Context: an optimization exercise on an open-source flow, tuned for small area, a short achievable clock period and few clock cycles. The choices shown serve that exercise and are no tape-out recipe. The RTL was checked by simulation tests, not by an equivalence proof against the original design. The series may have gaps, and a smaller design here may also do less where the tests do not look.

===== config.mk =====
export PLATFORM = sky130hd
export DESIGN_NAME = top
export DESIGN_NICKNAME = top
export VERILOG_FILES = /design/flow/design.v
export SDC_FILE = /design/flow/constraint.sdc
export NUM_CORES = 4
export LEC_CHECK = 0
export CAP_MARGIN = 20
export CORE_MARGIN = 2
export CORE_UTILIZATION = 30
export SLEW_MARGIN = 20

===== run.sh =====
#!/bin/bash
# synth_recipe.tcl (not shown) runs the flow's synth.tcl, then flattens the netlist and writes it again
# the make line also repeats each setting of config.mk as NAME=value (left out here)
make -C /OpenROAD-flow-scripts/flow DESIGN_CONFIG=/design/flow/config.mk WORK_HOME=/design/flow/orfs CLKGATE_MAP_FILE= SYNTH_SCRIPT=/design/flow/synth_recipe.tcl finish

===== design.v =====
`timescale 1ns / 1ps
`timescale 1ns / 1ps
 `timescale 1ns / 1ps
module adder(
input   [3:0] id_alu_op_r,
input  [31:0] id_ra_value_r,
input  [31:0] alu_opb_w,
output        adder_c_w,
output [31:0] adder_out_w,
output        adder_n_w,
output        adder_v_w,
output        adder_z_w
);
wire adder_sub_w = (4'd1 == id_alu_op_r || 4'd5 == id_alu_op_r || 4'd6 == id_alu_op_r);
wire [31:0] adder_opa_w = id_ra_value_r;
wire [31:0] adder_opb_w = adder_sub_w ? ~alu_opb_w : alu_opb_w;
wire        adder_cin_w = adder_sub_w ? 1'b1 : 1'b0;
assign adder_n_w = adder_out_w[31];
assign adder_v_w = (adder_opa_w[31] == adder_opb_w[31] && adder_out_w[31] != adder_opb_w[31]);
assign adder_z_w = (32'h0 == adder_out_w);
assign { adder_c_w, adder_out_w } = { 1'b0, adder_opa_w } + { 1'b0, adder_opb_w } + adder_cin_w;
endmodule
`timescale 1ns / 1ps
module shifter(
input         id_a_signed_r,
input  [31:0] id_ra_value_r,
input   [4:0] alu_opb_w,
output [31:0] sh_left_w,
output [31:0] sh_right_w
);
wire sh_fill_w = id_a_signed_r && id_ra_value_r[31];
wire [31:0] sl_0_w = alu_opb_w[0] ? { id_ra_value_r[30:0], 1'b0 } : id_ra_value_r;
wire [31:0] sl_1_w = alu_opb_w[1] ? { sl_0_w[29:0],  2'b0 } : sl_0_w;
wire [31:0] sl_2_w = alu_opb_w[2] ? { sl_1_w[27:0],  4'b0 } : sl_1_w;
wire [31:0] sl_3_w = alu_opb_w[3] ? { sl_2_w[23:0],  8'b0 } : sl_2_w;
wire [31:0] sl_4_w = alu_opb_w[4] ? { sl_3_w[15:0], 16'b0 } : sl_3_w;
wire [31:0] sr_0_w = alu_opb_w[0] ? {  {1{sh_fill_w}}, id_ra_value_r[31:1] } : id_ra_value_r;
wire [31:0] sr_1_w = alu_opb_w[1] ? {  {2{sh_fill_w}}, sr_0_w[31:2] }  : sr_0_w;
wire [31:0] sr_2_w = alu_opb_w[2] ? {  {4{sh_fill_w}}, sr_1_w[31:4] }  : sr_1_w;
wire [31:0] sr_3_w = alu_opb_w[3] ? {  {8{sh_fill_w}}, sr_2_w[31:8] }  : sr_2_w;
wire [31:0] sr_4_w = alu_opb_w[4] ? { {16{sh_fill_w}}, sr_3_w[31:16] } : sr_3_w;
assign sh_left_w  = sl_4_w;
assign sh_right_w = sr_4_w;
endmodule
`timescale 1ns / 1ps
module multiplier(
input  [31:0] id_ra_value_r,
input  [31:0] id_rb_value_r,
input         id_a_signed_r,
input         id_b_signed_r,
output [63:0] mul_res_w
);
wire mul_div_negative_w = (id_a_signed_r && id_ra_value_r[31]) ^ (id_b_signed_r && id_rb_value_r[31]);
wire [31:0] mul_div_a_w = (id_a_signed_r && id_ra_value_r[31]) ? -id_ra_value_r : id_ra_value_r;
wire [31:0] mul_div_b_w = (id_b_signed_r && id_rb_value_r[31]) ? -id_rb_value_r : id_rb_value_r;
wire [63:0] mul_opa_a_w = { {32{id_a_signed_r & id_ra_value_r[31]}}, id_ra_value_r };
wire [63:0] mul_opa_b_w = { {32{id_b_signed_r & id_rb_value_r[31]}}, id_rb_value_r };
assign mul_res_w = mul_opa_a_w * mul_opa_b_w;
endmodule
`timescale 1ns / 1ps
 `timescale 1ns / 1ps
module divider(
input clk_i,
input reset_i,
input [3:0] id_alu_op_r,
input mul_div_negative_w,
input mul_div_a_neg_w,
input [31:0] mul_div_a_w,
input [31:0] mul_div_b_w,
output [31:0] div_quotient_w,
output [31:0] div_remainder_w,
output ex_stall_div_w
    );
    reg         div_busy_r;
    reg         div_ready_r;
    reg   [4:0] div_count_r;
    reg  [31:0] div_rem_r;
    reg  [31:0] div_quot_r;
    reg  [31:0] div_b_val;
    reg         div_neg;
    reg         div_rem_neg;
    wire [33:0] div_sub_w = { 1'b0, div_rem_r[31:0], div_quot_r[31] } - { 2'b0, div_b_val };
    wire div_request_w  = (4'd11 == id_alu_op_r || 4'd12 == id_alu_op_r);
    wire [31:0] div_out_spc = (mul_div_b_w == 32'd0) ? 32'hffff_ffff : (mul_div_a_w == 32'b0) ? 32'd0 : (mul_div_b_w == mul_div_a_w) ? 32'd1 : 32'd0;
    wire [31:0] div_rem_spc = (mul_div_b_w == 32'd0) ? mul_div_a_w : 32'd0;
    wire div_spc_case = (mul_div_b_w == 32'd0) || (mul_div_a_w == 32'b0) || (mul_div_b_w == mul_div_a_w);
    assign div_quotient_w  = div_neg ? -div_quot_r : div_quot_r;
    assign div_remainder_w = div_rem_neg ? -div_rem_r : div_rem_r;
    always @(posedge clk_i) begin
      if (reset_i) begin
        div_busy_r  <= 1'b0;
        div_ready_r <= 1'b0;
        div_count_r <= 5'd0;
        div_quot_r  <= 32'h0;
        div_rem_r   <= 32'h0;
        div_b_val   <= 32'h0;
        div_neg     <= 0;
        div_rem_neg <= 0;
      end else begin
        if (div_busy_r) begin
          div_count_r <= div_count_r - 5'd1;
          div_quot_r  <= { div_quot_r[30:0], !div_sub_w[33] };
          if (div_sub_w[33])
            div_rem_r <= { div_rem_r[30:0], div_quot_r[31] };
          else
            div_rem_r <= div_sub_w[31:0];
          if (div_count_r == 5'd0) begin
            div_busy_r  <= 1'b0;
            div_ready_r <= 1'b1;
          end
        end else if (div_ready_r) begin
          div_ready_r <= 1'b0;
        end else if (div_request_w) begin
            if(div_spc_case) begin
                div_count_r <= 5'd0;
                div_busy_r  <= 1'b0;
                div_quot_r  <= div_out_spc;
                div_rem_r   <= div_rem_spc;
                div_ready_r <= 1'b1;
                div_neg     <= mul_div_negative_w && (mul_div_b_w != 32'd0);
                div_rem_neg <= mul_div_a_neg_w;
            end
            else begin
                div_count_r <= 5'd31;
                div_busy_r  <= 1'b1;
                div_quot_r  <= mul_div_a_w;
                div_rem_r   <= 32'h0;
                div_b_val   <= mul_div_b_w;
                div_neg     <= mul_div_negative_w;
                div_rem_neg <= mul_div_a_neg_w;
            end
        end
      end
    end
    assign ex_stall_div_w = div_request_w && !div_ready_r;
endmodule
`timescale 1ns / 1ps
module hazard_detection (
   input         reset_i,
   input   [4:0] id_ra_index_w,
   input   [4:0] id_rb_index_w,
   input   [4:0] id_rd_index_r,
   input   [4:0] ex_rd_index_r,
   input   [4:0] mem_rd_index_w,
   input  [31:0] id_ra_value_r,
   input  [31:0] id_rb_value_r,
   input  [31:0] ex_alu_res_r,
   input  [31:0] mem_wb_alu_result_r,
   input  [31:0] mem_rdata_w,
   input         mem_access_w,
   output [31:0] exe_ra_r,
   output [31:0] exe_rb_r
);
    wire ex_hazard_w_a;
    wire ex_hazard_w_b;
    wire mem_hazard_w_a;
    wire mem_hazard_w_b;
    wire [31:0] rd_value_w;
    assign ex_hazard_w_a  = reset_i      ? 0 : (ex_rd_index_r != 5'd0) && (id_ra_index_w == ex_rd_index_r );
    assign ex_hazard_w_b  = reset_i      ? 0 : (ex_rd_index_r != 5'd0) && (id_rb_index_w == ex_rd_index_r) ;
    assign rd_value_w     = mem_access_w ? mem_rdata_w : mem_wb_alu_result_r;
    assign mem_hazard_w_a = reset_i      ? 0 : (mem_rd_index_w != 5'd0) && (id_ra_index_w == mem_rd_index_w );
    assign mem_hazard_w_b = reset_i      ? 0 : (mem_rd_index_w != 5'd0) && (id_rb_index_w == mem_rd_index_w );
    assign exe_ra_r = reset_i  ? 32'b0 : ex_hazard_w_a ? ex_alu_res_r : ( mem_hazard_w_a ? rd_value_w : id_ra_value_r);
    assign exe_rb_r = reset_i  ? 32'b0 : ex_hazard_w_b ? ex_alu_res_r : ( mem_hazard_w_b ? rd_value_w : id_rb_value_r);
endmodule
`timescale 1ns / 1ps
 `timescale 1ns / 1ps
module stage1 (
input             clk_i,
input             reset_i,
input      [31:0] irdata_i,      
input             branch_taken_w,
input      [31:0] jump_addr_w,  
input             ex_stall_w,
output reg [31:0] id_pc_r,
output reg [31:0] id_next_pc_r,
output reg  [4:0] id_rd_index_r,
output reg  [4:0] addr_1,
output reg  [4:0] addr_2,
output reg        id_a_signed_r,
output reg        id_b_signed_r,
output reg  [3:0] id_alu_op_r,
output reg [31:0] id_imm_r,
output reg        id_op_imm_r,
output reg        id_mem_rd_r,
output reg        id_mem_wr_r,
output reg        id_mem_signed_r,
output reg  [1:0] id_mem_size_r,
output reg  [2:0] id_branch_r,
output reg        id_reg_jump_r,
output reg [31:0] iaddr_o,
output reg        ird_o
);
wire [31:0] if_opcode_w = irdata_i;
reg [6:0] op_w;
reg [4:0] rd_w ;
reg [2:0] f3_w ;
reg [4:0] ra_w;
reg [4:0] rb_w ;
reg [6:0] f7_w ;
reg op_branch_w,op_load_w,op_store_w,op_alu_imm_w,op_alu_reg_w;
reg op_f7_main_w,op_f7_alt_w,op_f7_mul_w;
reg lui_w,auipc_w;
reg jal_w,jalr_w,beq_w,bne_w,blt_w,bltu_w,bgeu_w,bge_w;
reg lb_w,lh_w,lw_w,lbu_w,lhu_w;
reg sb_w,sh_w,sw_w;
reg addi_w,slti_w,sltiu_w,xori_w,ori_w,andi_w,slli_w,srli_w,srai_w;
reg add_w,sub_w,slt_w,sltu_w,xor_w,or_w,and_w,sll_w,srl_w,sra_w;
reg mul_w,mulh_w,mulhsu_w,mulhu_w,div_w,divu_w,rem_w,remu_w;
reg load_w,store_w,alu_imm_w,alu_reg_w,branch_w,jump_w,id_illegal_w;
reg [31:0] id_i_imm_w,id_s_imm_w,id_b_imm_w,id_u_imm_w,id_j_imm_w,id_imm_w;
reg [4:0] id_rd_index_w,id_ra_index_w,id_rb_index_w;
reg [3:0] id_alu_op_w;
reg [2:0] id_branch_w;
reg [1:0] id_mem_size_w;
always @(*) begin
op_w = if_opcode_w[6:0];
rd_w = if_opcode_w[11:7];
f3_w = if_opcode_w[14:12];
ra_w = if_opcode_w[19:15];
rb_w = if_opcode_w[24:20];
f7_w = if_opcode_w[31:25];
op_branch_w  = (7'b1100011 == op_w);
op_load_w    = (7'b0000011 == op_w);
op_store_w   = (7'b0100011 == op_w);
op_alu_imm_w = (7'b0010011 == op_w);
op_alu_reg_w = (7'b0110011 == op_w);
op_f7_main_w = (7'b0000000 == f7_w);
op_f7_alt_w  = (7'b0100000 == f7_w);
op_f7_mul_w  = (7'b0000001 == f7_w);
lui_w    = (7'b0110111 == op_w);
auipc_w  = (7'b0010111 == op_w);
jal_w    = (7'b1101111 == op_w);
jalr_w   = (7'b1100111 == op_w) && (3'b000 == f3_w);
beq_w    = op_branch_w  && (3'b000 == f3_w);
bne_w    = op_branch_w  && (3'b001 == f3_w);
blt_w    = op_branch_w  && (3'b100 == f3_w);
bge_w    = op_branch_w  && (3'b101 == f3_w);
bltu_w   = op_branch_w  && (3'b110 == f3_w);
bgeu_w   = op_branch_w  && (3'b111 == f3_w);
lb_w     = op_load_w    && (3'b000 == f3_w);
lh_w     = op_load_w    && (3'b001 == f3_w);
lw_w     = op_load_w    && (3'b010 == f3_w);
lbu_w    = op_load_w    && (3'b100 == f3_w);
lhu_w    = op_load_w    && (3'b101 == f3_w);
sb_w     = op_store_w   && (3'b000 == f3_w);
sh_w     = op_store_w   && (3'b001 == f3_w);
sw_w     = op_store_w   && (3'b010 == f3_w);
addi_w   = op_alu_imm_w && (3'b000 == f3_w);
slti_w   = op_alu_imm_w && (3'b010 == f3_w);
sltiu_w  = op_alu_imm_w && (3'b011 == f3_w);
xori_w   = op_alu_imm_w && (3'b100 == f3_w);
ori_w    = op_alu_imm_w && (3'b110 == f3_w);
andi_w   = op_alu_imm_w && (3'b111 == f3_w);
slli_w   = op_alu_imm_w && (3'b001 == f3_w) && op_f7_main_w;
srli_w   = op_alu_imm_w && (3'b101 == f3_w) && op_f7_main_w;
srai_w   = op_alu_imm_w && (3'b101 == f3_w) && op_f7_alt_w;
add_w    = op_alu_reg_w && (3'b000 == f3_w) && op_f7_main_w;
sub_w    = op_alu_reg_w && (3'b000 == f3_w) && op_f7_alt_w;
slt_w    = op_alu_reg_w && (3'b010 == f3_w) && op_f7_main_w;
sltu_w   = op_alu_reg_w && (3'b011 == f3_w) && op_f7_main_w;
xor_w    = op_alu_reg_w && (3'b100 == f3_w) && op_f7_main_w;
or_w     = op_alu_reg_w && (3'b110 == f3_w) && op_f7_main_w;
and_w    = op_alu_reg_w && (3'b111 == f3_w) && op_f7_main_w;
sll_w    = op_alu_reg_w && (3'b001 == f3_w) && op_f7_main_w;
srl_w    = op_alu_reg_w && (3'b101 == f3_w) && op_f7_main_w;
sra_w    = op_alu_reg_w && (3'b101 == f3_w) && op_f7_alt_w;
mul_w    = op_alu_reg_w && (3'b000 == f3_w) && op_f7_mul_w;
mulh_w   = op_alu_reg_w && (3'b001 == f3_w) && op_f7_mul_w;
mulhsu_w = op_alu_reg_w && (3'b010 == f3_w) && op_f7_mul_w;
mulhu_w  = op_alu_reg_w && (3'b011 == f3_w) && op_f7_mul_w;
div_w    = op_alu_reg_w && (3'b100 == f3_w) && op_f7_mul_w;
divu_w   = op_alu_reg_w && (3'b101 == f3_w) && op_f7_mul_w;
rem_w    = op_alu_reg_w && (3'b110 == f3_w) && op_f7_mul_w;
remu_w   = op_alu_reg_w && (3'b111 == f3_w) && op_f7_mul_w;
load_w    = lb_w || lh_w || lw_w || lbu_w || lhu_w;
store_w   = sb_w || sh_w || sw_w;
alu_imm_w = addi_w || slti_w || sltiu_w || xori_w || ori_w || andi_w ||
                slli_w || srli_w || srai_w || lui_w || auipc_w;
alu_reg_w = add_w || sub_w || slt_w || sltu_w || xor_w || or_w || and_w ||
                sll_w || srl_w || sra_w || mul_w || mulh_w || mulhsu_w ||
                mulhu_w || div_w || divu_w || rem_w || remu_w;
branch_w  = beq_w || bne_w || blt_w || bge_w || bltu_w || bgeu_w;
jump_w    = jal_w || jalr_w;
id_illegal_w = !(load_w || store_w || alu_imm_w || alu_reg_w || jump_w || branch_w);
id_i_imm_w = { {20{if_opcode_w[31]}}, if_opcode_w[31:20] };
id_s_imm_w = { {20{if_opcode_w[31]}}, if_opcode_w[31:25], if_opcode_w[11:7] };
id_b_imm_w = { {19{if_opcode_w[31]}}, if_opcode_w[31], if_opcode_w[7], if_opcode_w[30:25], if_opcode_w[11:8], 1'b0 };
id_u_imm_w = { if_opcode_w[31:12], 12'h0 };
id_j_imm_w = { {11{if_opcode_w[31]}}, if_opcode_w[31], if_opcode_w[19:12], if_opcode_w[20], if_opcode_w[30:21], 1'b0 };
id_imm_w =
	(lui_w || auipc_w)              ? id_u_imm_w :
	(branch_w)                      ? id_b_imm_w :
	(load_w || jalr_w || alu_imm_w) ? id_i_imm_w :
	(store_w)                       ? id_s_imm_w :
	(jal_w)                         ? id_j_imm_w : 32'h0;
id_rd_index_w = (branch_w || store_w)           ? 5'd0 : rd_w;
id_ra_index_w = (lui_w || auipc_w || jal_w)     ? 5'd0 : ra_w;
id_rb_index_w = (load_w || jump_w || alu_imm_w) ? 5'd0 : rb_w;
id_alu_op_w =
	(add_w || addi_w || lui_w || load_w || store_w) ? 4'd0 :
	(andi_w || and_w)                    ? 4'd2 :
	(ori_w || or_w)                      ? 4'd3 :
	(xori_w || xor_w)                    ? 4'd4 :
	(slti_w || slt_w)                    ? 4'd5 :
	(sltiu_w || sltu_w)                  ? 4'd6 :
	(sll_w || slli_w)                    ? 4'd7 :
	(srl_w || srli_w || sra_w || srai_w) ? 4'd8 :
	(mulh_w || mulhsu_w || mulhu_w)      ? 4'd10 :
	(mul_w)                              ? 4'd9 :
	(div_w || divu_w)                    ? 4'd11 :
	(rem_w || remu_w)                    ? 4'd12 :
	(jal_w || jalr_w)                    ? 4'd13 :
	(auipc_w)                            ? 4'd14 : 4'd1;
id_branch_w =
	beq_w  ? 3'd2 :
	bne_w  ? 3'd3 :
	blt_w  ? 3'd4 :
	bge_w  ? 3'd5 :
	bltu_w ? 3'd6 :
	bgeu_w ? 3'd7 :
	jump_w ? 3'd1 : 3'd0;
id_mem_size_w =
	(lb_w || lbu_w || sb_w) ? 2'd0 :
	(lh_w || lhu_w || sh_w) ? 2'd1 : 2'd2;
end
reg  [31:0] if_pc_r;
reg  [29:0] if_addr_r;
reg         div_instr;
wire [31:0] if_next_pc_w   = if_pc_r + 4;
wire [29:0] if_next_addr_w = reset_i ? 0 
							: branch_taken_w ? jump_addr_w[31:2] 
							: (div_instr || ex_stall_w) ? if_addr_r 
							: if_addr_r + 30'h0000_0001;
always@(posedge clk_i or posedge reset_i) begin
	if (reset_i) begin
		if_addr_r <= 'h0; 
	end else begin
		if_addr_r <= if_next_addr_w;
	end
end
always @(posedge clk_i or posedge reset_i) begin
	if (reset_i) begin
		if_pc_r <= 32'h0;
	end else begin
		if_pc_r <= (if_next_addr_w<<2);
	end
end
always @(posedge clk_i or posedge reset_i) begin
	if (reset_i) begin
		div_instr <= 0;
	end else begin
		if(div_instr == 1) begin
			div_instr <= 0;
		end
		else begin
			if((!branch_taken_w) && (id_alu_op_w == 4'd11) && (!ex_stall_w)) begin
				div_instr <= 1;
			end
		end
	end
end
always @(posedge clk_i or posedge reset_i) begin
	if (reset_i) begin
		id_pc_r         <= 4;
		id_next_pc_r    <= 8;
		id_rd_index_r   <= 5'd0;
		id_imm_r        <= 32'h0;
		id_a_signed_r   <= 1'b0;
		id_b_signed_r   <= 1'b0;
		id_op_imm_r     <= 1'b0;
		id_alu_op_r     <= 4'd0;
		id_mem_rd_r     <= 1'b0;
		id_mem_wr_r     <= 1'b0;
		id_mem_signed_r <= 1'b0;
		id_mem_size_r   <= 2'd0;
		id_branch_r     <= 3'd0;
		id_reg_jump_r   <= 1'b0;
		addr_1          <= 0;
		addr_2          <= 0;
		iaddr_o         <= 0;
		ird_o           <= 0;
	end
	else if (branch_taken_w) begin
		id_pc_r         <= if_pc_r;
		id_next_pc_r    <= if_next_pc_w;
		id_rd_index_r   <= 5'd0;
		id_imm_r        <= 32'h0;
		id_a_signed_r   <= 1'b0;
		id_b_signed_r   <= 1'b0;
		id_op_imm_r     <= 1'b0;
		id_alu_op_r     <= 4'd0;
		id_mem_rd_r     <= 1'b0;
		id_mem_wr_r     <= 1'b0;
		id_mem_signed_r <= 1'b0;
		id_mem_size_r   <= 2'd0;
		id_branch_r     <= 3'd0;
		id_reg_jump_r   <= 1'b0;
		addr_1          <= 0;
		addr_2          <= 0;
		iaddr_o         <= if_next_addr_w<<2;
		ird_o           <= 1;
	end
	else if(div_instr || ex_stall_w) begin
		id_pc_r         <= if_pc_r;
		id_next_pc_r    <= if_next_pc_w;
		id_rd_index_r   <= id_rd_index_r;
		id_imm_r        <= id_imm_r;
		id_a_signed_r   <= id_a_signed_r;
		id_b_signed_r   <= id_b_signed_r;
		id_op_imm_r     <= id_op_imm_r;
		id_alu_op_r     <= id_alu_op_r;
		id_mem_rd_r     <= id_mem_rd_r;
		id_mem_wr_r     <= id_mem_wr_r;
		id_mem_signed_r <= id_mem_signed_r;
		id_mem_size_r   <= id_mem_size_r;
		id_branch_r     <= id_branch_r;
		id_reg_jump_r   <= id_reg_jump_r;
		addr_1          <= addr_1;
		addr_2          <= addr_2;
		iaddr_o         <= if_next_addr_w<<2;
		ird_o           <= 1;
	end
	else begin
		id_pc_r         <= if_pc_r;
		id_next_pc_r    <= if_next_pc_w;
		id_rd_index_r   <= id_rd_index_w;
		id_imm_r        <= id_imm_w;
		id_a_signed_r   <= mulh_w || mulhsu_w || div_w || rem_w || sra_w || srai_w;
		id_b_signed_r   <= mulh_w || div_w || rem_w;
		id_op_imm_r     <= alu_imm_w || jal_w || load_w || store_w;
		id_alu_op_r     <= id_alu_op_w;
		id_mem_rd_r     <= load_w;
		id_mem_wr_r     <= store_w;
		id_mem_signed_r <= !lbu_w && !lhu_w;
		id_mem_size_r   <= id_mem_size_w;
		id_branch_r     <= id_branch_w;
		id_reg_jump_r   <= jalr_w;
		addr_1          <= id_ra_index_w;
		addr_2          <= id_rb_index_w;
		iaddr_o         <= if_next_addr_w<<2;
		ird_o           <= 1;
	end
end
endmodule 
`timescale 1ns / 1ps
 `timescale 1ns / 1ps
module exe_stage(
input             clk_i,
input             reset_i,
input       [3:0] id_alu_op_r,
input      [31:0] id_ra_value_r,
input      [31:0] id_rb_value_r,
input             id_a_signed_r,
input             id_b_signed_r,
input       [4:0] id_rd_index_r,
input      [31:0] id_imm_r,
input             id_op_imm_r,
input      [31:0] id_pc_reg,
input      [31:0] id_next_pc_r,
input             id_reg_jump_r, 
input       [2:0] id_branch_r,
input             id_mem_rd_r,
input             id_mem_wr_r,
input       [1:0] id_mem_size_r,
input             id_mem_signed_r, 
output reg        branch_taken_w,
output reg [31:0] jump_addr_w,
output reg  [4:0] ex_rd_index_r,
output reg [31:0] ex_alu_res_r,
output reg [31:0] ex_mem_data_r,
output reg        ex_mem_rd_r,
output reg        ex_mem_wr_r,
output reg        ex_mem_signed_r,
output reg  [1:0] ex_mem_size_r,
output            ex_stall_w
);
reg [31:0] ex_alu_res_w_internal;
reg epoch;
reg b_w;
reg [31:0] jump_addr_r;
wire [31:0] alu_opb_w = id_op_imm_r ? id_imm_r : id_rb_value_r;
wire adder_c_w;
wire [31:0] adder_out_w;
wire adder_n_w;
wire adder_v_w;
wire adder_z_w;
wire [31:0] sh_left_w;
wire [31:0] sh_right_w;
wire mul_div_negative_w = (id_a_signed_r && id_ra_value_r[31]) ^ (id_b_signed_r && id_rb_value_r[31]);
wire [31:0] mul_div_a_w = (id_a_signed_r && id_ra_value_r[31]) ? -id_ra_value_r : id_ra_value_r;
wire [31:0] mul_div_b_w = (id_b_signed_r && id_rb_value_r[31]) ? -id_rb_value_r : id_rb_value_r;
wire [63:0] mul_res_w;
wire ex_stall_mul_w;
wire [31:0] div_quotient_w;
wire [31:0] div_remainder_w;
wire ex_stall_div_w;
wire exe_bubble_w = b_w && epoch;
assign ex_stall_w = ex_stall_div_w;
adder adder_from_alu(
    .id_alu_op_r(id_alu_op_r),
    .id_ra_value_r(id_ra_value_r),
    .alu_opb_w(alu_opb_w),
    .adder_c_w(adder_c_w),
    .adder_out_w(adder_out_w),
    .adder_n_w(adder_n_w),
    .adder_v_w(adder_v_w),
    .adder_z_w(adder_z_w)
);
shifter shifter_from_alu(
    .id_a_signed_r(id_a_signed_r),
    .id_ra_value_r(id_ra_value_r),
    .alu_opb_w(alu_opb_w[4:0]),
    .sh_left_w(sh_left_w),
    .sh_right_w(sh_right_w)
);
multiplier multiplier_from_alu(
    .id_ra_value_r(id_ra_value_r),
    .id_rb_value_r(id_rb_value_r),
    .id_a_signed_r(id_a_signed_r),
    .id_b_signed_r(id_b_signed_r),
    .mul_res_w(mul_res_w)
);
divider divider_from_alu(
    .clk_i(clk_i),
    .reset_i(reset_i || branch_taken_w),
    .id_alu_op_r(id_alu_op_r),
    .mul_div_negative_w(mul_div_negative_w),
    .mul_div_a_neg_w(id_a_signed_r && id_ra_value_r[31]),
    .mul_div_a_w(mul_div_a_w),
    .mul_div_b_w(mul_div_b_w),
    .div_quotient_w(div_quotient_w),
    .div_remainder_w(div_remainder_w),
    .ex_stall_div_w(ex_stall_div_w)
);
always @(*) begin
b_w = (3'd1 == id_branch_r) ? 1'b1 :
      (3'd2   == id_branch_r) ? adder_z_w :
      (3'd3   == id_branch_r) ? !adder_z_w :
      (3'd4   == id_branch_r) ? adder_n_w != adder_v_w :
      (3'd5   == id_branch_r) ? adder_n_w == adder_v_w :
      (3'd6  == id_branch_r) ? !adder_c_w :
      (3'd7  == id_branch_r) ? adder_c_w : 1'b0; 
jump_addr_r = (id_reg_jump_r ? id_ra_value_r : id_pc_reg) + id_imm_r;
case (id_alu_op_r)
    4'd0   : ex_alu_res_w_internal = adder_out_w;
    4'd1   : ex_alu_res_w_internal = adder_out_w;
    4'd2   : ex_alu_res_w_internal = id_ra_value_r & alu_opb_w;
    4'd3    : ex_alu_res_w_internal = id_ra_value_r | alu_opb_w;
    4'd4   : ex_alu_res_w_internal = id_ra_value_r ^ alu_opb_w;
    4'd5   : ex_alu_res_w_internal = (adder_n_w != adder_v_w) ? 32'h1 : 32'h0;
    4'd6  : ex_alu_res_w_internal = (adder_c_w == 1'b0) ? 32'h1 : 32'h0;
    4'd7   : ex_alu_res_w_internal = sh_left_w;
    4'd8   : ex_alu_res_w_internal = sh_right_w;
    4'd9  : ex_alu_res_w_internal = mul_res_w[31:0];
    4'd10  : ex_alu_res_w_internal = mul_res_w[63:32];
    4'd11   : ex_alu_res_w_internal = div_quotient_w;
    4'd12   : ex_alu_res_w_internal = div_remainder_w;
    4'd13   : ex_alu_res_w_internal = id_next_pc_r;
    4'd14 : ex_alu_res_w_internal = jump_addr_r;
    default   : ex_alu_res_w_internal = 32'h0;
endcase
end
always @(posedge clk_i or posedge reset_i) begin
   if(reset_i) begin
      epoch<=1;
   end else if(exe_bubble_w) begin
      epoch<=0;
   end else begin
      epoch<=1;
   end
end
always @(posedge clk_i or posedge reset_i) begin
       if (reset_i) begin
            ex_rd_index_r   <= 5'd2;  
            ex_alu_res_r    <= 32'h2000;
            ex_mem_data_r   <= 32'h0;
            ex_mem_rd_r     <= 1'b0;
            ex_mem_wr_r     <= 1'b0;
            ex_mem_signed_r <= 1'b0;
            ex_mem_size_r   <= 2'd0;
            branch_taken_w  <= 0;
            jump_addr_w     <= 0;
        end
        else if(~epoch) begin
            ex_rd_index_r   <= 5'd0;  
            ex_alu_res_r    <= 0;
            ex_mem_data_r   <= 32'h0;
            ex_mem_rd_r     <= 1'b0;
            ex_mem_wr_r     <= 1'b0;
            ex_mem_signed_r <= 1'b0;
            ex_mem_size_r   <= 2'd0;
            branch_taken_w  <= 0;
            jump_addr_w     <= 0;
            end
       else begin
            ex_rd_index_r   <= id_rd_index_r;
            ex_alu_res_r    <= ex_alu_res_w_internal;
            ex_mem_data_r   <= id_rb_value_r;
            ex_mem_rd_r     <= id_mem_rd_r;
            ex_mem_wr_r     <= id_mem_wr_r;
            ex_mem_signed_r <= id_mem_signed_r;
            ex_mem_size_r   <= id_mem_size_r;
            jump_addr_w     <= jump_addr_r;
            branch_taken_w  <= b_w;
        end
    end
endmodule
`timescale 1ns / 1ps
 `timescale 1ns / 1ps
module mem_stage(
   input             clk_i,
   input             reset_i,
   input      [31:0] ex_alu_res_r, 
   input      [31:0] ex_mem_data_r,
   input             ex_mem_rd_r,
   input             ex_mem_wr_r,
   input             ex_mem_signed_r,
   input       [1:0] ex_mem_size_r,
   input      [31:0] drdata_i,
   input       [4:0] ex_rd_index_w,
   output reg  [4:0] mem_rd_index_w,
   output reg [31:0] mem_wb_alu_result_r,
   output     [31:0] daddr_o,
   output     [31:0] dwdata_o,
   output      [1:0] dsize_o,
   output            drd_o,
   output            dwr_o,
   output     [31:0] mem_rdata_for_hazard,
   output reg        mem_access_w,
   output reg [31:0] mem_rdata_w,
   output      [3:0] dbe_w
);
   assign daddr_o  = ex_alu_res_r;
   assign dsize_o  = ex_mem_size_r; 
   assign drd_o    = ex_mem_rd_r ;
   assign dwr_o    = ex_mem_wr_r ;
   wire [7:0] rdata_byte_w =
      (2'b00 == ex_alu_res_r[1:0]) ? drdata_i[7:0] :
      (2'b01 == ex_alu_res_r[1:0]) ? drdata_i[15:8] :
      (2'b10 == ex_alu_res_r[1:0]) ? drdata_i[23:16] : drdata_i[31:24];
   wire [15:0] rdata_half_w =
      ex_alu_res_r[1] ? drdata_i[31:16] : drdata_i[15:0];
   wire [31:0] drdata_o1 =
      (2'd0 == ex_mem_size_r) ? { 24'b0, rdata_byte_w } :
      (2'd1 == ex_mem_size_r) ? { 16'b0, rdata_half_w } : drdata_i;
   wire [31:0] mem_rdata_w_internal = 
      (2'd0 == ex_mem_size_r) ? { {24{ex_mem_signed_r & drdata_o1[7]}}, drdata_o1[7:0] } :
      (2'd1 == ex_mem_size_r) ? { {16{ex_mem_signed_r & drdata_o1[15]}}, drdata_o1[15:0] } : drdata_o1;
   assign mem_rdata_for_hazard = mem_rdata_w;
   wire [31:0] dwdata_w =
      (2'd0 == ex_mem_size_r) ? {4{ex_mem_data_r[7:0]}} :
      (2'd1 == ex_mem_size_r) ? {2{ex_mem_data_r[15:0]}} : ex_mem_data_r;
   assign dwdata_o = dwdata_w;
   wire [3:0] dbe_byte_w = 
      (2'b00 == ex_alu_res_r[1:0]) ? 4'b0001 :
      (2'b01 == ex_alu_res_r[1:0]) ? 4'b0010 :
      (2'b10 == ex_alu_res_r[1:0]) ? 4'b0100 : 4'b1000;
   wire [3:0] dbe_half_w =
      ex_alu_res_r[1] ? 4'b1100 : 4'b0011;
   assign dbe_w =
      (2'd0 == ex_mem_size_r) ? dbe_byte_w :
      (2'd1 == ex_mem_size_r) ? dbe_half_w : 4'b1111;
   wire mem_access_r = (ex_mem_rd_r || ex_mem_wr_r);
   always @(posedge clk_i or posedge reset_i) begin
      if(reset_i) begin
         mem_rd_index_w      <= 0;
         mem_wb_alu_result_r <= 0;
		 mem_rdata_w         <= 0;
         mem_access_w        <= 0;
      end
      else begin
         mem_rd_index_w      <= ex_rd_index_w;
         mem_wb_alu_result_r <= ex_alu_res_r;
         mem_rdata_w         <= mem_rdata_w_internal;
         mem_access_w        <= mem_access_r;
      end
    end
endmodule
`timescale 1ns / 1ps
module register_file (
	input 			clk_i,
	input 			reset_i,
	input  [4:0]	addr_1,
	input  [4:0]	addr_2,
	input [31:0]	data_in,
	input  [4:0]	data_write_address,
	input 			write_enable_w,
	output [31:0]	out_1,
	output [31:0]	out_2
);
reg [31:0]	reg_file [31:0];
assign out_1 = reg_file[addr_1];
assign out_2 = reg_file[addr_2];
wire 	  we = (data_write_address == 0) ? 1'b0 : write_enable_w; 
integer i;
always @(posedge clk_i) begin
	if(reset_i) begin
		for (i=0; i<32; i=i+1) begin
			reg_file[i] <= 32'b0;
		end
	end
	else begin
		if(we) begin
			reg_file[data_write_address] <= data_in;
		end
	end
end
endmodule 
`timescale 1ns / 1ps
module top(
input         clk_i,
input         reset_i,
input  [31:0] irdata_i,
output        ird_o,
output [31:0] iaddr_o,
output [31:0] daddr_o,
output [31:0] dwdata_o,
input  [31:0] drdata_i,
output  [1:0] dsize_o,
output  [3:0] dbe_w,
output        drd_o,
output        dwr_o
);
wire [31:0] exe_ra_r;
wire [31:0] exe_rb_r;
wire [31:0] id_pc_r;
wire [31:0] id_next_pc_r;
wire  [4:0] id_rd_index_r;
wire  [4:0] addr_1;
wire  [4:0] addr_2;
wire [31:0] id_imm_r;
wire        id_a_signed_r;
wire        id_b_signed_r;
wire        id_op_imm_r;
wire  [3:0] id_alu_op_r;
wire        id_mem_rd_r;
wire        id_mem_wr_r;
wire        id_mem_signed_r;
wire  [1:0] id_mem_size_r;
wire  [2:0] id_branch_r;
wire        id_reg_jump_r;
wire        branch_taken_w;
wire [31:0] jump_addr_w;
wire        ex_stall_w;
wire  [4:0] ex_rd_index_r;
wire [31:0] ex_alu_res_r;
wire [31:0] ex_mem_data_r;
wire        ex_mem_rd_r;
wire        ex_mem_wr_r;
wire        ex_mem_signed_r;
wire  [1:0] ex_mem_size_r;
wire  [4:0] mem_rd_index_w;
wire [31:0] mem_wb_alu_result_r;
wire        mem_access_w;
wire [31:0] mem_rdata_w;
wire [31:0] mem_rdata_for_hazard;
wire [31:0] rd_value_w;
wire [31:0] id_ra_value_r;
wire [31:0] id_rb_value_r;
hazard_detection hazard_detection_from_top(
	.reset_i(reset_i),
	.id_ra_index_w(addr_1),
	.id_rb_index_w(addr_2),
	.id_rd_index_r(id_rd_index_r),
	.ex_rd_index_r(ex_rd_index_r),
	.mem_rd_index_w(mem_rd_index_w),
	.id_ra_value_r(id_ra_value_r),
	.id_rb_value_r(id_rb_value_r),
	.ex_alu_res_r(ex_alu_res_r),
	.mem_wb_alu_result_r(mem_wb_alu_result_r),
	.mem_rdata_w(mem_rdata_for_hazard),
	.mem_access_w(mem_access_w),
	.exe_ra_r(exe_ra_r),
	.exe_rb_r(exe_rb_r)
);
stage1 if_id_from_top(
	.clk_i(clk_i),
	.reset_i(reset_i),
	.irdata_i(irdata_i),
	.id_branch_r(id_branch_r),
	.id_reg_jump_r(id_reg_jump_r),
	.ex_stall_w(ex_stall_w),
	.id_pc_r(id_pc_r),
	.id_next_pc_r(id_next_pc_r),
	.addr_1(addr_1),
	.addr_2(addr_2),
	.id_rd_index_r(id_rd_index_r),
	.id_alu_op_r(id_alu_op_r),
	.id_a_signed_r(id_a_signed_r),
	.id_b_signed_r(id_b_signed_r),
	.id_op_imm_r(id_op_imm_r),
	.id_imm_r(id_imm_r),
	.id_mem_rd_r(id_mem_rd_r),
	.id_mem_wr_r(id_mem_wr_r),
	.id_mem_signed_r(id_mem_signed_r),
	.id_mem_size_r(id_mem_size_r),
	.branch_taken_w(branch_taken_w), 
	.jump_addr_w(jump_addr_w), 
	.iaddr_o(iaddr_o),
	.ird_o(ird_o)
);
exe_stage exe_Stage_from_top(
	.clk_i(clk_i),
	.reset_i(reset_i),
	.id_alu_op_r(id_alu_op_r),
	.id_op_imm_r(id_op_imm_r),
	.id_a_signed_r(id_a_signed_r),
	.id_b_signed_r(id_b_signed_r),
	.id_ra_value_r(exe_ra_r),
	.id_rb_value_r(exe_rb_r),
	.id_imm_r(id_imm_r),
	.id_rd_index_r(id_rd_index_r),
	.id_pc_reg(id_pc_r),
	.id_next_pc_r(id_next_pc_r),
	.id_branch_r(id_branch_r),
	.id_reg_jump_r(id_reg_jump_r),
	.id_mem_rd_r(id_mem_rd_r),
	.id_mem_wr_r(id_mem_wr_r),
	.id_mem_signed_r(id_mem_signed_r),
	.id_mem_size_r(id_mem_size_r),
	.ex_rd_index_r(ex_rd_index_r),
	.ex_alu_res_r(ex_alu_res_r),
	.ex_mem_data_r(ex_mem_data_r),
	.ex_mem_rd_r(ex_mem_rd_r),
	.ex_mem_wr_r(ex_mem_wr_r),
	.ex_mem_signed_r(ex_mem_signed_r),
	.ex_mem_size_r(ex_mem_size_r),
	.branch_taken_w(branch_taken_w),
	.jump_addr_w(jump_addr_w),
	.ex_stall_w(ex_stall_w)
);
mem_stage mem_stage_from_top(
	.clk_i(clk_i),
	.reset_i(reset_i),
	.ex_alu_res_r(ex_alu_res_r),
	.ex_mem_data_r(ex_mem_data_r),
	.ex_mem_rd_r(ex_mem_rd_r),
	.ex_mem_wr_r(ex_mem_wr_r),
	.ex_mem_signed_r(ex_mem_signed_r),
	.ex_mem_size_r(ex_mem_size_r),
	.drdata_i(drdata_i),
	.ex_rd_index_w(ex_rd_index_r),
	.mem_rd_index_w(mem_rd_index_w),
	.mem_wb_alu_result_r(mem_wb_alu_result_r),
	.mem_access_w(mem_access_w),
	.mem_rdata_w(mem_rdata_w),
	.daddr_o(daddr_o),
	.dwdata_o(dwdata_o),
	.dsize_o(dsize_o),
	.drd_o(drd_o),
	.dwr_o(dwr_o),
	.dbe_w(dbe_w),
	.mem_rdata_for_hazard(mem_rdata_for_hazard)
);
assign rd_value_w = mem_access_w ? mem_rdata_w : mem_wb_alu_result_r; 
register_file register_file_from_top(
	.clk_i(clk_i),
	.reset_i(reset_i),
	.addr_1(addr_1),
	.addr_2(addr_2),
	.out_1(id_ra_value_r),
	.out_2(id_rb_value_r),
	.data_in(rd_value_w),
	.data_write_address(mem_rd_index_w),
	.write_enable_w(1'b1)
);
endmodule

===== constraint.sdc =====
create_clock -name core_clock -period 16.5 [get_ports {clk_i}]
set_input_delay 3.3000 -clock core_clock [delete_from_list [all_inputs] [get_ports {clk_i}]]
set_output_delay 3.3000 -clock core_clock [all_outputs]
set_load 0.01 [all_outputs]

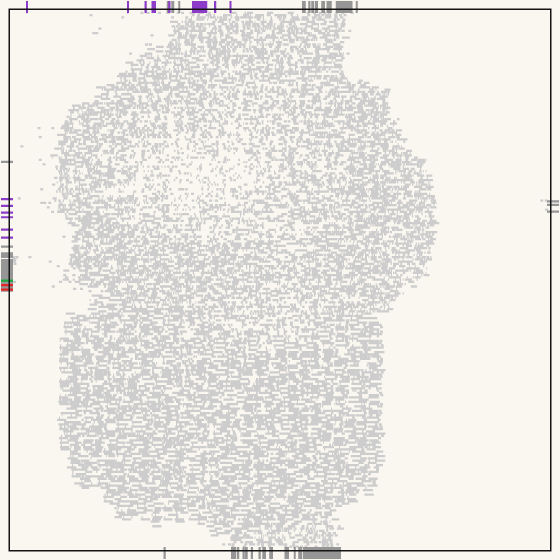
run_1/io_placement.png
Pins as bars across the die edge, other pins in grey.
colour	port	pins	direction	edge
green	drd_o	1	output	west
red	dsize_o	2	output	west
purple	iaddr_o	32	output	26 north, 6 west

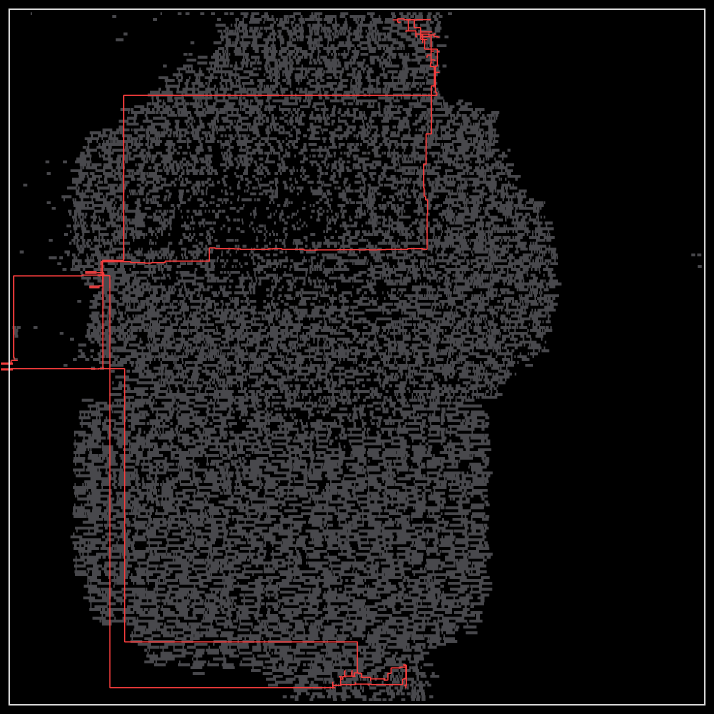
run_1/io_fan.png
colour	port	bits	direction	end cells	buffers	wire
red	dsize_o	2	output	2	4	3050 um

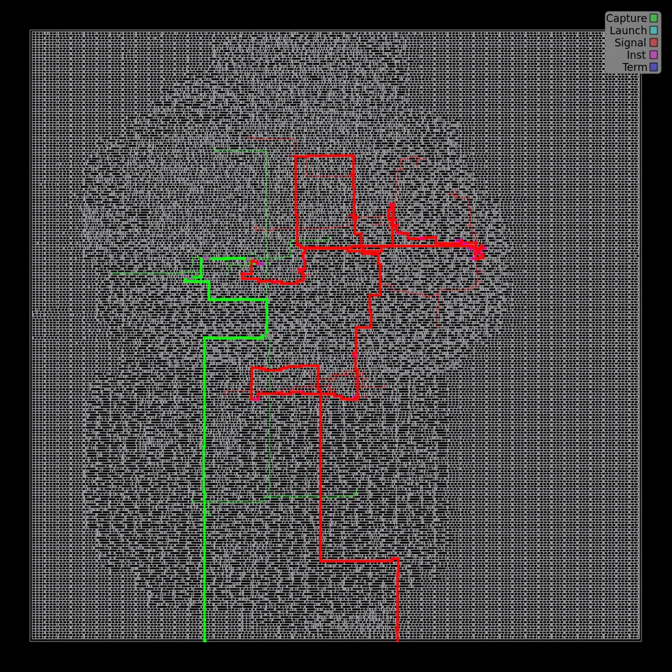
run_1/worst_path.png
final critical-path required period: 14.45 ns
setup TNS: 0 ns
Post-Route Utilization: 33.4%
Worst Slack Setup Final: 2.05 ns
post-layout instance count excluding filler cells: 17800

==> run_summary.xml, run 1 <==
<?xml version="1.0" encoding="UTF-8"?>
<metrics>
  <group name="route">
    <metric name="dr.max_layer_used" unit="">met5</metric>
    <metric name="drt-vias-per-instance" unit="">5.80</metric>
    <metric name="wl_per_cell" unit="um">31.5</metric>
    <metric name="total_length_of_routed_wires" unit="mm">562</metric>
    <metric name="ant_nets" unit="">0</metric>
    <metric name="remaining_drc_errors" unit="">0</metric>
    <metric name="wl_met1" unit="mm">204</metric>
    <metric name="met2WireLength" unit="mm">234</metric>
    <metric name="met3RoutedLength" unit="mm">73.7</metric>
    <metric name="vias" unit="">103000</metric>
  </group>
  <group name="layout">
    <metric name="layout.cells.most_common_list" unit="">sky130_fd_sc_hd__nor2_1 (1530), sky130_fd_sc_hd__nand2_1 (1447), sky130_fd_sc_hd__inv_1 (1274)</metric>
    <metric name="sh_seq_area" unit="%">29.7</metric>
    <metric name="layout.clock.cell_area_share" unit="%">3.52</metric>
    <metric name="final_layout_size_suffix_gt1_share" unit="%">11.0</metric>
    <metric name="finalInstanceArea" unit="mm2">0.139</metric>
    <metric name="nFlopsAndLatches" unit="">1460</metric>
    <metric name="num-multi-input-gates" unit="">8713</metric>
    <metric name="n_fill_cell" unit="">42100</metric>
    <metric name="finalNetCount" unit="">13800</metric>
    <metric name="non_clock_buffer_area_share" unit="%">3.47</metric>
    <metric name="n_antenna_cell" unit="">34</metric>
    <metric name="register_area" unit="mm2">0.0412</metric>
  </group>
  <group name="critical_path">
    <metric name="cp_delay_by_family_top" unit="">adder cells</metric>
    <metric name="cp_common_cell" unit="">sky130_fd_sc_hd__fa_1</metric>
    <metric name="r2r_cells" unit="">36</metric>
    <metric name="worst-path-buf-inv" unit="">12</metric>
    <metric name="cp.arrival" unit="ns">15.16</metric>
    <metric name="worstPathRequired" unit="ns">17.21</metric>
    <metric name="cpPeakStageDelay" unit="ns">0.73</metric>
    <metric name="critical_path.endpoint" unit="">exe_Stage_from_top.ex_alu_res_r[19]$_DFF_PP0_</metric>
    <metric name="worst-path-stages" unit="">41</metric>
    <metric name="cp_slowest_cell" unit="">sky130_fd_sc_hd__a21boi_0</metric>
  </group>
  <group name="placement">
    <metric name="dp_cells" unit="">17500</metric>
    <metric name="placement.cell_area" unit="mm2">0.134</metric>
    <metric name="buffer_ports.inserted" unit="">168</metric>
  </group>
  <group name="global_route">
    <metric name="grt.total_usage" unit="%">26.0</metric>
    <metric name="global_route.peak_usage_layer" unit="">met2</metric>
    <metric name="gr-usage-met2" unit="%">37.6</metric>
    <metric name="grt_pass1_vias" unit="">101000</metric>
    <metric name="grt.met3_usage" unit="%">7.93</metric>
    <metric name="grt_antenna_before_repair" unit="">56</metric>
    <metric name="grt_max_degree" unit="">141</metric>
    <metric name="grt.overflow.total" unit="">0</metric>
  </group>
  <group name="hold_path">
    <metric name="worst_hold_path.endpoint" unit="">if_id_from_top.id_pc_r[27]$_DFF_PP0_</metric>
    <metric name="hold_class" unit="">reg -&gt; reg</metric>
    <metric name="holdPathStages" unit="">0</metric>
  </group>
  <group name="floorplan">
    <metric name="placeableCoreArea" unit="mm2">0.416</metric>
    <metric name="die-height" unit="um">649</metric>
    <metric name="starting_density" unit="%">30.1</metric>
    <metric name="die-area" unit="mm2">0.422</metric>
  </group>
  <group name="logic_synthesis">
    <metric name="synth_area_leaders" unit="">sky130_fd_sc_hd__edfxtp_1 (25%), sky130_fd_sc_hd__fa_1 (18%), sky130_fd_sc_hd__dfrtp_1 (6.5%)</metric>
    <metric name="avgSynthCellArea" unit="um2">10.1</metric>
    <metric name="yosysUniqueCellTypes" unit="">124</metric>
    <metric name="netlist_area" unit="mm2">0.125</metric>
    <metric name="synth_fa_ha_area_share" unit="%">21.9</metric>
    <metric name="synth_enable_flop_cells" unit="">1024</metric>
    <metric name="synth_seq_area_share" unit="%">32.9</metric>
    <metric name="synth_top_family_by_area" unit="">adder cells</metric>
    <metric name="postSynthCellCount" unit="">12300</metric>
    <metric name="yosysTopAreaCellShare" unit="%">24.6</metric>
    <metric name="synth_mux_area_share" unit="%">11.7</metric>
    <metric name="compound_gate_fraction_of_synth_area" unit="%">9.75</metric>
    <metric name="synth_ff_type" unit="">sky130_fd_sc_hd__edfxtp_1</metric>
    <metric name="synth-xor-area-share" unit="%">2.80</metric>
    <metric name="synth_top_area_cell" unit="">sky130_fd_sc_hd__edfxtp_1</metric>
  </group>
  <group name="sta">
    <metric name="total_setup_violations_reported_at_the_end_of_the_flow" unit="">0</metric>
    <metric name="worst_hold_slack" unit="ns">0.436</metric>
    <metric name="final_hold_viol_count" unit="">0</metric>
    <metric name="max_clock_freq" unit="MHz">69.2</metric>
    <metric name="rsz_0062_raised_after_global_routing" unit="">no</metric>
    <metric name="max_slew.worst_pin.slew" unit="ns">1.23</metric>
    <metric name="relSlewSlack" unit="%">15.8</metric>
  </group>
  <group name="clock_network">
    <metric name="h_tree_levels" unit="">4</metric>
    <metric name="clock_tree.buffer_depth" unit="">4</metric>
    <metric name="clockRootBuffer" unit="">sky130_fd_sc_hd__clkbuf_16</metric>
    <metric name="ctsHoldBuffers" unit="">0</metric>
    <metric name="cts_post_setup_buffers_inserted" unit="">0</metric>
  </group>
  <group name="status">
    <metric name="outcome" unit="">no timing/DRC/antenna violations</metric>
  </group>
</metrics>
Testbench counts for the RTL of run 1, summed over its fixed seeds: cycles 15,369.
## Run 2: files that changed since run 1, shown whole
==> design.v <==
`timescale 1ns / 1ps
`timescale 1ns / 1ps
module mul_step (
	input  [32:0] m,
	input   [8:0] digit,
	input  [32:0] h,
	output [41:0] sum
);
wire signed [32:0] ms = m;
wire signed  [8:0] ds = digit;
wire signed [41:0] pp = ms * ds;
assign sum = { {9{h[32]}}, h } + pp;
endmodule
`timescale 1ns / 1ps
module muldiv (
	input             clk_i,
	input             reset_i,
	input             req,       
	input       [2:0] f3,        
	input      [31:0] a,
	input      [31:0] b,
	output reg        done,
	output reg [31:0] res
);
localparam ST_IDLE = 2'd0, ST_MUL = 2'd1, ST_DNORM = 2'd2, ST_DITER = 2'd3;
reg  [1:0] st_r;
reg [32:0] h_r;      
reg [31:0] l_r;      
reg [32:0] m_r;      
reg  [4:0] cnt_r;
reg        neg_q_r;
reg        neg_r_r;
function [5:0] clz32(input [31:0] x);
	integer j;
	begin
		clz32 = 6'd32;
		for (j = 0; j < 32; j = j + 1)
			if (x[j]) clz32 = 6'd31 - j;
	end
endfunction
wire        mul_a_signed = f3[0] ^ f3[1];               
wire        mul_b_signed = (f3[1:0] == 2'b01);          
wire        mul_last     = (cnt_r[1:0] == 2'd3);
wire  [8:0] digit        = { mul_last & mul_b_signed & l_r[7], l_r[7:0] };
wire [41:0] mul_sum;
mul_step mul_step_i (.m(m_r), .digit(digit), .h(h_r), .sum(mul_sum));
wire        div_signed = !f3[0];
wire        a_neg      = div_signed & a[31];
wire        b_neg      = div_signed & b[31];
wire [31:0] a_mag      = a_neg ? -a : a;
wire [31:0] b_mag      = b_neg ? -b : b;
wire  [5:0] za         = clz32(h_r[31:0]);
wire  [5:0] zb         = clz32(m_r[31:0]);
wire        d_zero     = (m_r[31:0] == 32'h0);
wire        r_zero     = (h_r[31:0] == 32'h0);
wire        trivial    = d_zero | r_zero | (zb < za);
wire  [4:0] shamt      = zb[4:0] - za[4:0];
wire [31:0] rem_triv   = neg_r_r ? -h_r[31:0] : h_r[31:0];
wire [32:0] diff       = { 1'b0, h_r[31:0] } - { 1'b0, m_r[31:0] };
wire        ge         = !diff[32];
wire [31:0] rn         = ge ? diff[31:0] : h_r[31:0];
wire [31:0] qn         = { l_r[30:0], ge };
always @(*) begin
	done = 1'b0;
	res  = 32'h0;
	case (st_r)
		ST_MUL: begin
			done = mul_last;
			res  = (f3[1:0] == 2'b00) ? { mul_sum[7:0], l_r[31:8] } : mul_sum[39:8];
		end
		ST_DNORM: begin
			done = trivial;
			res  = f3[1] ? rem_triv : (d_zero ? 32'hffff_ffff : 32'h0);
		end
		ST_DITER: begin
			done = (cnt_r == 5'd0);
			res  = f3[1] ? (neg_r_r ? -rn : rn) : (neg_q_r ? -qn : qn);
		end
		default: ;
	endcase
end
always @(posedge clk_i or posedge reset_i) begin
	if (reset_i)
		st_r <= ST_IDLE;
	else case (st_r)
		ST_IDLE:  if (req) st_r <= f3[2] ? ST_DNORM : ST_MUL;
		ST_MUL:   if (mul_last) st_r <= ST_IDLE;
		ST_DNORM: st_r <= trivial ? ST_IDLE : ST_DITER;
		ST_DITER: if (cnt_r == 5'd0) st_r <= ST_IDLE;
	endcase
end
always @(posedge clk_i) begin
	case (st_r)
		ST_IDLE: begin
			if (!f3[2]) begin
				m_r   <= { mul_a_signed & a[31], a };
				h_r   <= 33'h0;
				l_r   <= b;
				cnt_r <= 5'd0;
			end else begin
				h_r     <= { 1'b0, a_mag };
				m_r     <= { 1'b0, b_mag };
				l_r     <= 32'h0;
				neg_q_r <= a_neg ^ b_neg;
				neg_r_r <= a_neg;
			end
		end
		ST_MUL: begin
			h_r   <= mul_sum[40:8];
			l_r   <= { mul_sum[7:0], l_r[31:8] };
			cnt_r <= cnt_r + 5'd1;
		end
		ST_DNORM: begin
			m_r   <= { 1'b0, m_r[31:0] << shamt };
			cnt_r <= shamt;
		end
		ST_DITER: begin
			h_r   <= { 1'b0, rn };
			l_r   <= qn;
			m_r   <= { 1'b0, m_r[32:1] };
			cnt_r <= cnt_r - 5'd1;
		end
	endcase
end
endmodule
`timescale 1ns / 1ps
 `timescale 1ns / 1ps
module register_file (
	input         clk_i,
	input         reset_i,
	input   [4:0] ra1,
	input   [4:0] ra2,
	input   [4:0] wa,       
	input  [31:0] wd,
	output reg [31:0] rd1,
	output reg [31:0] rd2
);
reg  [31:1] valid_r;
wire [1023:0] rows;
assign rows[31:0] = 32'h0;
genvar i;
generate
	for (i = 1; i < 32; i = i + 1) begin : g_row
		reg [31:0] q;
		always @(posedge clk_i)
			if (wa == i) q <= wd;
		assign rows[32*i +: 32] = q;
	end
endgenerate
always @(posedge clk_i or posedge reset_i) begin
	if (reset_i)
		valid_r <= 31'h0;
	else if (wa != 5'd0)
		valid_r[wa] <= 1'b1;
end
wire [31:0] v = {valid_r, 1'b0};
integer k;
always @(*) begin
	rd1 = 32'h0;
	rd2 = 32'h0;
	for (k = 1; k < 32; k = k + 1) begin
		rd1 = rd1 | ({32{ra1 == k && v[k]}} & rows[32*k +: 32]);
		rd2 = rd2 | ({32{ra2 == k && v[k]}} & rows[32*k +: 32]);
	end
	rd1 = rd1 | ({32{ra1 == 5'd2 && !v[2]}} & 32'h2000);
	rd2 = rd2 | ({32{ra2 == 5'd2 && !v[2]}} & 32'h2000);
end
endmodule
`timescale 1ns / 1ps
 `timescale 1ns / 1ps
module top(
input         clk_i,
input         reset_i,
input  [31:0] irdata_i,
output        ird_o,
output [31:0] iaddr_o,
output [31:0] daddr_o,
output [31:0] dwdata_o,
input  [31:0] drdata_i,
output  [1:0] dsize_o,
output  [3:0] dbe_w,
output        drd_o,
output        dwr_o
);
reg  [29:0] pc_r;
reg         ird_r;
assign iaddr_o = { pc_r, 2'b00 };
assign ird_o   = ird_r;
wire [31:0] ins = irdata_i;
wire  [4:0] opc = ins[6:2];
wire  [2:0] f3  = ins[14:12];
wire op_lui    = (opc == 5'b01101);
wire op_auipc  = (opc == 5'b00101);
wire op_jal    = (opc == 5'b11011);
wire op_jalr   = (opc == 5'b11001);
wire op_branch = (opc == 5'b11000);
wire op_load   = (opc == 5'b00000);
wire op_store  = (opc == 5'b01000);
wire op_imm    = (opc == 5'b00100);
wire op_reg    = (opc == 5'b01100);
wire [31:0] imm_i = { {20{ins[31]}}, ins[31:20] };
wire [31:0] imm_s = { {20{ins[31]}}, ins[31:25], ins[11:7] };
wire [31:0] imm_b = { {20{ins[31]}}, ins[7], ins[30:25], ins[11:8], 1'b0 };
wire [31:0] imm_u = { ins[31:12], 12'h0 };
wire [31:0] imm_j = { {12{ins[31]}}, ins[19:12], ins[20], ins[30:21], 1'b0 };
wire [31:0] dec_imm = (op_lui | op_auipc) ? imm_u :
                      op_store            ? imm_s :
                      op_branch           ? imm_b :
                      op_jal              ? imm_j : imm_i;
wire dec_writes = op_lui | op_auipc | op_jal | op_jalr | op_load | op_imm | op_reg;
reg         e_v;
reg   [4:0] e_rs1, e_rs2, e_rd;
reg  [31:0] e_imm;
reg  [29:0] e_pc;
reg   [2:0] e_f3;
reg         e_alt;         
reg         e_useimm;      
reg         e_alu;         
reg         e_md;          
reg         e_upper;       
reg         e_lui;
reg         e_link;        
reg         e_jal, e_jalr, e_branch, e_load, e_store;
reg   [4:0] m_rd;
reg  [31:0] m_res;
reg  [31:0] m_wdata;
reg   [3:0] m_be;
reg   [1:0] m_size;
reg         m_lsigned;
reg         m_load, m_store;
wire [31:0] rf_rd1, rf_rd2;
wire  [4:0] wb_rd;
wire [31:0] wb_data;
register_file register_file_i (
	.clk_i(clk_i), .reset_i(reset_i),
	.ra1(e_rs1), .ra2(e_rs2),
	.wa(wb_rd), .wd(wb_data),
	.rd1(rf_rd1), .rd2(rf_rd2)
);
wire fwd1 = (m_rd != 5'd0) && (m_rd == e_rs1);
wire fwd2 = (m_rd != 5'd0) && (m_rd == e_rs2);
wire [31:0] opa = fwd1 ? m_res : rf_rd1;
wire [31:0] rs2v = fwd2 ? m_res : rf_rd2;
wire [31:0] opb = e_useimm ? e_imm : rs2v;
wire        is_sub = e_branch | (e_alu & ((e_f3 == 3'b000 & e_alt & !e_useimm) | (e_f3[2:1] == 2'b01)));
wire [32:0] sum = { 1'b0, opa } + { 1'b0, is_sub ? ~opb : opb } + { 32'h0, is_sub };
wire        ltu = !sum[32];
wire        lt  = (opa[31] == opb[31]) ? sum[31] : opa[31];
wire        eq  = (opa == opb);
wire  [4:0] shamt = opb[4:0];
wire [31:0] shl = opa << shamt;
wire signed [32:0] shr_in = { e_alt & opa[31], opa };
wire signed [32:0] shr_w  = shr_in >>> shamt;
wire [31:0] shr = shr_w[31:0];
wire [31:0] pc_w    = { e_pc, 2'b00 };
wire [31:0] pc_imm  = (e_lui ? 32'h0 : pc_w) + e_imm;
wire [31:0] pc_4    = { e_pc + 30'd1, 2'b00 };
wire        md_done;
wire [31:0] md_res;
muldiv muldiv_i (
	.clk_i(clk_i), .reset_i(reset_i),
	.req(e_v & e_md), .f3(e_f3),
	.a(opa), .b(rs2v),
	.done(md_done), .res(md_res)
);
wire stall = e_v & e_md & !md_done;
wire br_cond = e_f3[2] ? (e_f3[1] ? ltu : lt) : eq;
wire taken   = e_v & (e_jal | e_jalr | (e_branch & (br_cond ^ e_f3[0])));
wire [29:0] target = e_jalr ? sum[31:2] : pc_imm[31:2];
reg [31:0] alu_res;
always @(*) begin
	case (e_f3)
		3'b000: alu_res = sum[31:0];
		3'b001: alu_res = shl;
		3'b010: alu_res = { 31'h0, lt };
		3'b011: alu_res = { 31'h0, ltu };
		3'b100: alu_res = opa ^ opb;
		3'b101: alu_res = shr;
		3'b110: alu_res = opa | opb;
		default: alu_res = opa & opb;
	endcase
end
wire [31:0] ex_res = e_md    ? md_res :
                     e_link  ? pc_4 :
                     e_upper ? pc_imm :
                     e_alu   ? alu_res : sum[31:0];
wire [1:0] ex_size = e_f3[1:0];
wire [31:0] st_data = (ex_size == 2'd0) ? {4{rs2v[7:0]}} :
                      (ex_size == 2'd1) ? {2{rs2v[15:0]}} : rs2v;
wire [3:0] st_be = (ex_size == 2'd0) ? (4'b0001 << sum[1:0]) :
                   (ex_size == 2'd1) ? (sum[1] ? 4'b1100 : 4'b0011) : 4'b1111;
wire ex_go = e_v & !stall;
always @(posedge clk_i or posedge reset_i) begin
	if (reset_i) begin
		pc_r    <= 30'h0;
		ird_r   <= 1'b0;
		e_v     <= 1'b0;
		m_rd    <= 5'd0;
		m_load  <= 1'b0;
		m_store <= 1'b0;
	end else begin
		ird_r <= 1'b1;
		if (taken)
			pc_r <= target;
		else if (!stall)
			pc_r <= pc_r + 30'd1;
		if (taken)
			e_v <= 1'b0;
		else if (!stall)
			e_v <= 1'b1;
		m_rd    <= ex_go ? e_rd : 5'd0;
		m_load  <= ex_go & e_load;
		m_store <= ex_go & e_store;
	end
end
always @(posedge clk_i) begin
	if (!stall) begin
		e_rs1    <= ins[19:15];
		e_rs2    <= ins[24:20];
		e_rd     <= dec_writes ? ins[11:7] : 5'd0;
		e_imm    <= dec_imm;
		e_pc     <= pc_r;
		e_f3     <= f3;
		e_alt    <= ins[30];
		e_useimm <= op_imm | op_load | op_store | op_jalr;
		e_alu    <= op_imm | (op_reg & !ins[25]);
		e_md     <= op_reg & ins[25];
		e_upper  <= op_lui | op_auipc;
		e_lui    <= op_lui;
		e_link   <= op_jal | op_jalr;
		e_jal    <= op_jal;
		e_jalr   <= op_jalr;
		e_branch <= op_branch;
		e_load   <= op_load;
		e_store  <= op_store;
	end
	m_res     <= ex_res;
	m_wdata   <= st_data;
	m_be      <= st_be;
	m_size    <= ex_size;
	m_lsigned <= !e_f3[2];
end
assign daddr_o  = m_res;
assign dwdata_o = m_wdata;
assign dbe_w    = m_be;
assign dsize_o  = m_size;
assign drd_o    = m_load;
assign dwr_o    = m_store;
wire  [7:0] ld_byte = drdata_i[8*m_res[1:0] +: 8];
wire [15:0] ld_half = m_res[1] ? drdata_i[31:16] : drdata_i[15:0];
wire [31:0] ld_data = (m_size == 2'd0) ? { {24{m_lsigned & ld_byte[7]}}, ld_byte } :
                      (m_size == 2'd1) ? { {16{m_lsigned & ld_half[15]}}, ld_half } : drdata_i;
assign wb_rd   = m_rd;
assign wb_data = m_load ? ld_data : m_res;
endmodule
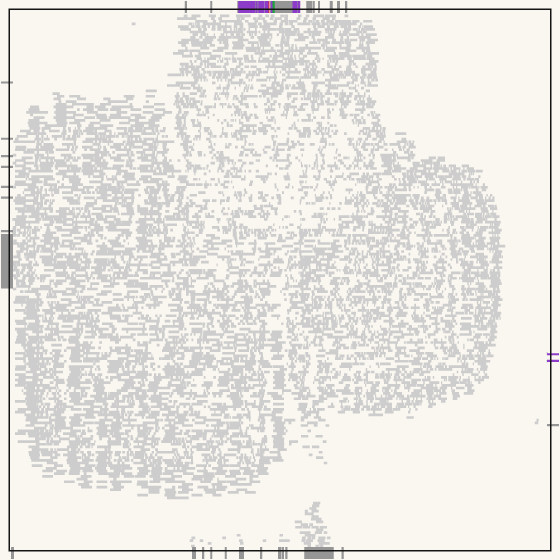
run_2/io_placement.png
Pins as bars across the die edge, other pins in grey.
colour	port	pins	direction	edge
purple	iaddr_o	32	output	30 north, 2 east
red	dsize_o	2	output	north
green	drd_o	1	output	north

==> run_summary.xml, run 2 <==
<?xml version="1.0" encoding="UTF-8"?>
<metrics>
  <group name="status">
    <metric name="outcome" unit="">no timing/DRC/antenna violations</metric>
  </group>
  <group name="critical_path">
    <metric name="critical_path.endpoint_type" unit="">register</metric>
    <metric name="r2r_cells" unit="">31</metric>
    <metric name="cp_delay_by_family_top" unit="">compound AO/OA/AOI/OAI gates</metric>
    <metric name="worstPathRequired" unit="ns">17.23</metric>
    <metric name="worst-path-stages" unit="">31</metric>
    <metric name="rrSetupSlack" unit="ns">5.30</metric>
    <metric name="critical_path.endpoint" unit="">pc_r[28]$_DFFE_PP0P_</metric>
    <metric name="cp_slowest_cell" unit="">sky130_fd_sc_hd__edfxtp_1</metric>
    <metric name="cp.arrival" unit="ns">11.93</metric>
    <metric name="cpPeakStageDelay" unit="ns">0.94</metric>
  </group>
  <group name="layout">
    <metric name="num-multi-input-gates" unit="">6312</metric>
    <metric name="layout.cells.most_common_list" unit="">sky130_fd_sc_hd__edfxtp_1 (1189), sky130_fd_sc_hd__nand2_1 (860), sky130_fd_sc_hd__a22oi_1 (639)</metric>
    <metric name="n_fill_cell" unit="">29300</metric>
    <metric name="non_clock_buffer_area_share" unit="%">4.11</metric>
    <metric name="largestClassByArea" unit="">multi-input gates</metric>
    <metric name="register_area" unit="mm2">0.0389</metric>
    <metric name="n_antenna_cell" unit="">49</metric>
    <metric name="finalInstanceArea" unit="mm2">0.102</metric>
    <metric name="sh_seq_area" unit="%">38.3</metric>
    <metric name="finalNetCount" unit="">9387</metric>
    <metric name="nFlopsAndLatches" unit="">1332</metric>
    <metric name="final_layout_size_suffix_gt1_share" unit="%">10.2</metric>
    <metric name="num-clock-buffers" unit="">191</metric>
    <metric name="final-instance-count-excl-fill" unit="">12800</metric>
  </group>
  <group name="logic_synthesis">
    <metric name="synth-xor-area-share" unit="%">3.43</metric>
    <metric name="compound_gate_fraction_of_synth_area" unit="%">18.9</metric>
    <metric name="synth_top_family_by_area" unit="">compound AO/OA/AOI/OAI gates</metric>
    <metric name="post-synth-top-count-cell" unit="">sky130_fd_sc_hd__edfxtp_1</metric>
    <metric name="avgSynthCellArea" unit="um2">10.2</metric>
    <metric name="yosys_warnings" unit="">3</metric>
    <metric name="synth_seq_area_share" unit="%">43.7</metric>
    <metric name="postSynthCellCount" unit="">8714</metric>
    <metric name="synth_area_leaders" unit="">sky130_fd_sc_hd__edfxtp_1 (40%), sky130_fd_sc_hd__fa_1 (6.2%), sky130_fd_sc_hd__a22oi_1 (5.4%)</metric>
    <metric name="yosysTopAreaCellShare" unit="%">40.1</metric>
    <metric name="yosysUniqueCellTypes" unit="">115</metric>
    <metric name="synth_enable_flop_cells" unit="">1189</metric>
    <metric name="synth_ff_type" unit="">sky130_fd_sc_hd__edfxtp_1</metric>
    <metric name="synth_fa_ha_area_share" unit="%">10.3</metric>
    <metric name="synth_top_area_cell" unit="">sky130_fd_sc_hd__edfxtp_1</metric>
    <metric name="netlist_area" unit="mm2">0.0890</metric>
    <metric name="synth_mux_area_share" unit="%">3.54</metric>
  </group>
  <group name="global_route">
    <metric name="grt.met3_usage" unit="%">12.9</metric>
    <metric name="grt_pass1_vias" unit="">79500</metric>
    <metric name="grt.overflow.total" unit="">0</metric>
    <metric name="grt_antenna_before_repair" unit="">40</metric>
    <metric name="grt_max_degree" unit="">67</metric>
    <metric name="gr-usage-met2" unit="%">44.2</metric>
    <metric name="global_route.peak_usage_layer" unit="">met2</metric>
    <metric name="grt.total_usage" unit="%">31.4</metric>
  </group>
  <group name="sta">
    <metric name="finalSetupTns" unit="ns">0</metric>
    <metric name="total_setup_violations_reported_at_the_end_of_the_flow" unit="">0</metric>
    <metric name="max_slew.worst_pin.slew" unit="ns">1.33</metric>
    <metric name="clock-skew-final" unit="ns">0.0838</metric>
    <metric name="setup_ws" unit="ns">5.30</metric>
    <metric name="max_clock_freq" unit="MHz">89.3</metric>
    <metric name="relSlewSlack" unit="%">11.6</metric>
    <metric name="worst_hold_slack" unit="ns">0.481</metric>
    <metric name="finalWorstPathRequiredPeriod" unit="ns">11.20</metric>
    <metric name="final_hold_viol_count" unit="">0</metric>
    <metric name="rsz_0062_raised_after_global_routing" unit="">no</metric>
  </group>
  <group name="route">
    <metric name="wl_met1" unit="mm">170</metric>
    <metric name="dr.max_layer_used" unit="">met5</metric>
    <metric name="drt_iter0_markers" unit="">17400</metric>
    <metric name="met2WireLength" unit="mm">198</metric>
    <metric name="ant_nets" unit="">0</metric>
    <metric name="tritonroute_pass_1_iters" unit="">13</metric>
    <metric name="wl_per_cell" unit="um">38.3</metric>
    <metric name="vias" unit="">85200</metric>
    <metric name="remaining_drc_errors" unit="">0</metric>
    <metric name="met3RoutedLength" unit="mm">75.3</metric>
    <metric name="total_length_of_routed_wires" unit="mm">492</metric>
    <metric name="drt-vias-per-instance" unit="">6.64</metric>
  </group>
  <group name="hold_path">
    <metric name="hold_class" unit="">reg -&gt; reg</metric>
    <metric name="min_from" unit="">e_store$_DFFE_PN_</metric>
    <metric name="holdPathStages" unit="">1</metric>
  </group>
  <group name="clock_network">
    <metric name="clock_insertion_delay_worst_skew" unit="ns">0.90</metric>
    <metric name="ctsHoldBuffers" unit="">0</metric>
    <metric name="clockRootBuffer" unit="">sky130_fd_sc_hd__clkbuf_16</metric>
    <metric name="clock_tree.buffer_depth" unit="">4</metric>
    <metric name="cts_post_setup_buffers_inserted" unit="">0</metric>
    <metric name="h_tree_levels" unit="">4</metric>
  </group>
  <group name="placement">
    <metric name="buffer_ports.inserted" unit="">166</metric>
    <metric name="dp_cells" unit="">12500</metric>
    <metric name="placement.cell_area" unit="mm2">0.0963</metric>
  </group>
  <group name="floorplan">
    <metric name="starting_density" unit="%">30.2</metric>
    <metric name="placeableCoreArea" unit="mm2">0.295</metric>
    <metric name="die-height" unit="um">549</metric>
    <metric name="n_tap_cell" unit="">3919</metric>
    <metric name="design.portCount" unit="">171</metric>
    <metric name="die-area" unit="mm2">0.301</metric>
  </group>
</metrics>
Testbench counts for the RTL of run 2, summed over its fixed seeds: cycles 14,346.
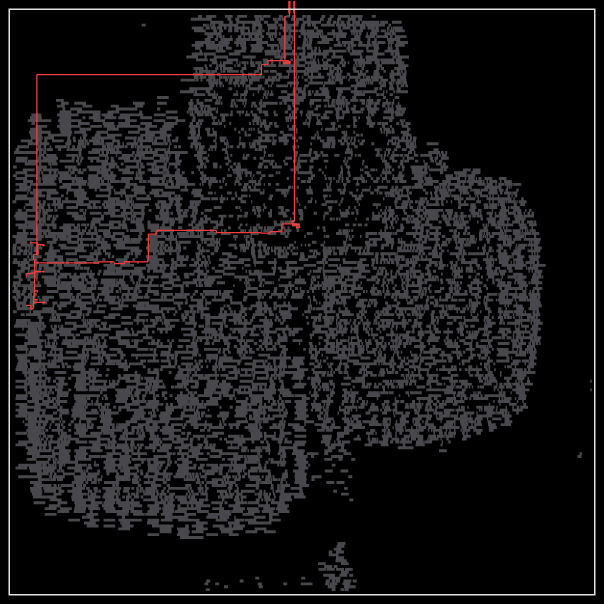
run_2/io_fan.png
colour	port	bits	direction	end cells	buffers	wire
red	dsize_o	2	output	2	3	1110 um

--- run 3 (changed files replaced; the others as in run 2) ---
removed: run.sh
==> design.v <==
`timescale 1ns / 1ps
`timescale 1ns / 1ps
module ks_add #(parameter W = 32, parameter L = 6) (    
	input  [W-1:0] a,
	input  [W-1:0] b,
	input          cin,
	output [W-1:0] s,
	output         cout
);
reg [W:0] g, p;
integer l;
always @(*) begin
	g = { a & b, cin };
	p = { a ^ b, 1'b0 };
	for (l = 0; l < L; l = l + 1) begin
		g = g | (p & (g << (1 << l)));
		p = p & (p << (1 << l));
	end
end
assign s    = (a ^ b) ^ g[W-1:0];
assign cout = g[W];
endmodule
`timescale 1ns / 1ps
module booth_enc (
	input   [8:0] d,        
	output [12:0] enc       
);
wire [9:0] dx = { d, 1'b0 };    
genvar i;
generate
	for (i = 0; i < 4; i = i + 1) begin : g_grp
		wire b2 = dx[2*i+2], b1 = dx[2*i+1], b0 = dx[2*i];
		assign enc[3*i+2] = b2 & !(b1 & b0);                             
		assign enc[3*i+1] = (b2 & !b1 & !b0) | (!b2 & b1 & b0);           
		assign enc[3*i]   = b1 ^ b0;                                      
	end
endgenerate
assign enc[12] = d[7] & !d[8];
endmodule
module mul_step (
	input  [32:0] m,
	input  [12:0] enc,
	input  [32:0] h,
	output [41:0] sum
);
function [33:0] bsel(input [32:0] mm, input neg, input two, input one);
	reg [33:0] r;
	begin
		r = two ? { mm, 1'b0 } : (one ? { mm[32], mm } : 34'h0);
		bsel = neg ? ~r : r;
	end
endfunction
wire [33:0] b0 = bsel(m, enc[2],  enc[1],  enc[0]);
wire [33:0] b1 = bsel(m, enc[5],  enc[4],  enc[3]);
wire [33:0] b2 = bsel(m, enc[8],  enc[7],  enc[6]);
wire [33:0] b3 = bsel(m, enc[11], enc[10], enc[9]);
wire [41:0] r0 = { {8{b0[33]}}, b0 };
wire [41:0] r1 = { {6{b1[33]}}, b1, 2'b00 };
wire [41:0] r2 = { {4{b2[33]}}, b2, 4'h0 };
wire [41:0] r3 = { {2{b3[33]}}, b3, 6'h00 };
wire [41:0] r4 = { {1{enc[12] & m[32]}}, {33{enc[12]}} & m, 1'b0, enc[11], 1'b0, enc[8], 1'b0, enc[5], 1'b0, enc[2] };
wire [41:0] rh = { {9{h[32]}}, h };
wire [41:0] s1a = r0 ^ r1 ^ r2;
wire [41:0] c1a = ((r0 & r1) | (r0 & r2) | (r1 & r2)) << 1;
wire [41:0] s1b = r3 ^ r4 ^ rh;
wire [41:0] c1b = ((r3 & r4) | (r3 & rh) | (r4 & rh)) << 1;
wire [41:0] s2  = s1a ^ c1a ^ s1b;
wire [41:0] c2  = ((s1a & c1a) | (s1a & s1b) | (c1a & s1b)) << 1;
wire [41:0] s3  = s2 ^ c2 ^ c1b;
wire [41:0] c3  = ((s2 & c2) | (s2 & c1b) | (c2 & c1b)) << 1;
wire cout_unused;
ks_add #(.W(42), .L(6)) cpa (.a(s3), .b(c3), .cin(1'b0), .s(sum), .cout(cout_unused));
endmodule
`timescale 1ns / 1ps
module muldiv (
	input             clk_i,
	input             reset_i,
	input             accept,    
	input       [2:0] f3_i,
	input       [4:0] rd_i,
	input      [31:0] a,
	input      [31:0] b,
	output            busy,
	output reg        done,
	output reg  [4:0] rd,
	output reg [31:0] res
);
localparam ST_IDLE = 3'd0, ST_MUL = 3'd1, ST_DNORM = 3'd2, ST_DITER = 3'd3, ST_DFIN = 3'd4;
reg  [2:0] st_r;
reg  [2:0] f3;
reg [32:0] h_r;      
reg [31:0] l_r;      
reg [32:0] m_r;      
reg [12:0] enc_r;    
reg  [4:0] cnt_r;
reg        neg_q_r;
reg        neg_r_r;
assign busy = (st_r != ST_IDLE);
function [5:0] clz32(input [31:0] x);
	integer j;
	begin
		clz32 = 6'd32;
		for (j = 0; j < 32; j = j + 1)
			if (x[j]) clz32 = 6'd31 - j;
	end
endfunction
wire        a_mul_signed = f3_i[0] ^ f3_i[1];           
wire        mul_b_signed = (f3[1:0] == 2'b01);          
wire        mul_last     = (cnt_r[1:0] == 2'd3);
wire        next_last    = (cnt_r[1:0] == 2'd2);
wire [12:0] enc_first, enc_next;
wire [41:0] mul_sum;
booth_enc booth_first (.d({ 1'b0, b[7:0] }), .enc(enc_first));
booth_enc booth_next  (.d({ next_last & mul_b_signed & l_r[15], l_r[15:8] }), .enc(enc_next));
mul_step mul_step_i (.m(m_r), .enc(enc_r), .h(h_r), .sum(mul_sum));
wire        div_signed = !f3_i[0];
wire        a_neg      = div_signed & a[31];
wire        b_neg      = div_signed & b[31];
wire [31:0] a_mag      = a_neg ? -a : a;
wire [31:0] b_mag      = b_neg ? -b : b;
wire  [5:0] za         = clz32(h_r[31:0]);
wire  [5:0] zb         = clz32(m_r[31:0]);
wire        d_zero     = (m_r[31:0] == 32'h0);
wire        r_zero     = (h_r[31:0] == 32'h0);
wire        trivial    = d_zero | r_zero | (zb < za);
wire  [4:0] shamt      = zb[4:0] - za[4:0];
wire [32:0] diff       = { 1'b0, h_r[31:0] } - { 1'b0, m_r[31:0] };
wire        ge         = !diff[32];
wire [31:0] rn         = ge ? diff[31:0] : h_r[31:0];
wire [31:0] qn         = { l_r[30:0], ge };
wire        in_norm  = (st_r == ST_DNORM);
wire [31:0] div_mag  = f3[1] ? h_r[31:0] : (in_norm ? {32{d_zero}} : l_r);
wire        div_neg  = f3[1] ? neg_r_r : (neg_q_r & !in_norm);
wire [31:0] div_res  = div_neg ? -div_mag : div_mag;
wire [31:0] mul_res  = (f3[1:0] == 2'b00) ? { mul_sum[7:0], l_r[31:8] } : mul_sum[39:8];
always @(*) begin
	done = 1'b0;
	res  = div_res;
	case (st_r)
		ST_MUL:   begin done = mul_last; res = mul_res; end
		ST_DNORM: done = trivial;
		ST_DFIN:  done = 1'b1;
		default:  ;
	endcase
end
always @(posedge clk_i or posedge reset_i) begin
	if (reset_i)
		st_r <= ST_IDLE;
	else case (st_r)
		ST_IDLE:  if (accept) st_r <= f3_i[2] ? ST_DNORM : ST_MUL;
		ST_MUL:   if (mul_last) st_r <= ST_IDLE;
		ST_DNORM: st_r <= trivial ? ST_IDLE : ST_DITER;
		ST_DITER: if (cnt_r == 5'd0) st_r <= ST_DFIN;
		default:  st_r <= ST_IDLE;
	endcase
end
always @(posedge clk_i) begin
	case (st_r)
		ST_IDLE: begin
			f3 <= f3_i;
			rd <= rd_i;
			if (!f3_i[2]) begin
				m_r   <= { a_mul_signed & a[31], a };
				h_r   <= 33'h0;
				l_r   <= b;
				enc_r <= enc_first;
				cnt_r <= 5'd0;
			end else begin
				h_r     <= { 1'b0, a_mag };
				m_r     <= { 1'b0, b_mag };
				l_r     <= 32'h0;
				neg_q_r <= a_neg ^ b_neg;
				neg_r_r <= a_neg;
			end
		end
		ST_MUL: begin
			h_r   <= mul_sum[40:8];
			l_r   <= { mul_sum[7:0], l_r[31:8] };
			enc_r <= enc_next;
			cnt_r <= cnt_r + 5'd1;
		end
		ST_DNORM: begin
			m_r   <= { 1'b0, m_r[31:0] << shamt };
			cnt_r <= shamt;
		end
		ST_DITER: begin
			h_r   <= { 1'b0, rn };
			l_r   <= qn;
			m_r   <= { 1'b0, m_r[32:1] };
			cnt_r <= cnt_r - 5'd1;
		end
		default: ;
	endcase
end
endmodule
`timescale 1ns / 1ps
 `timescale 1ns / 1ps
module register_file (
	input         clk_i,
	input         reset_i,
	input   [4:0] ra1,
	input   [4:0] ra2,
	input   [4:0] wa,       
	input  [31:0] wd,
	output reg [31:0] rd1,
	output reg [31:0] rd2
);
reg  [31:1] valid_r;
wire [1023:0] rows;
assign rows[31:0] = 32'h0;
genvar i;
generate
	for (i = 1; i < 32; i = i + 1) begin : g_row
		reg [31:0] q;
		always @(posedge clk_i)
			if (wa == i) q <= wd;
		assign rows[32*i +: 32] = q;
	end
endgenerate
always @(posedge clk_i or posedge reset_i) begin
	if (reset_i)
		valid_r <= 31'h0;
	else if (wa != 5'd0)
		valid_r[wa] <= 1'b1;
end
wire [31:0] v = { valid_r, 1'b0 };
integer k;
always @(*) begin
	rd1 = 32'h0;
	rd2 = 32'h0;
	for (k = 1; k < 32; k = k + 1) begin
		rd1 = rd1 | ({32{ra1 == k && v[k]}} & rows[32*k +: 32]);
		rd2 = rd2 | ({32{ra2 == k && v[k]}} & rows[32*k +: 32]);
	end
	rd1 = rd1 | ({32{ra1 == 5'd2 && !v[2]}} & 32'h2000);
	rd2 = rd2 | ({32{ra2 == 5'd2 && !v[2]}} & 32'h2000);
end
endmodule
`timescale 1ns / 1ps
 `timescale 1ns / 1ps
module top(
input         clk_i,
input         reset_i,
input  [31:0] irdata_i,
output        ird_o,
output [31:0] iaddr_o,
output [31:0] daddr_o,
output [31:0] dwdata_o,
input  [31:0] drdata_i,
output  [1:0] dsize_o,
output  [3:0] dbe_w,
output        drd_o,
output        dwr_o
);
reg  [29:0] pc_r;
reg         ird_r;
assign iaddr_o = { pc_r, 2'b00 };
assign ird_o   = ird_r;
wire [31:0] ins = irdata_i;
wire  [4:0] opc = ins[6:2];
wire  [2:0] f3  = ins[14:12];
wire  [4:0] rs1 = ins[19:15];
wire  [4:0] rs2 = ins[24:20];
wire op_lui    = (opc == 5'b01101);
wire op_auipc  = (opc == 5'b00101);
wire op_jal    = (opc == 5'b11011);
wire op_jalr   = (opc == 5'b11001);
wire op_branch = (opc == 5'b11000);
wire op_load   = (opc == 5'b00000);
wire op_store  = (opc == 5'b01000);
wire op_imm    = (opc == 5'b00100);
wire op_reg    = (opc == 5'b01100);
wire op_alu    = op_imm | (op_reg & !ins[25]);
wire [31:0] imm_i = { {20{ins[31]}}, ins[31:20] };
wire [31:0] imm_s = { {20{ins[31]}}, ins[31:25], ins[11:7] };
wire [31:0] imm_b = { {20{ins[31]}}, ins[7], ins[30:25], ins[11:8], 1'b0 };
wire [31:0] imm_u = { ins[31:12], 12'h0 };
wire [31:0] imm_j = { {12{ins[31]}}, ins[19:12], ins[20], ins[30:21], 1'b0 };
wire [31:0] dec_imm = (op_lui | op_auipc) ? imm_u :
                      op_store            ? imm_s :
                      op_branch           ? imm_b :
                      op_jal              ? imm_j : imm_i;
wire dec_writes = op_lui | op_auipc | op_jal | op_jalr | op_load | op_imm | op_reg;
wire  [4:0] dec_rd = dec_writes ? ins[11:7] : 5'd0;
wire dec_br_next  = op_branch & (imm_b == 32'd4);
wire dec_jal_next = op_jal & (imm_j == 32'd4);
reg         e_v;
reg  [31:0] e_a, e_b;           
reg         e_fwd1, e_fwd2;     
reg   [4:0] e_rd;
reg  [31:0] e_imm;
reg  [29:0] e_pc;
reg   [2:0] e_f3;
reg         e_useimm;           
reg         e_sub;              
reg         e_md;               
reg         e_lui;
reg         e_jal, e_jalr, e_branch, e_load, e_store;
reg         e_r_sum, e_r_shl, e_r_shr, e_r_lt, e_r_ltu, e_r_xor, e_r_or, e_r_and, e_r_pc4, e_r_pcimm;
reg         e_sra;
reg   [4:0] m_rd;
reg  [31:0] m_res;
reg  [31:0] m_wdata;
reg   [3:0] m_be;
reg   [1:0] m_size;
reg         m_lsigned;
reg         m_load, m_store;
wire [31:0] rf_rd1, rf_rd2;
wire  [4:0] wb_rd;
wire [31:0] wb_data;
register_file register_file_i (
	.clk_i(clk_i), .reset_i(reset_i),
	.ra1(rs1), .ra2(rs2),
	.wa(wb_rd), .wd(wb_data),
	.rd1(rf_rd1), .rd2(rf_rd2)
);
wire [31:0] f_a = (wb_rd != 5'd0 && rs1 == wb_rd) ? wb_data : rf_rd1;
wire [31:0] f_b = (wb_rd != 5'd0 && rs2 == wb_rd) ? wb_data : rf_rd2;
wire [31:0] opa  = e_fwd1 ? m_res : e_a;
wire [31:0] rs2v = e_fwd2 ? m_res : e_b;
wire [31:0] opb  = e_useimm ? e_imm : rs2v;
wire [31:0] sum;
wire        sum_c;
ks_add #(.W(32), .L(6)) alu_add (.a(opa), .b(e_sub ? ~opb : opb), .cin(e_sub), .s(sum), .cout(sum_c));
wire        ltu = !sum_c;
wire        lt  = (opa[31] == opb[31]) ? sum[31] : opa[31];
wire        eq  = (opa == opb);
wire  [4:0] shamt = opb[4:0];
wire [31:0] shl = opa << shamt;
wire signed [32:0] shr_in = { e_sra & opa[31], opa };
wire signed [32:0] shr_w  = shr_in >>> shamt;
wire [31:0] shr = shr_w[31:0];
wire [31:0] pc_imm;
wire        pc_imm_c;
ks_add #(.W(32), .L(6)) pc_add (.a(e_lui ? 32'h0 : { e_pc, 2'b00 }), .b(e_imm), .cin(1'b0), .s(pc_imm), .cout(pc_imm_c));
wire [31:0] pc_4 = { e_pc + 30'd1, 2'b00 };
wire        md_busy, md_done;
wire  [4:0] md_rd;
wire [31:0] md_res;
wire        md_accept = e_v & e_md & !md_busy;
muldiv muldiv_i (
	.clk_i(clk_i), .reset_i(reset_i),
	.accept(md_accept), .f3_i(e_f3), .rd_i(e_rd),
	.a(opa), .b(rs2v),
	.busy(md_busy), .done(md_done), .rd(md_rd), .res(md_res)
);
wire exec = e_v & !e_md & !md_busy;
wire advance = !e_v | (!md_busy & !e_md) | md_done;
wire br_cond = e_f3[2] ? (e_f3[1] ? ltu : lt) : eq;
wire taken   = exec & (e_jal | e_jalr | (e_branch & (br_cond ^ e_f3[0])));
wire [29:0] target = e_jalr ? sum[31:2] : pc_imm[31:2];
wire [31:0] ex_res = ({32{e_r_sum}}   & sum)
                   | ({32{e_r_shl}}   & shl)
                   | ({32{e_r_shr}}   & shr)
                   | ({32{e_r_lt}}    & { 31'h0, lt })
                   | ({32{e_r_ltu}}   & { 31'h0, ltu })
                   | ({32{e_r_xor}}   & (opa ^ opb))
                   | ({32{e_r_or}}    & (opa | opb))
                   | ({32{e_r_and}}   & (opa & opb))
                   | ({32{e_r_pc4}}   & pc_4)
                   | ({32{e_r_pcimm}} & pc_imm);
wire [1:0] ex_size = e_f3[1:0];
wire [31:0] st_data = (ex_size == 2'd0) ? {4{rs2v[7:0]}} :
                      (ex_size == 2'd1) ? {2{rs2v[15:0]}} : rs2v;
wire [3:0] st_be = (ex_size == 2'd0) ? (4'b0001 << sum[1:0]) :
                   (ex_size == 2'd1) ? (sum[1] ? 4'b1100 : 4'b0011) : 4'b1111;
wire [4:0] rd_to_m = md_done ? md_rd : (exec ? e_rd : 5'd0);
always @(posedge clk_i or posedge reset_i) begin
	if (reset_i) begin
		pc_r    <= 30'h0;
		ird_r   <= 1'b0;
		e_v     <= 1'b0;
		m_rd    <= 5'd0;
		m_load  <= 1'b0;
		m_store <= 1'b0;
	end else begin
		ird_r <= 1'b1;
		if (taken)
			pc_r <= target;
		else if (advance)
			pc_r <= pc_r + 30'd1;
		e_v     <= !taken;
		m_rd    <= rd_to_m;
		m_load  <= exec & e_load;
		m_store <= exec & e_store;
	end
end
always @(posedge clk_i) begin
	e_a      <= f_a;
	e_b      <= f_b;
	e_fwd1   <= (rd_to_m != 5'd0) && (rs1 == rd_to_m);
	e_fwd2   <= (rd_to_m != 5'd0) && (rs2 == rd_to_m);
	e_rd     <= dec_rd;
	e_imm    <= dec_imm;
	e_pc     <= pc_r;
	e_f3     <= f3;
	e_useimm <= op_imm | op_load | op_store | op_jalr;
	e_sub    <= op_branch | (op_reg & !ins[25] & f3 == 3'b000 & ins[30]) | (op_alu & f3[2:1] == 2'b01);
	e_md     <= op_reg & ins[25];
	e_lui    <= op_lui;
	e_jal    <= op_jal & !dec_jal_next;
	e_jalr   <= op_jalr;
	e_branch <= op_branch & !dec_br_next;
	e_load   <= op_load;
	e_store  <= op_store;
	e_sra    <= ins[30];
	e_r_sum  <= op_load | op_store | (op_alu & f3 == 3'b000);
	e_r_shl  <= op_alu & f3 == 3'b001;
	e_r_lt   <= op_alu & f3 == 3'b010;
	e_r_ltu  <= op_alu & f3 == 3'b011;
	e_r_xor  <= op_alu & f3 == 3'b100;
	e_r_shr  <= op_alu & f3 == 3'b101;
	e_r_or   <= op_alu & f3 == 3'b110;
	e_r_and  <= op_alu & f3 == 3'b111;
	e_r_pc4  <= op_jal | op_jalr;
	e_r_pcimm <= op_lui | op_auipc;
	m_res     <= md_done ? md_res : ex_res;
	m_wdata   <= st_data;
	m_be      <= st_be;
	m_size    <= ex_size;
	m_lsigned <= !e_f3[2];
end
assign daddr_o  = m_res;
assign dwdata_o = m_wdata;
assign dbe_w    = m_be;
assign dsize_o  = m_size;
assign drd_o    = m_load;
assign dwr_o    = m_store;
wire  [7:0] ld_byte = drdata_i[8*m_res[1:0] +: 8];
wire [15:0] ld_half = m_res[1] ? drdata_i[31:16] : drdata_i[15:0];
wire [31:0] ld_data = (m_size == 2'd0) ? { {24{m_lsigned & ld_byte[7]}}, ld_byte } :
                      (m_size == 2'd1) ? { {16{m_lsigned & ld_half[15]}}, ld_half } : drdata_i;
assign wb_rd   = m_rd;
assign wb_data = m_load ? ld_data : m_res;
endmodule
==> flow/run.sh <==
#!/bin/bash
set -euo pipefail
bash standard.sh SETUP_SLACK_MARGIN=10 finish > flow_make.log 2>&1
==> standard.sh <==
#!/bin/bash
# synth_recipe.tcl (not shown) runs the flow's synth.tcl, then flattens the netlist and writes it again
# the make line also repeats each setting of config.mk as NAME=value (left out here)
make -C /OpenROAD-flow-scripts/flow DESIGN_CONFIG=/design/flow/config.mk WORK_HOME=/design/flow/orfs CLKGATE_MAP_FILE= SYNTH_SCRIPT=/design/flow/synth_recipe.tcl "${@:-finish}"
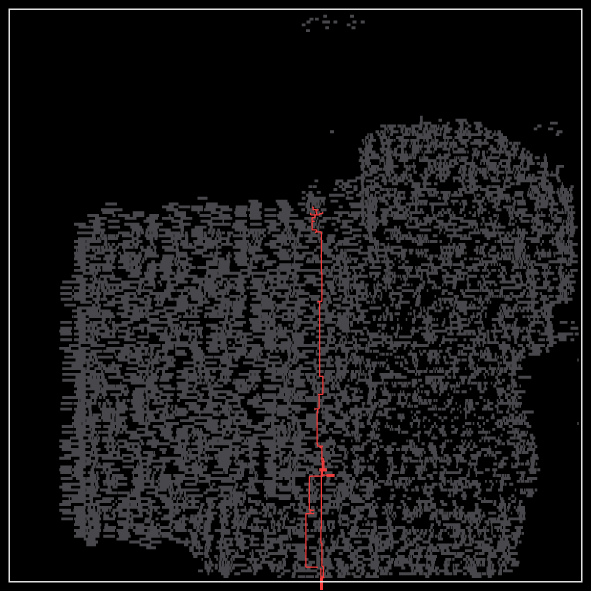
run_3/io_fan.png
colour	port	bits	direction	end cells	buffers	wire
red	dsize_o	2	output	2	3	595 um

==> run_summary.xml, run 3 <==
<?xml version="1.0" encoding="UTF-8"?>
<metrics>
  <group name="status">
    <metric name="outcome" unit="">no timing/DRC/antenna violations</metric>
  </group>
  <group name="logic_synthesis">
    <metric name="compound_gate_fraction_of_synth_area" unit="%">21.1</metric>
    <metric name="synth_fa_ha_area_share" unit="%">6.99</metric>
    <metric name="synth_enable_flop_cells" unit="">1117</metric>
    <metric name="synth_mux_area_share" unit="%">5.10</metric>
    <metric name="yosys_warnings" unit="">6</metric>
    <metric name="netlist_area" unit="mm2">0.0854</metric>
    <metric name="synth_seq_area_share" unit="%">46.7</metric>
    <metric name="synth-xor-area-share" unit="%">4.50</metric>
    <metric name="avgSynthCellArea" unit="um2">10.5</metric>
    <metric name="synth_top_area_cell" unit="">sky130_fd_sc_hd__edfxtp_1</metric>
    <metric name="synth_top_family_by_area" unit="">compound AO/OA/AOI/OAI gates</metric>
  </group>
  <group name="critical_path">
    <metric name="rrSetupSlack" unit="ns">10.04</metric>
    <metric name="worst-path-stages" unit="">9</metric>
    <metric name="cp_slowest_cell" unit="">sky130_fd_sc_hd__and3_2</metric>
    <metric name="critical_path.endpoint_type" unit="">register</metric>
    <metric name="critical_path.endpoint" unit="">e_b[8]$_DFF_P_</metric>
    <metric name="r2r_cells" unit="">22</metric>
  </group>
  <group name="route">
    <metric name="total_length_of_routed_wires" unit="mm">430</metric>
    <metric name="tritonroute_pass_1_iters" unit="">14</metric>
    <metric name="met3RoutedLength" unit="mm">59.8</metric>
    <metric name="remaining_drc_errors" unit="">0</metric>
    <metric name="drt-vias-per-instance" unit="">6.50</metric>
    <metric name="met2WireLength" unit="mm">183</metric>
    <metric name="wl_met1" unit="mm">145</metric>
    <metric name="vias" unit="">78200</metric>
    <metric name="dr.max_layer_used" unit="">met5</metric>
    <metric name="ant_nets" unit="">0</metric>
  </group>
  <group name="clock_network">
    <metric name="clock_insertion_delay_worst_skew" unit="ns">0.82</metric>
    <metric name="clockRootBuffer" unit="">sky130_fd_sc_hd__clkbuf_16</metric>
    <metric name="cts_post_setup_buffers_inserted" unit="">29</metric>
    <metric name="clock_tree.buffer_depth" unit="">3</metric>
  </group>
  <group name="floorplan">
    <metric name="design.portCount" unit="">171</metric>
    <metric name="starting_density" unit="%">30.2</metric>
  </group>
  <group name="layout">
    <metric name="largestClassByArea" unit="">multi-input gates</metric>
    <metric name="register_area" unit="mm2">0.0399</metric>
    <metric name="finalInstanceArea" unit="mm2">0.0978</metric>
    <metric name="layout.cells.most_common_list" unit="">sky130_fd_sc_hd__edfxtp_1 (1117), sky130_fd_sc_hd__nand2_1 (651), sky130_fd_sc_hd__nor2_1 (403)</metric>
    <metric name="sh_seq_area" unit="%">40.8</metric>
    <metric name="n_antenna_cell" unit="">13</metric>
    <metric name="non_clock_buffer_area_share" unit="%">4.04</metric>
    <metric name="nFlopsAndLatches" unit="">1417</metric>
    <metric name="final_layout_size_suffix_gt1_share" unit="%">10.3</metric>
  </group>
  <group name="global_route">
    <metric name="grt.overflow.total" unit="">0</metric>
    <metric name="grt.total_usage" unit="%">28.5</metric>
    <metric name="grt.met3_usage" unit="%">9.78</metric>
    <metric name="gr-usage-met2" unit="%">42.9</metric>
    <metric name="grt_antenna_before_repair" unit="">41</metric>
    <metric name="grt_pass1_vias" unit="">73400</metric>
  </group>
  <group name="placement">
    <metric name="dp_cells" unit="">11700</metric>
    <metric name="buffer_ports.inserted" unit="">166</metric>
  </group>
  <group name="sta">
    <metric name="max_clock_freq" unit="MHz">150</metric>
    <metric name="clock-skew-final" unit="ns">0.0772</metric>
    <metric name="total_setup_violations_reported_at_the_end_of_the_flow" unit="">0</metric>
    <metric name="rsz_0062_raised_after_global_routing" unit="">yes</metric>
    <metric name="worst_hold_slack" unit="ns">0.442</metric>
    <metric name="max_slew.worst_pin.slew" unit="ns">1.39</metric>
  </group>
  <group name="hold_path">
    <metric name="min_from" unit="">e_store$_DFF_P_</metric>
    <metric name="holdPathStages" unit="">1</metric>
    <metric name="hold_class" unit="">reg -&gt; reg</metric>
  </group>
</metrics>
Testbench counts for the RTL of run 3, summed over its fixed seeds: cycles 14,281.
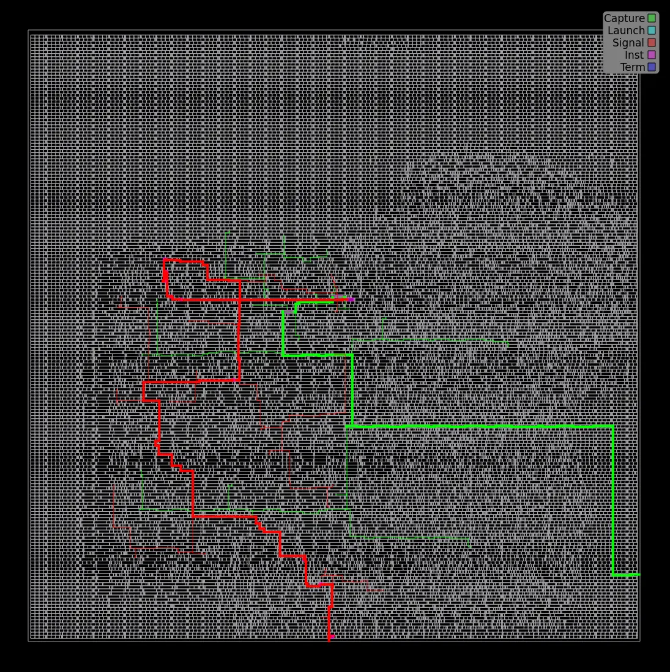
run_3/worst_path.png
Worst Slack Setup Final: 9.82 ns
Post-Route Utilization: 34.6%
post-layout instance count excluding filler cells: 12000
final critical-path required period: 6.68 ns

--- run 4 (diff from run 3) ---
--- a/design.v
+++ b/design.v
@@ -324,15 +324,18 @@
 ks_add #(.W(32), .L(6)) alu_add (.a(opa), .b(e_sub ? ~opb : opb), .cin(e_sub), .s(sum), .cout(sum_c));
 wire        ltu = !sum_c;
 wire        lt  = (opa[31] == opb[31]) ? sum[31] : opa[31];
-wire        eq  = (opa == opb);
+wire        br_ge_c;
+wire [31:0] br_diff_unused;
+ks_add #(.W(32), .L(6)) br_cmp (.a(opa), .b(~rs2v), .cin(1'b1), .s(br_diff_unused), .cout(br_ge_c));
+wire        br_eq  = (opa == rs2v);
+wire        br_ltu = !br_ge_c;
+wire        br_lt  = (opa[31] == rs2v[31]) ? br_ltu : opa[31];
 wire  [4:0] shamt = opb[4:0];
 wire [31:0] shl = opa << shamt;
 wire signed [32:0] shr_in = { e_sra & opa[31], opa };
 wire signed [32:0] shr_w  = shr_in >>> shamt;
 wire [31:0] shr = shr_w[31:0];
-wire [31:0] pc_imm;
-wire        pc_imm_c;
-ks_add #(.W(32), .L(6)) pc_add (.a(e_lui ? 32'h0 : { e_pc, 2'b00 }), .b(e_imm), .cin(1'b0), .s(pc_imm), .cout(pc_imm_c));
+wire [31:0] pc_imm = (e_lui ? 32'h0 : { e_pc, 2'b00 }) + e_imm;
 wire [31:0] pc_4 = { e_pc + 30'd1, 2'b00 };
 wire        md_busy, md_done;
 wire  [4:0] md_rd;
@@ -346,7 +349,7 @@
 );
 wire exec = e_v & !e_md & !md_busy;
 wire advance = !e_v | (!md_busy & !e_md) | md_done;
-wire br_cond = e_f3[2] ? (e_f3[1] ? ltu : lt) : eq;
+wire br_cond = e_f3[2] ? (e_f3[1] ? br_ltu : br_lt) : br_eq;
 wire taken   = exec & (e_jal | e_jalr | (e_branch & (br_cond ^ e_f3[0])));
 wire [29:0] target = e_jalr ? sum[31:2] : pc_imm[31:2];
 wire [31:0] ex_res = ({32{e_r_sum}}   & sum)
@@ -395,7 +398,7 @@
 	e_pc     <= pc_r;
 	e_f3     <= f3;
 	e_useimm <= op_imm | op_load | op_store | op_jalr;
-	e_sub    <= op_branch | (op_reg & !ins[25] & f3 == 3'b000 & ins[30]) | (op_alu & f3[2:1] == 2'b01);
+	e_sub    <= (op_reg & !ins[25] & f3 == 3'b000 & ins[30]) | (op_alu & f3[2:1] == 2'b01);
 	e_md     <= op_reg & ins[25];
 	e_lui    <= op_lui;
 	e_jal    <= op_jal & !dec_jal_next;
==> flow/run.sh (replaced) <==
#!/bin/bash
set -euo pipefail
bash standard.sh SETUP_SLACK_MARGIN=11 finish > flow_make.log 2>&1
--- a/config.mk
+++ b/config.mk
@@ -7,5 +7,6 @@
 export LEC_CHECK = 0
 export CAP_MARGIN = 20
 export CORE_MARGIN = 2
-export CORE_UTILIZATION = 30
+export CORE_UTILIZATION = 40
+export CTS_BUF_LIST = sky130_fd_sc_hd__clkbuf_8
 export SLEW_MARGIN = 20
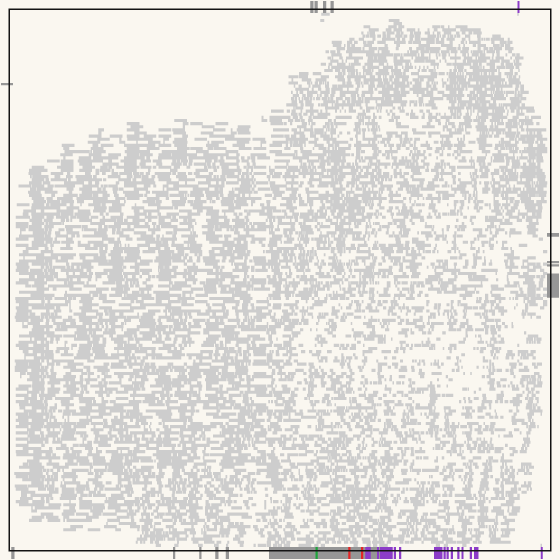
run_4/io_placement.png
Pins as bars across the die edge, other pins in grey.
colour	port	pins	direction	edge
red	dsize_o	2	output	south
green	drd_o	1	output	south
purple	iaddr_o	32	output	31 south, 1 north
all pins by edge	142 south, 19 east, 9 north, 1 west

==> run_summary.xml, run 4 <==
<?xml version="1.0" encoding="UTF-8"?>
<metrics>
  <group name="status">
    <metric name="outcome" unit="">no timing/DRC/antenna violations</metric>
  </group>
  <group name="critical_path">
    <metric name="rrSetupSlack" unit="ns">10.56</metric>
    <metric name="critical_path.endpoint_type" unit="">register</metric>
    <metric name="r2r_end" unit="">m_res[22]$_DFF_P_</metric>
    <metric name="cp_slowest_cell" unit="">sky130_fd_sc_hd__or4b_4</metric>
    <metric name="worst-path-stages" unit="">22</metric>
    <metric name="r2r_cells" unit="">22</metric>
    <metric name="critical_path.endpoint" unit="">m_res[22]$_DFF_P_</metric>
  </group>
  <group name="logic_synthesis">
    <metric name="synth_mux_area_share" unit="%">4.00</metric>
    <metric name="synth_fa_ha_area_share" unit="%">7.33</metric>
    <metric name="synth_enable_flop_cells" unit="">1117</metric>
    <metric name="synth_top_family_by_area" unit="">compound AO/OA/AOI/OAI gates</metric>
    <metric name="synth-xor-area-share" unit="%">4.17</metric>
    <metric name="netlist_area" unit="mm2">0.0869</metric>
    <metric name="synth_seq_area_share" unit="%">45.9</metric>
    <metric name="avgSynthCellArea" unit="um2">10.3</metric>
    <metric name="yosys_warnings" unit="">6</metric>
  </group>
  <group name="route">
    <metric name="dr.max_layer_used" unit="">met5</metric>
    <metric name="vias" unit="">83500</metric>
    <metric name="met2WireLength" unit="mm">191</metric>
    <metric name="ant_nets" unit="">0</metric>
    <metric name="remaining_drc_errors" unit="">0</metric>
    <metric name="total_length_of_routed_wires" unit="mm">462</metric>
    <metric name="met3RoutedLength" unit="mm">67.1</metric>
    <metric name="drt-vias-per-instance" unit="">7.13</metric>
    <metric name="tritonroute_pass_1_iters" unit="">12</metric>
  </group>
  <group name="layout">
    <metric name="finalInstanceArea" unit="mm2">0.102</metric>
    <metric name="nFlopsAndLatches" unit="">1417</metric>
    <metric name="final_core_util" unit="%">47.1</metric>
    <metric name="final-instance-count-excl-fill" unit="">11700</metric>
    <metric name="n_antenna_cell" unit="">17</metric>
    <metric name="sh_seq_area" unit="%">39.2</metric>
    <metric name="non_clock_buffer_area_share" unit="%">5.85</metric>
    <metric name="largestClassByArea" unit="">multi-input gates</metric>
    <metric name="layout.cells.most_common_list" unit="">sky130_fd_sc_hd__edfxtp_1 (1117), sky130_fd_sc_hd__nand2_1 (783), sky130_fd_sc_hd__inv_1 (449)</metric>
    <metric name="register_area" unit="mm2">0.0400</metric>
  </group>
  <group name="global_route">
    <metric name="gr-usage-met2" unit="%">58.3</metric>
    <metric name="grt.overflow.total" unit="">0</metric>
    <metric name="grt_antenna_before_repair" unit="">36</metric>
    <metric name="grt_pass1_vias" unit="">78200</metric>
    <metric name="grt.met3_usage" unit="%">13.8</metric>
    <metric name="grt.total_usage" unit="%">40.0</metric>
  </group>
  <group name="sta">
    <metric name="max_clock_freq" unit="MHz">168</metric>
    <metric name="setup_ws" unit="ns">10.56</metric>
    <metric name="finalWorstPathRequiredPeriod" unit="ns">5.94</metric>
    <metric name="worst_hold_slack" unit="ns">0.436</metric>
    <metric name="total_setup_violations_reported_at_the_end_of_the_flow" unit="">0</metric>
  </group>
  <group name="clock_network">
    <metric name="clockRootBuffer" unit="">sky130_fd_sc_hd__clkbuf_8</metric>
    <metric name="clock_tree.buffer_depth" unit="">3</metric>
  </group>
  <group name="hold_path">
    <metric name="min_from" unit="">e_load$_DFF_P_</metric>
    <metric name="hold_class" unit="">reg -&gt; reg</metric>
  </group>
  <group name="floorplan">
    <metric name="design.portCount" unit="">171</metric>
  </group>
  <group name="placement">
    <metric name="buffer_ports.inserted" unit="">166</metric>
    <metric name="dp_cells" unit="">11100</metric>
  </group>
</metrics>
Testbench counts for the RTL of run 4, summed over its fixed seeds: cycles 14,281.
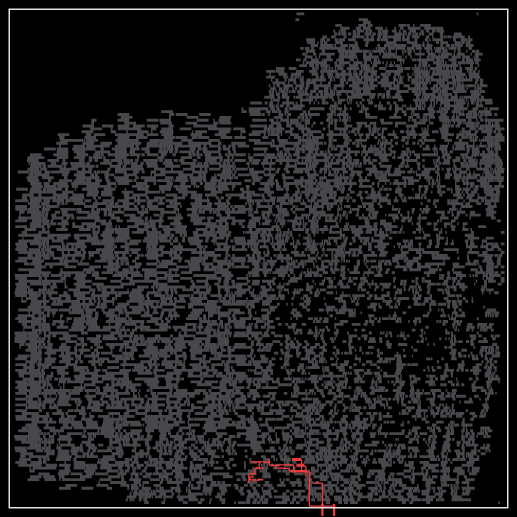
run_4/io_fan.png
colour	port	bits	direction	end cells	buffers	wire
red	dsize_o	2	output	2	2	280 um

--- run 5 (diff from run 4) ---
--- a/design.v
+++ b/design.v
@@ -368,6 +368,7 @@
 wire [3:0] st_be = (ex_size == 2'd0) ? (4'b0001 << sum[1:0]) :
                    (ex_size == 2'd1) ? (sum[1] ? 4'b1100 : 4'b0011) : 4'b1111;
 wire [4:0] rd_to_m = md_done ? md_rd : (exec ? e_rd : 5'd0);
+wire [4:0] rd_fwd  = md_busy ? md_rd : (exec ? e_rd : 5'd0);
 always @(posedge clk_i or posedge reset_i) begin
 	if (reset_i) begin
 		pc_r    <= 30'h0;
@@ -391,8 +392,8 @@
 always @(posedge clk_i) begin
 	e_a      <= f_a;
 	e_b      <= f_b;
-	e_fwd1   <= (rd_to_m != 5'd0) && (rs1 == rd_to_m);
-	e_fwd2   <= (rd_to_m != 5'd0) && (rs2 == rd_to_m);
+	e_fwd1   <= (rd_fwd != 5'd0) && (rs1 == rd_fwd);
+	e_fwd2   <= (rd_fwd != 5'd0) && (rs2 == rd_fwd);
 	e_rd     <= dec_rd;
 	e_imm    <= dec_imm;
 	e_pc     <= pc_r;
==> flow/run.sh (replaced) <==
#!/bin/bash
set -euo pipefail
bash standard.sh SETUP_SLACK_MARGIN=11 "BUFFER_PORTS_ARGS=-buffer_cell sky130_fd_sc_hd__buf_4" finish > flow_make.log 2>&1
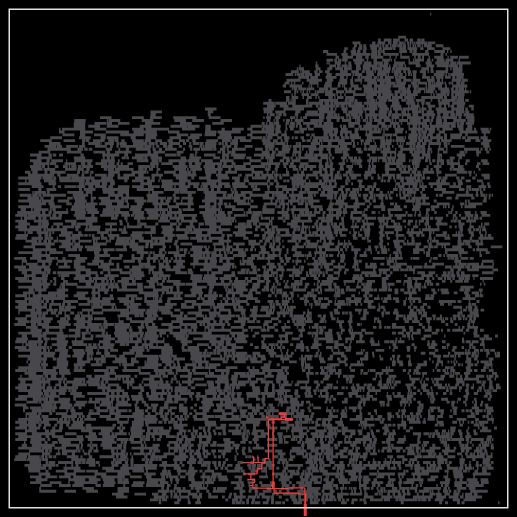
run_5/io_fan.png
colour	port	bits	direction	end cells	buffers	wire
red	dsize_o	2	output	2	3	367 um

==> run_summary.xml, run 5 <==
<?xml version="1.0" encoding="UTF-8"?>
<metrics>
  <group name="route">
    <metric name="total_length_of_routed_wires" unit="mm">459</metric>
    <metric name="met2WireLength" unit="mm">189</metric>
    <metric name="remaining_drc_errors" unit="">0</metric>
    <metric name="vias" unit="">83500</metric>
    <metric name="drt-vias-per-instance" unit="">7.15</metric>
    <metric name="met3RoutedLength" unit="mm">69.3</metric>
    <metric name="tritonroute_pass_1_iters" unit="">10</metric>
    <metric name="dr.max_layer_used" unit="">met5</metric>
  </group>
  <group name="logic_synthesis">
    <metric name="synth_enable_flop_cells" unit="">1117</metric>
    <metric name="yosys_warnings" unit="">6</metric>
    <metric name="synth-xor-area-share" unit="%">4.23</metric>
    <metric name="synth_mux_area_share" unit="%">5.02</metric>
    <metric name="netlist_area" unit="mm2">0.0870</metric>
    <metric name="avgSynthCellArea" unit="um2">10.4</metric>
    <metric name="synth_seq_area_share" unit="%">45.9</metric>
    <metric name="synth_top_family_by_area" unit="">compound AO/OA/AOI/OAI gates</metric>
  </group>
  <group name="critical_path">
    <metric name="worst-path-stages" unit="">9</metric>
    <metric name="critical_path.endpoint_type" unit="">register</metric>
    <metric name="r2r_cells" unit="">25</metric>
    <metric name="cp_slowest_cell" unit="">sky130_fd_sc_hd__and3_2</metric>
    <metric name="rrSetupSlack" unit="ns">10.73</metric>
    <metric name="timing.critical_path.fanout_max" unit="">24</metric>
    <metric name="r2r_end" unit="">m_res[26]$_DFF_P_</metric>
  </group>
  <group name="floorplan">
    <metric name="design.portCount" unit="">171</metric>
  </group>
  <group name="layout">
    <metric name="n_antenna_cell" unit="">21</metric>
    <metric name="final-instance-count-excl-fill" unit="">11700</metric>
    <metric name="final_core_util" unit="%">46.5</metric>
    <metric name="largestClassByArea" unit="">multi-input gates</metric>
    <metric name="finalInstanceArea" unit="mm2">0.101</metric>
    <metric name="non_clock_buffer_area_share" unit="%">5.49</metric>
    <metric name="multi_input_area_share" unit="%">45.2</metric>
    <metric name="nFlopsAndLatches" unit="">1417</metric>
    <metric name="layout.cells.most_common_list" unit="">sky130_fd_sc_hd__edfxtp_1 (1117), sky130_fd_sc_hd__nand2_1 (716), sky130_fd_sc_hd__buf_4 (546)</metric>
  </group>
  <group name="global_route">
    <metric name="grt.met3_usage" unit="%">14.8</metric>
    <metric name="grt_pass1_vias" unit="">77200</metric>
    <metric name="grt.overflow.total" unit="">0</metric>
    <metric name="gr-usage-met2" unit="%">57.2</metric>
    <metric name="grt_max_degree" unit="">69</metric>
    <metric name="grt.total_usage" unit="%">39.7</metric>
  </group>
  <group name="sta">
    <metric name="total_setup_violations_reported_at_the_end_of_the_flow" unit="">0</metric>
    <metric name="worst_hold_slack" unit="ns">0.436</metric>
    <metric name="finalWorstPathRequiredPeriod" unit="ns">5.83</metric>
  </group>
  <group name="clock_network">
    <metric name="clock_tree.buffer_depth" unit="">3</metric>
    <metric name="clockRootBuffer" unit="">sky130_fd_sc_hd__clkbuf_8</metric>
  </group>
  <group name="status">
    <metric name="outcome" unit="">no timing/DRC/antenna violations</metric>
  </group>
  <group name="placement">
    <metric name="dp_cells" unit="">11100</metric>
    <metric name="buffer_ports.inserted" unit="">166</metric>
  </group>
  <group name="hold_path">
    <metric name="hold_class" unit="">reg -&gt; reg</metric>
    <metric name="min_from" unit="">e_store$_DFF_P_</metric>
  </group>
</metrics>
Testbench counts for the RTL of run 5, summed over its fixed seeds: cycles 14,281.
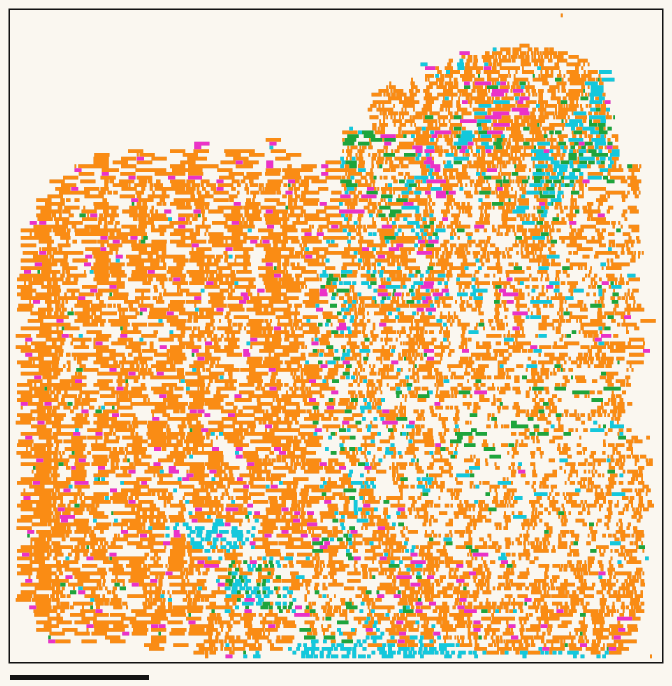
run_5/sizes.png
Scale bar: 100 um.
colour	size	cells
orange	_0 and _1 cells	7310
green	_2 cells	390
magenta	_6 and larger	356
cyan	_3 and _4 cells	749

--- run 6 (diff from run 5) ---
--- a/design.v
+++ b/design.v
@@ -283,7 +283,10 @@
 wire dec_writes = op_lui | op_auipc | op_jal | op_jalr | op_load | op_imm | op_reg;
 wire  [4:0] dec_rd = dec_writes ? ins[11:7] : 5'd0;
 wire dec_br_next  = op_branch & (imm_b == 32'd4);
-wire dec_jal_next = op_jal & (imm_j == 32'd4);
+wire        f_pred   = op_jal | (op_branch & ins[31]);
+wire [29:0] f_target;
+wire        f_target_c;
+ks_add #(.W(30), .L(5)) f_add (.a(pc_r), .b(ins[3] ? imm_j[31:2] : imm_b[31:2]), .cin(1'b0), .s(f_target), .cout(f_target_c));
 reg         e_v;
 reg  [31:0] e_a, e_b;           
 reg         e_fwd1, e_fwd2;     
@@ -295,7 +298,8 @@
 reg         e_sub;              
 reg         e_md;               
 reg         e_lui;
-reg         e_jal, e_jalr, e_branch, e_load, e_store;
+reg         e_jalr, e_branch, e_load, e_store;
+reg         e_pred;             
 reg         e_r_sum, e_r_shl, e_r_shr, e_r_lt, e_r_ltu, e_r_xor, e_r_or, e_r_and, e_r_pc4, e_r_pcimm;
 reg         e_sra;
 reg   [4:0] m_rd;
@@ -350,8 +354,8 @@
 wire exec = e_v & !e_md & !md_busy;
 wire advance = !e_v | (!md_busy & !e_md) | md_done;
 wire br_cond = e_f3[2] ? (e_f3[1] ? br_ltu : br_lt) : br_eq;
-wire taken   = exec & (e_jal | e_jalr | (e_branch & (br_cond ^ e_f3[0])));
-wire [29:0] target = e_jalr ? sum[31:2] : pc_imm[31:2];
+wire taken   = exec & (e_jalr | (e_branch & (br_cond ^ e_f3[0] ^ e_pred)));
+wire [29:0] target = e_jalr ? sum[31:2] : (e_pred ? pc_4[31:2] : pc_imm[31:2]);
 wire [31:0] ex_res = ({32{e_r_sum}}   & sum)
                    | ({32{e_r_shl}}   & shl)
                    | ({32{e_r_shr}}   & shr)
@@ -368,7 +372,6 @@
 wire [3:0] st_be = (ex_size == 2'd0) ? (4'b0001 << sum[1:0]) :
                    (ex_size == 2'd1) ? (sum[1] ? 4'b1100 : 4'b0011) : 4'b1111;
 wire [4:0] rd_to_m = md_done ? md_rd : (exec ? e_rd : 5'd0);
-wire [4:0] rd_fwd  = md_busy ? md_rd : (exec ? e_rd : 5'd0);
 always @(posedge clk_i or posedge reset_i) begin
 	if (reset_i) begin
 		pc_r    <= 30'h0;
@@ -382,7 +385,7 @@
 		if (taken)
 			pc_r <= target;
 		else if (advance)
-			pc_r <= pc_r + 30'd1;
+			pc_r <= f_pred ? f_target : pc_r + 30'd1;
 		e_v     <= !taken;
 		m_rd    <= rd_to_m;
 		m_load  <= exec & e_load;
@@ -392,8 +395,8 @@
 always @(posedge clk_i) begin
 	e_a      <= f_a;
 	e_b      <= f_b;
-	e_fwd1   <= (rd_fwd != 5'd0) && (rs1 == rd_fwd);
-	e_fwd2   <= (rd_fwd != 5'd0) && (rs2 == rd_fwd);
+	e_fwd1   <= (rd_to_m != 5'd0) && (rs1 == rd_to_m);
+	e_fwd2   <= (rd_to_m != 5'd0) && (rs2 == rd_to_m);
 	e_rd     <= dec_rd;
 	e_imm    <= dec_imm;
 	e_pc     <= pc_r;
@@ -402,7 +405,7 @@
 	e_sub    <= (op_reg & !ins[25] & f3 == 3'b000 & ins[30]) | (op_alu & f3[2:1] == 2'b01);
 	e_md     <= op_reg & ins[25];
 	e_lui    <= op_lui;
-	e_jal    <= op_jal & !dec_jal_next;
+	e_pred   <= f_pred;
 	e_jalr   <= op_jalr;
 	e_branch <= op_branch & !dec_br_next;
 	e_load   <= op_load;
==> flow/run.sh (replaced) <==
#!/bin/bash
set -euo pipefail
bash standard.sh SETUP_SLACK_MARGIN=11 finish > flow_make.log 2>&1
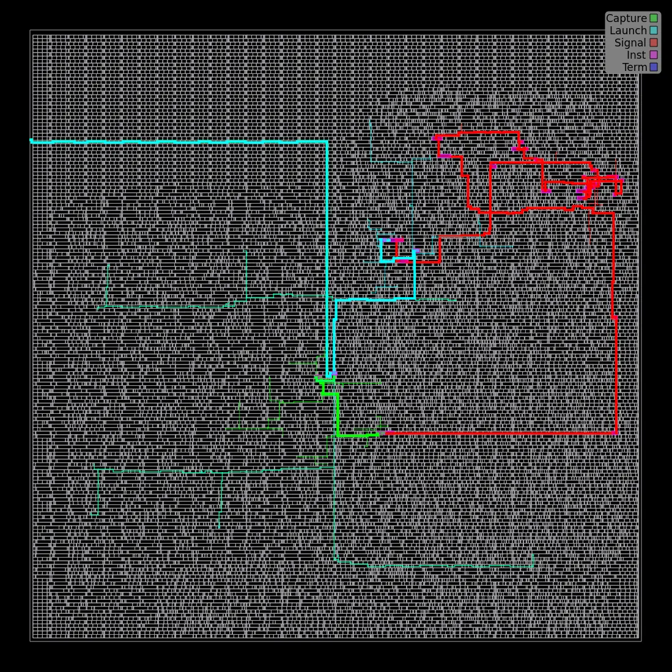
run_6/worst_path.png
Worst Slack Setup Final: 10.39 ns
post-layout instance count excluding filler cells: 12000

==> run_summary.xml, run 6 <==
<?xml version="1.0" encoding="UTF-8"?>
<metrics>
  <group name="sta">
    <metric name="maxSlewViolCount" unit="">0</metric>
    <metric name="total_setup_violations_reported_at_the_end_of_the_flow" unit="">0</metric>
    <metric name="worst_hold_slack" unit="ns">0.380</metric>
    <metric name="rsz_0062_raised_after_global_routing" unit="">yes</metric>
    <metric name="final_hold_viol_count" unit="">0</metric>
    <metric name="finalWorstPathRequiredPeriod" unit="ns">6.11</metric>
    <metric name="max_clock_freq" unit="MHz">164</metric>
    <metric name="relSlewSlack" unit="%">11.8</metric>
    <metric name="max_slew.worst_pin.slew" unit="ns">1.31</metric>
  </group>
  <group name="layout">
    <metric name="multi_input_area_share" unit="%">45.8</metric>
    <metric name="final_core_util" unit="%">47.5</metric>
    <metric name="multi_input_area" unit="mm2">0.0478</metric>
    <metric name="non_clock_buffer_area_share" unit="%">6.19</metric>
    <metric name="layout.cells.most_common_list" unit="">sky130_fd_sc_hd__edfxtp_1 (1117), sky130_fd_sc_hd__nand2_1 (770), sky130_fd_sc_hd__inv_1 (449)</metric>
    <metric name="layout.clock.cell_area_share" unit="%">4.61</metric>
    <metric name="largestClassByArea" unit="">multi-input gates</metric>
    <metric name="n_antenna_cell" unit="">27</metric>
    <metric name="nFlopsAndLatches" unit="">1417</metric>
    <metric name="num-clock-buffers" unit="">249</metric>
    <metric name="finalInstanceArea" unit="mm2">0.104</metric>
    <metric name="register_area" unit="mm2">0.0400</metric>
    <metric name="layout.non_clock_inverters" unit="">433</metric>
  </group>
  <group name="route">
    <metric name="met3RoutedLength" unit="mm">69.0</metric>
    <metric name="remaining_drc_errors" unit="">0</metric>
    <metric name="tritonroute_pass_1_iters" unit="">13</metric>
    <metric name="drt_iter0_markers" unit="">16800</metric>
    <metric name="total_length_of_routed_wires" unit="mm">460</metric>
    <metric name="met2WireLength" unit="mm">189</metric>
    <metric name="vias" unit="">85200</metric>
    <metric name="drt-vias-per-instance" unit="">7.07</metric>
    <metric name="ant_nets" unit="">0</metric>
    <metric name="dr.max_layer_used" unit="">met5</metric>
  </group>
  <group name="placement">
    <metric name="hpwl" unit="mm">279</metric>
    <metric name="buffer_ports.inserted" unit="">166</metric>
    <metric name="placement.cell_area" unit="mm2">0.0942</metric>
    <metric name="dp_cells" unit="">11400</metric>
  </group>
  <group name="clock_network">
    <metric name="clockRootBuffer" unit="">sky130_fd_sc_hd__clkbuf_8</metric>
    <metric name="h_tree_levels" unit="">4</metric>
    <metric name="cts-buffers-inserted" unit="">227</metric>
    <metric name="clock_tree.buffer_depth" unit="">3</metric>
    <metric name="cts.sinks" unit="">1417</metric>
    <metric name="clock_insertion_delay_worst_skew" unit="ns">1.06</metric>
  </group>
  <group name="logic_synthesis">
    <metric name="ys_seq_elements" unit="">1417</metric>
    <metric name="synth-xor-area-share" unit="%">4.73</metric>
    <metric name="netlist_area" unit="mm2">0.0886</metric>
    <metric name="compound_gate_fraction_of_synth_area" unit="%">21.7</metric>
    <metric name="synth_enable_flop_cells" unit="">1117</metric>
    <metric name="yosysUniqueCellTypes" unit="">108</metric>
    <metric name="asyncSetResetFlopFracSynth" unit="%">5.15</metric>
    <metric name="yosys.area_share.simple" unit="%">11.5</metric>
    <metric name="synth_seq_area_share" unit="%">45.1</metric>
    <metric name="yosys_warnings" unit="">7</metric>
    <metric name="avgSynthCellArea" unit="um2">10.3</metric>
    <metric name="synth_mux_area_share" unit="%">4.74</metric>
    <metric name="synth_area_leaders" unit="">sky130_fd_sc_hd__edfxtp_1 (38%), sky130_fd_sc_hd__dfxtp_1 (5.1%), sky130_fd_sc_hd__ha_1 (4.4%)</metric>
    <metric name="synth_ff_type" unit="">sky130_fd_sc_hd__edfxtp_1</metric>
    <metric name="post-synth-top-count-cell" unit="">sky130_fd_sc_hd__edfxtp_1</metric>
    <metric name="synth_top_family_by_area" unit="">compound AO/OA/AOI/OAI gates</metric>
    <metric name="synth_fa_ha_area_share" unit="%">7.64</metric>
  </group>
  <group name="critical_path">
    <metric name="r2r_end" unit="">m_res[31]$_DFF_P_</metric>
    <metric name="cp_delay_by_family_top" unit="">compound AO/OA/AOI/OAI gates</metric>
    <metric name="critical_path.endpoint_type" unit="">register</metric>
    <metric name="worst-path-buf-inv" unit="">5</metric>
    <metric name="cp.arrival" unit="ns">7.02</metric>
    <metric name="worstPathRequired" unit="ns">17.41</metric>
    <metric name="r2r_cells" unit="">22</metric>
    <metric name="cp_slowest_cell" unit="">sky130_fd_sc_hd__a22oi_2</metric>
    <metric name="rrSetupSlack" unit="ns">10.39</metric>
    <metric name="worst-path-stages" unit="">22</metric>
    <metric name="cp_cell_sequence" unit="">buf_12 -&gt; nor2b_4 -&gt; buf_6 -&gt; a22oi_1 -&gt; xnor2_1 -&gt; fa_2 -&gt; fa_1 -&gt; inv_1 -&gt; fa_1 -&gt; inv_2 -&gt; ha_4 -&gt; nand4_1 -&gt; a21o_1 -&gt; a211oi_4 -&gt; o211ai_1 -&gt; and4_1 -&gt; nor3_4 -&gt; buf_6 -&gt; a211oi_4 -&gt; xnor2_4 -&gt; o211ai_1 -&gt; a22oi_2</metric>
    <metric name="worstSetupPathType" unit="">reg -&gt; reg</metric>
    <metric name="timing.critical_path.fanout_max" unit="">5</metric>
    <metric name="startpoint_type" unit="">register</metric>
    <metric name="cpPeakStageDelay" unit="ns">0.55</metric>
  </group>
  <group name="global_route">
    <metric name="grt_pass1_vias" unit="">79400</metric>
    <metric name="gr-usage-met2" unit="%">56.3</metric>
    <metric name="grt_antenna_before_repair" unit="">40</metric>
    <metric name="grt.total_usage" unit="%">39.2</metric>
    <metric name="grt.met3_usage" unit="%">14.7</metric>
    <metric name="grt.overflow.total" unit="">0</metric>
    <metric name="grt_max_degree" unit="">73</metric>
    <metric name="grt_use_met1" unit="%">47.4</metric>
  </group>
  <group name="run">
    <metric name="drv_cap" unit="">0</metric>
  </group>
  <group name="hold_path">
    <metric name="hold_class" unit="">reg -&gt; reg</metric>
    <metric name="min_from" unit="">e_rd[1]$_SDFF_PN0_</metric>
  </group>
  <group name="floorplan">
    <metric name="design.portCount" unit="">171</metric>
    <metric name="die-area" unit="mm2">0.225</metric>
    <metric name="starting_density" unit="%">40.3</metric>
    <metric name="die_width" unit="um">475</metric>
    <metric name="die-height" unit="um">475</metric>
    <metric name="n_tap_cell" unit="">2958</metric>
    <metric name="floorplan.rows" unit="">172</metric>
  </group>
  <group name="status">
    <metric name="outcome" unit="">no timing/DRC/antenna violations</metric>
  </group>
</metrics>
Testbench counts for the RTL of run 6, summed over its fixed seeds: cycles 14,016.
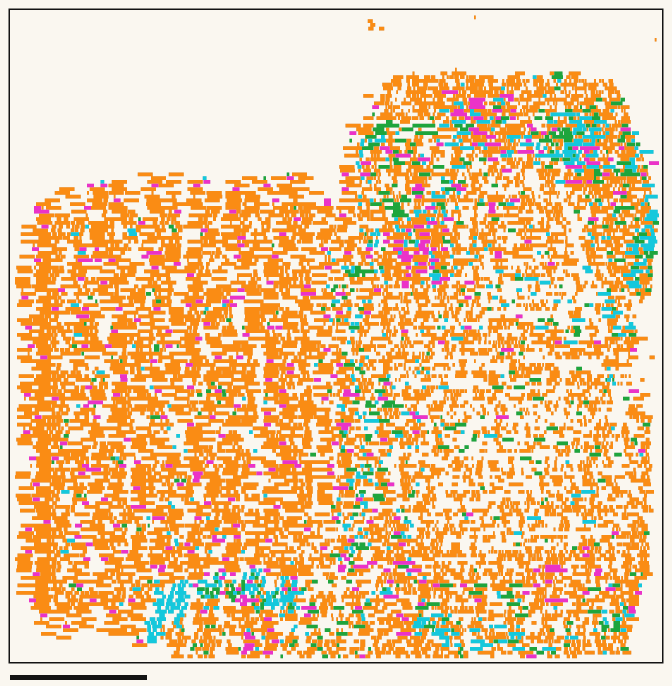
run_6/sizes.png
Scale bar: 100 um.
colour	size	cells
magenta	_6 and larger	400
green	_2 cells	510
orange	_0 and _1 cells	7550
cyan	_3 and _4 cells	597


==> notes/layouts.md <==
Pictures saved along the way, in no particular order.

I/O pins on the die edge.
Pins as bars across the die edge, other pins in grey.
shot_01.png
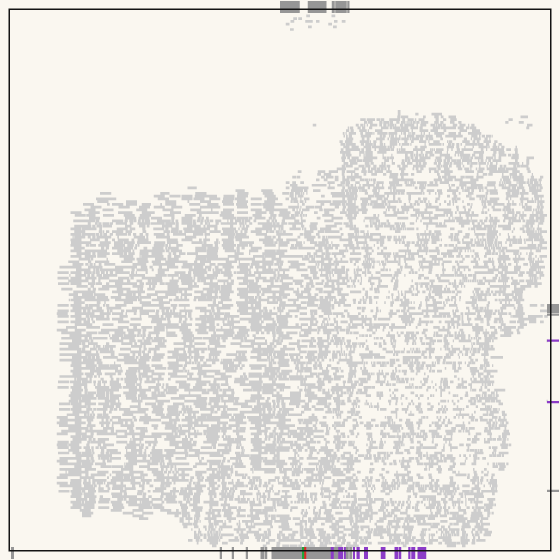
shot_02.png
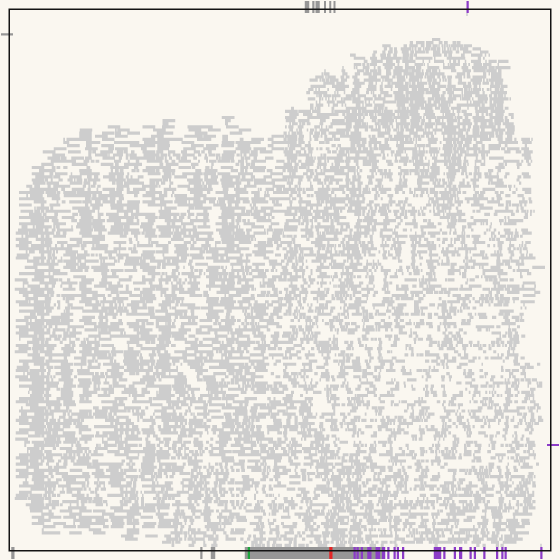
run 3: shot_01.png
run 5: shot_02.png

Key to shot_01.png:
colour	port	pins	direction	edge
green	drd_o	1	output	south
purple	iaddr_o	32	output	30 south, 2 east
red	dsize_o	2	output	south
all pins by edge	113 south, 48 north, 10 east


==> gallery <==
The worst timing path.
(a)
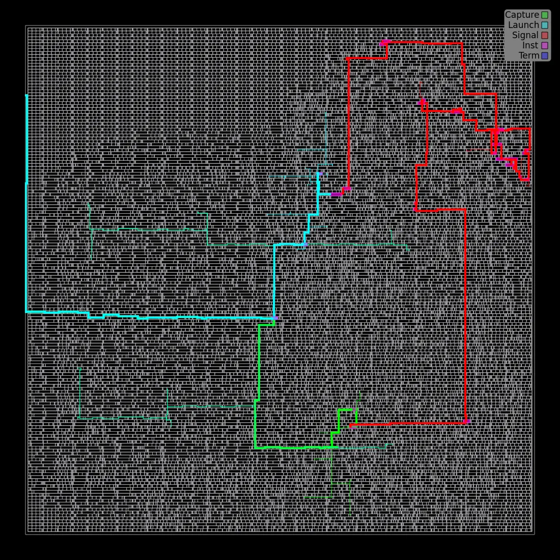
(b)
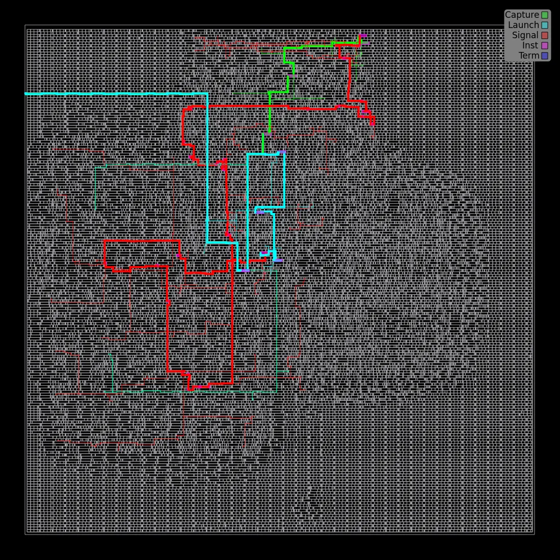
| from | picture |
|---|---|
| run 4 | (a) |
| run 2 | (b) |
The one with the highest utilization is (a).

separate check: timing with driven ports:
The flow's constraints put no driver on any port. The routed layouts listed below were extracted and timed again, unchanged, in two steps. Step 1 sets driving cells, clkbuf_16 on the clock port and buf_2 on the other inputs (assumed; they add their load-dependent delay and slew). Step 2 moves the port delays by t, midway between the first and last clock arrival at a register: inputs arrive t later, outputs are due t later. That takes back most of the time a late clock gives input paths. Slacks: ideal ports / drivers / drivers and shift; pairs: ideal ports / drivers.
run | t, ns | setup WS [ns] | worst slew at a driven data input, ns
run 1 | 0.933 | 2.051 / 2.072 / 1.138 | 0.11
run 2 | 0.943 | 5.302 / 5.302 / 5.302 | 0.09
run 3 | 0.875 | 9.818 / 9.885 / 9.009 | 0.16
run 4 | 1.074 | 10.560 / 10.560 / 9.818 | 0.07
run 5 | 1.085 | 10.670 / 10.729 / 9.644 | 0.08
run 6 | 1.084 | 10.388 / 10.388 / 9.575 | 0.07
After both steps setup and hold are still met in every run listed. The setup slack of run 5, which loses most, moves by +0.059 ns with the drivers and by -1.026 ns with both steps.
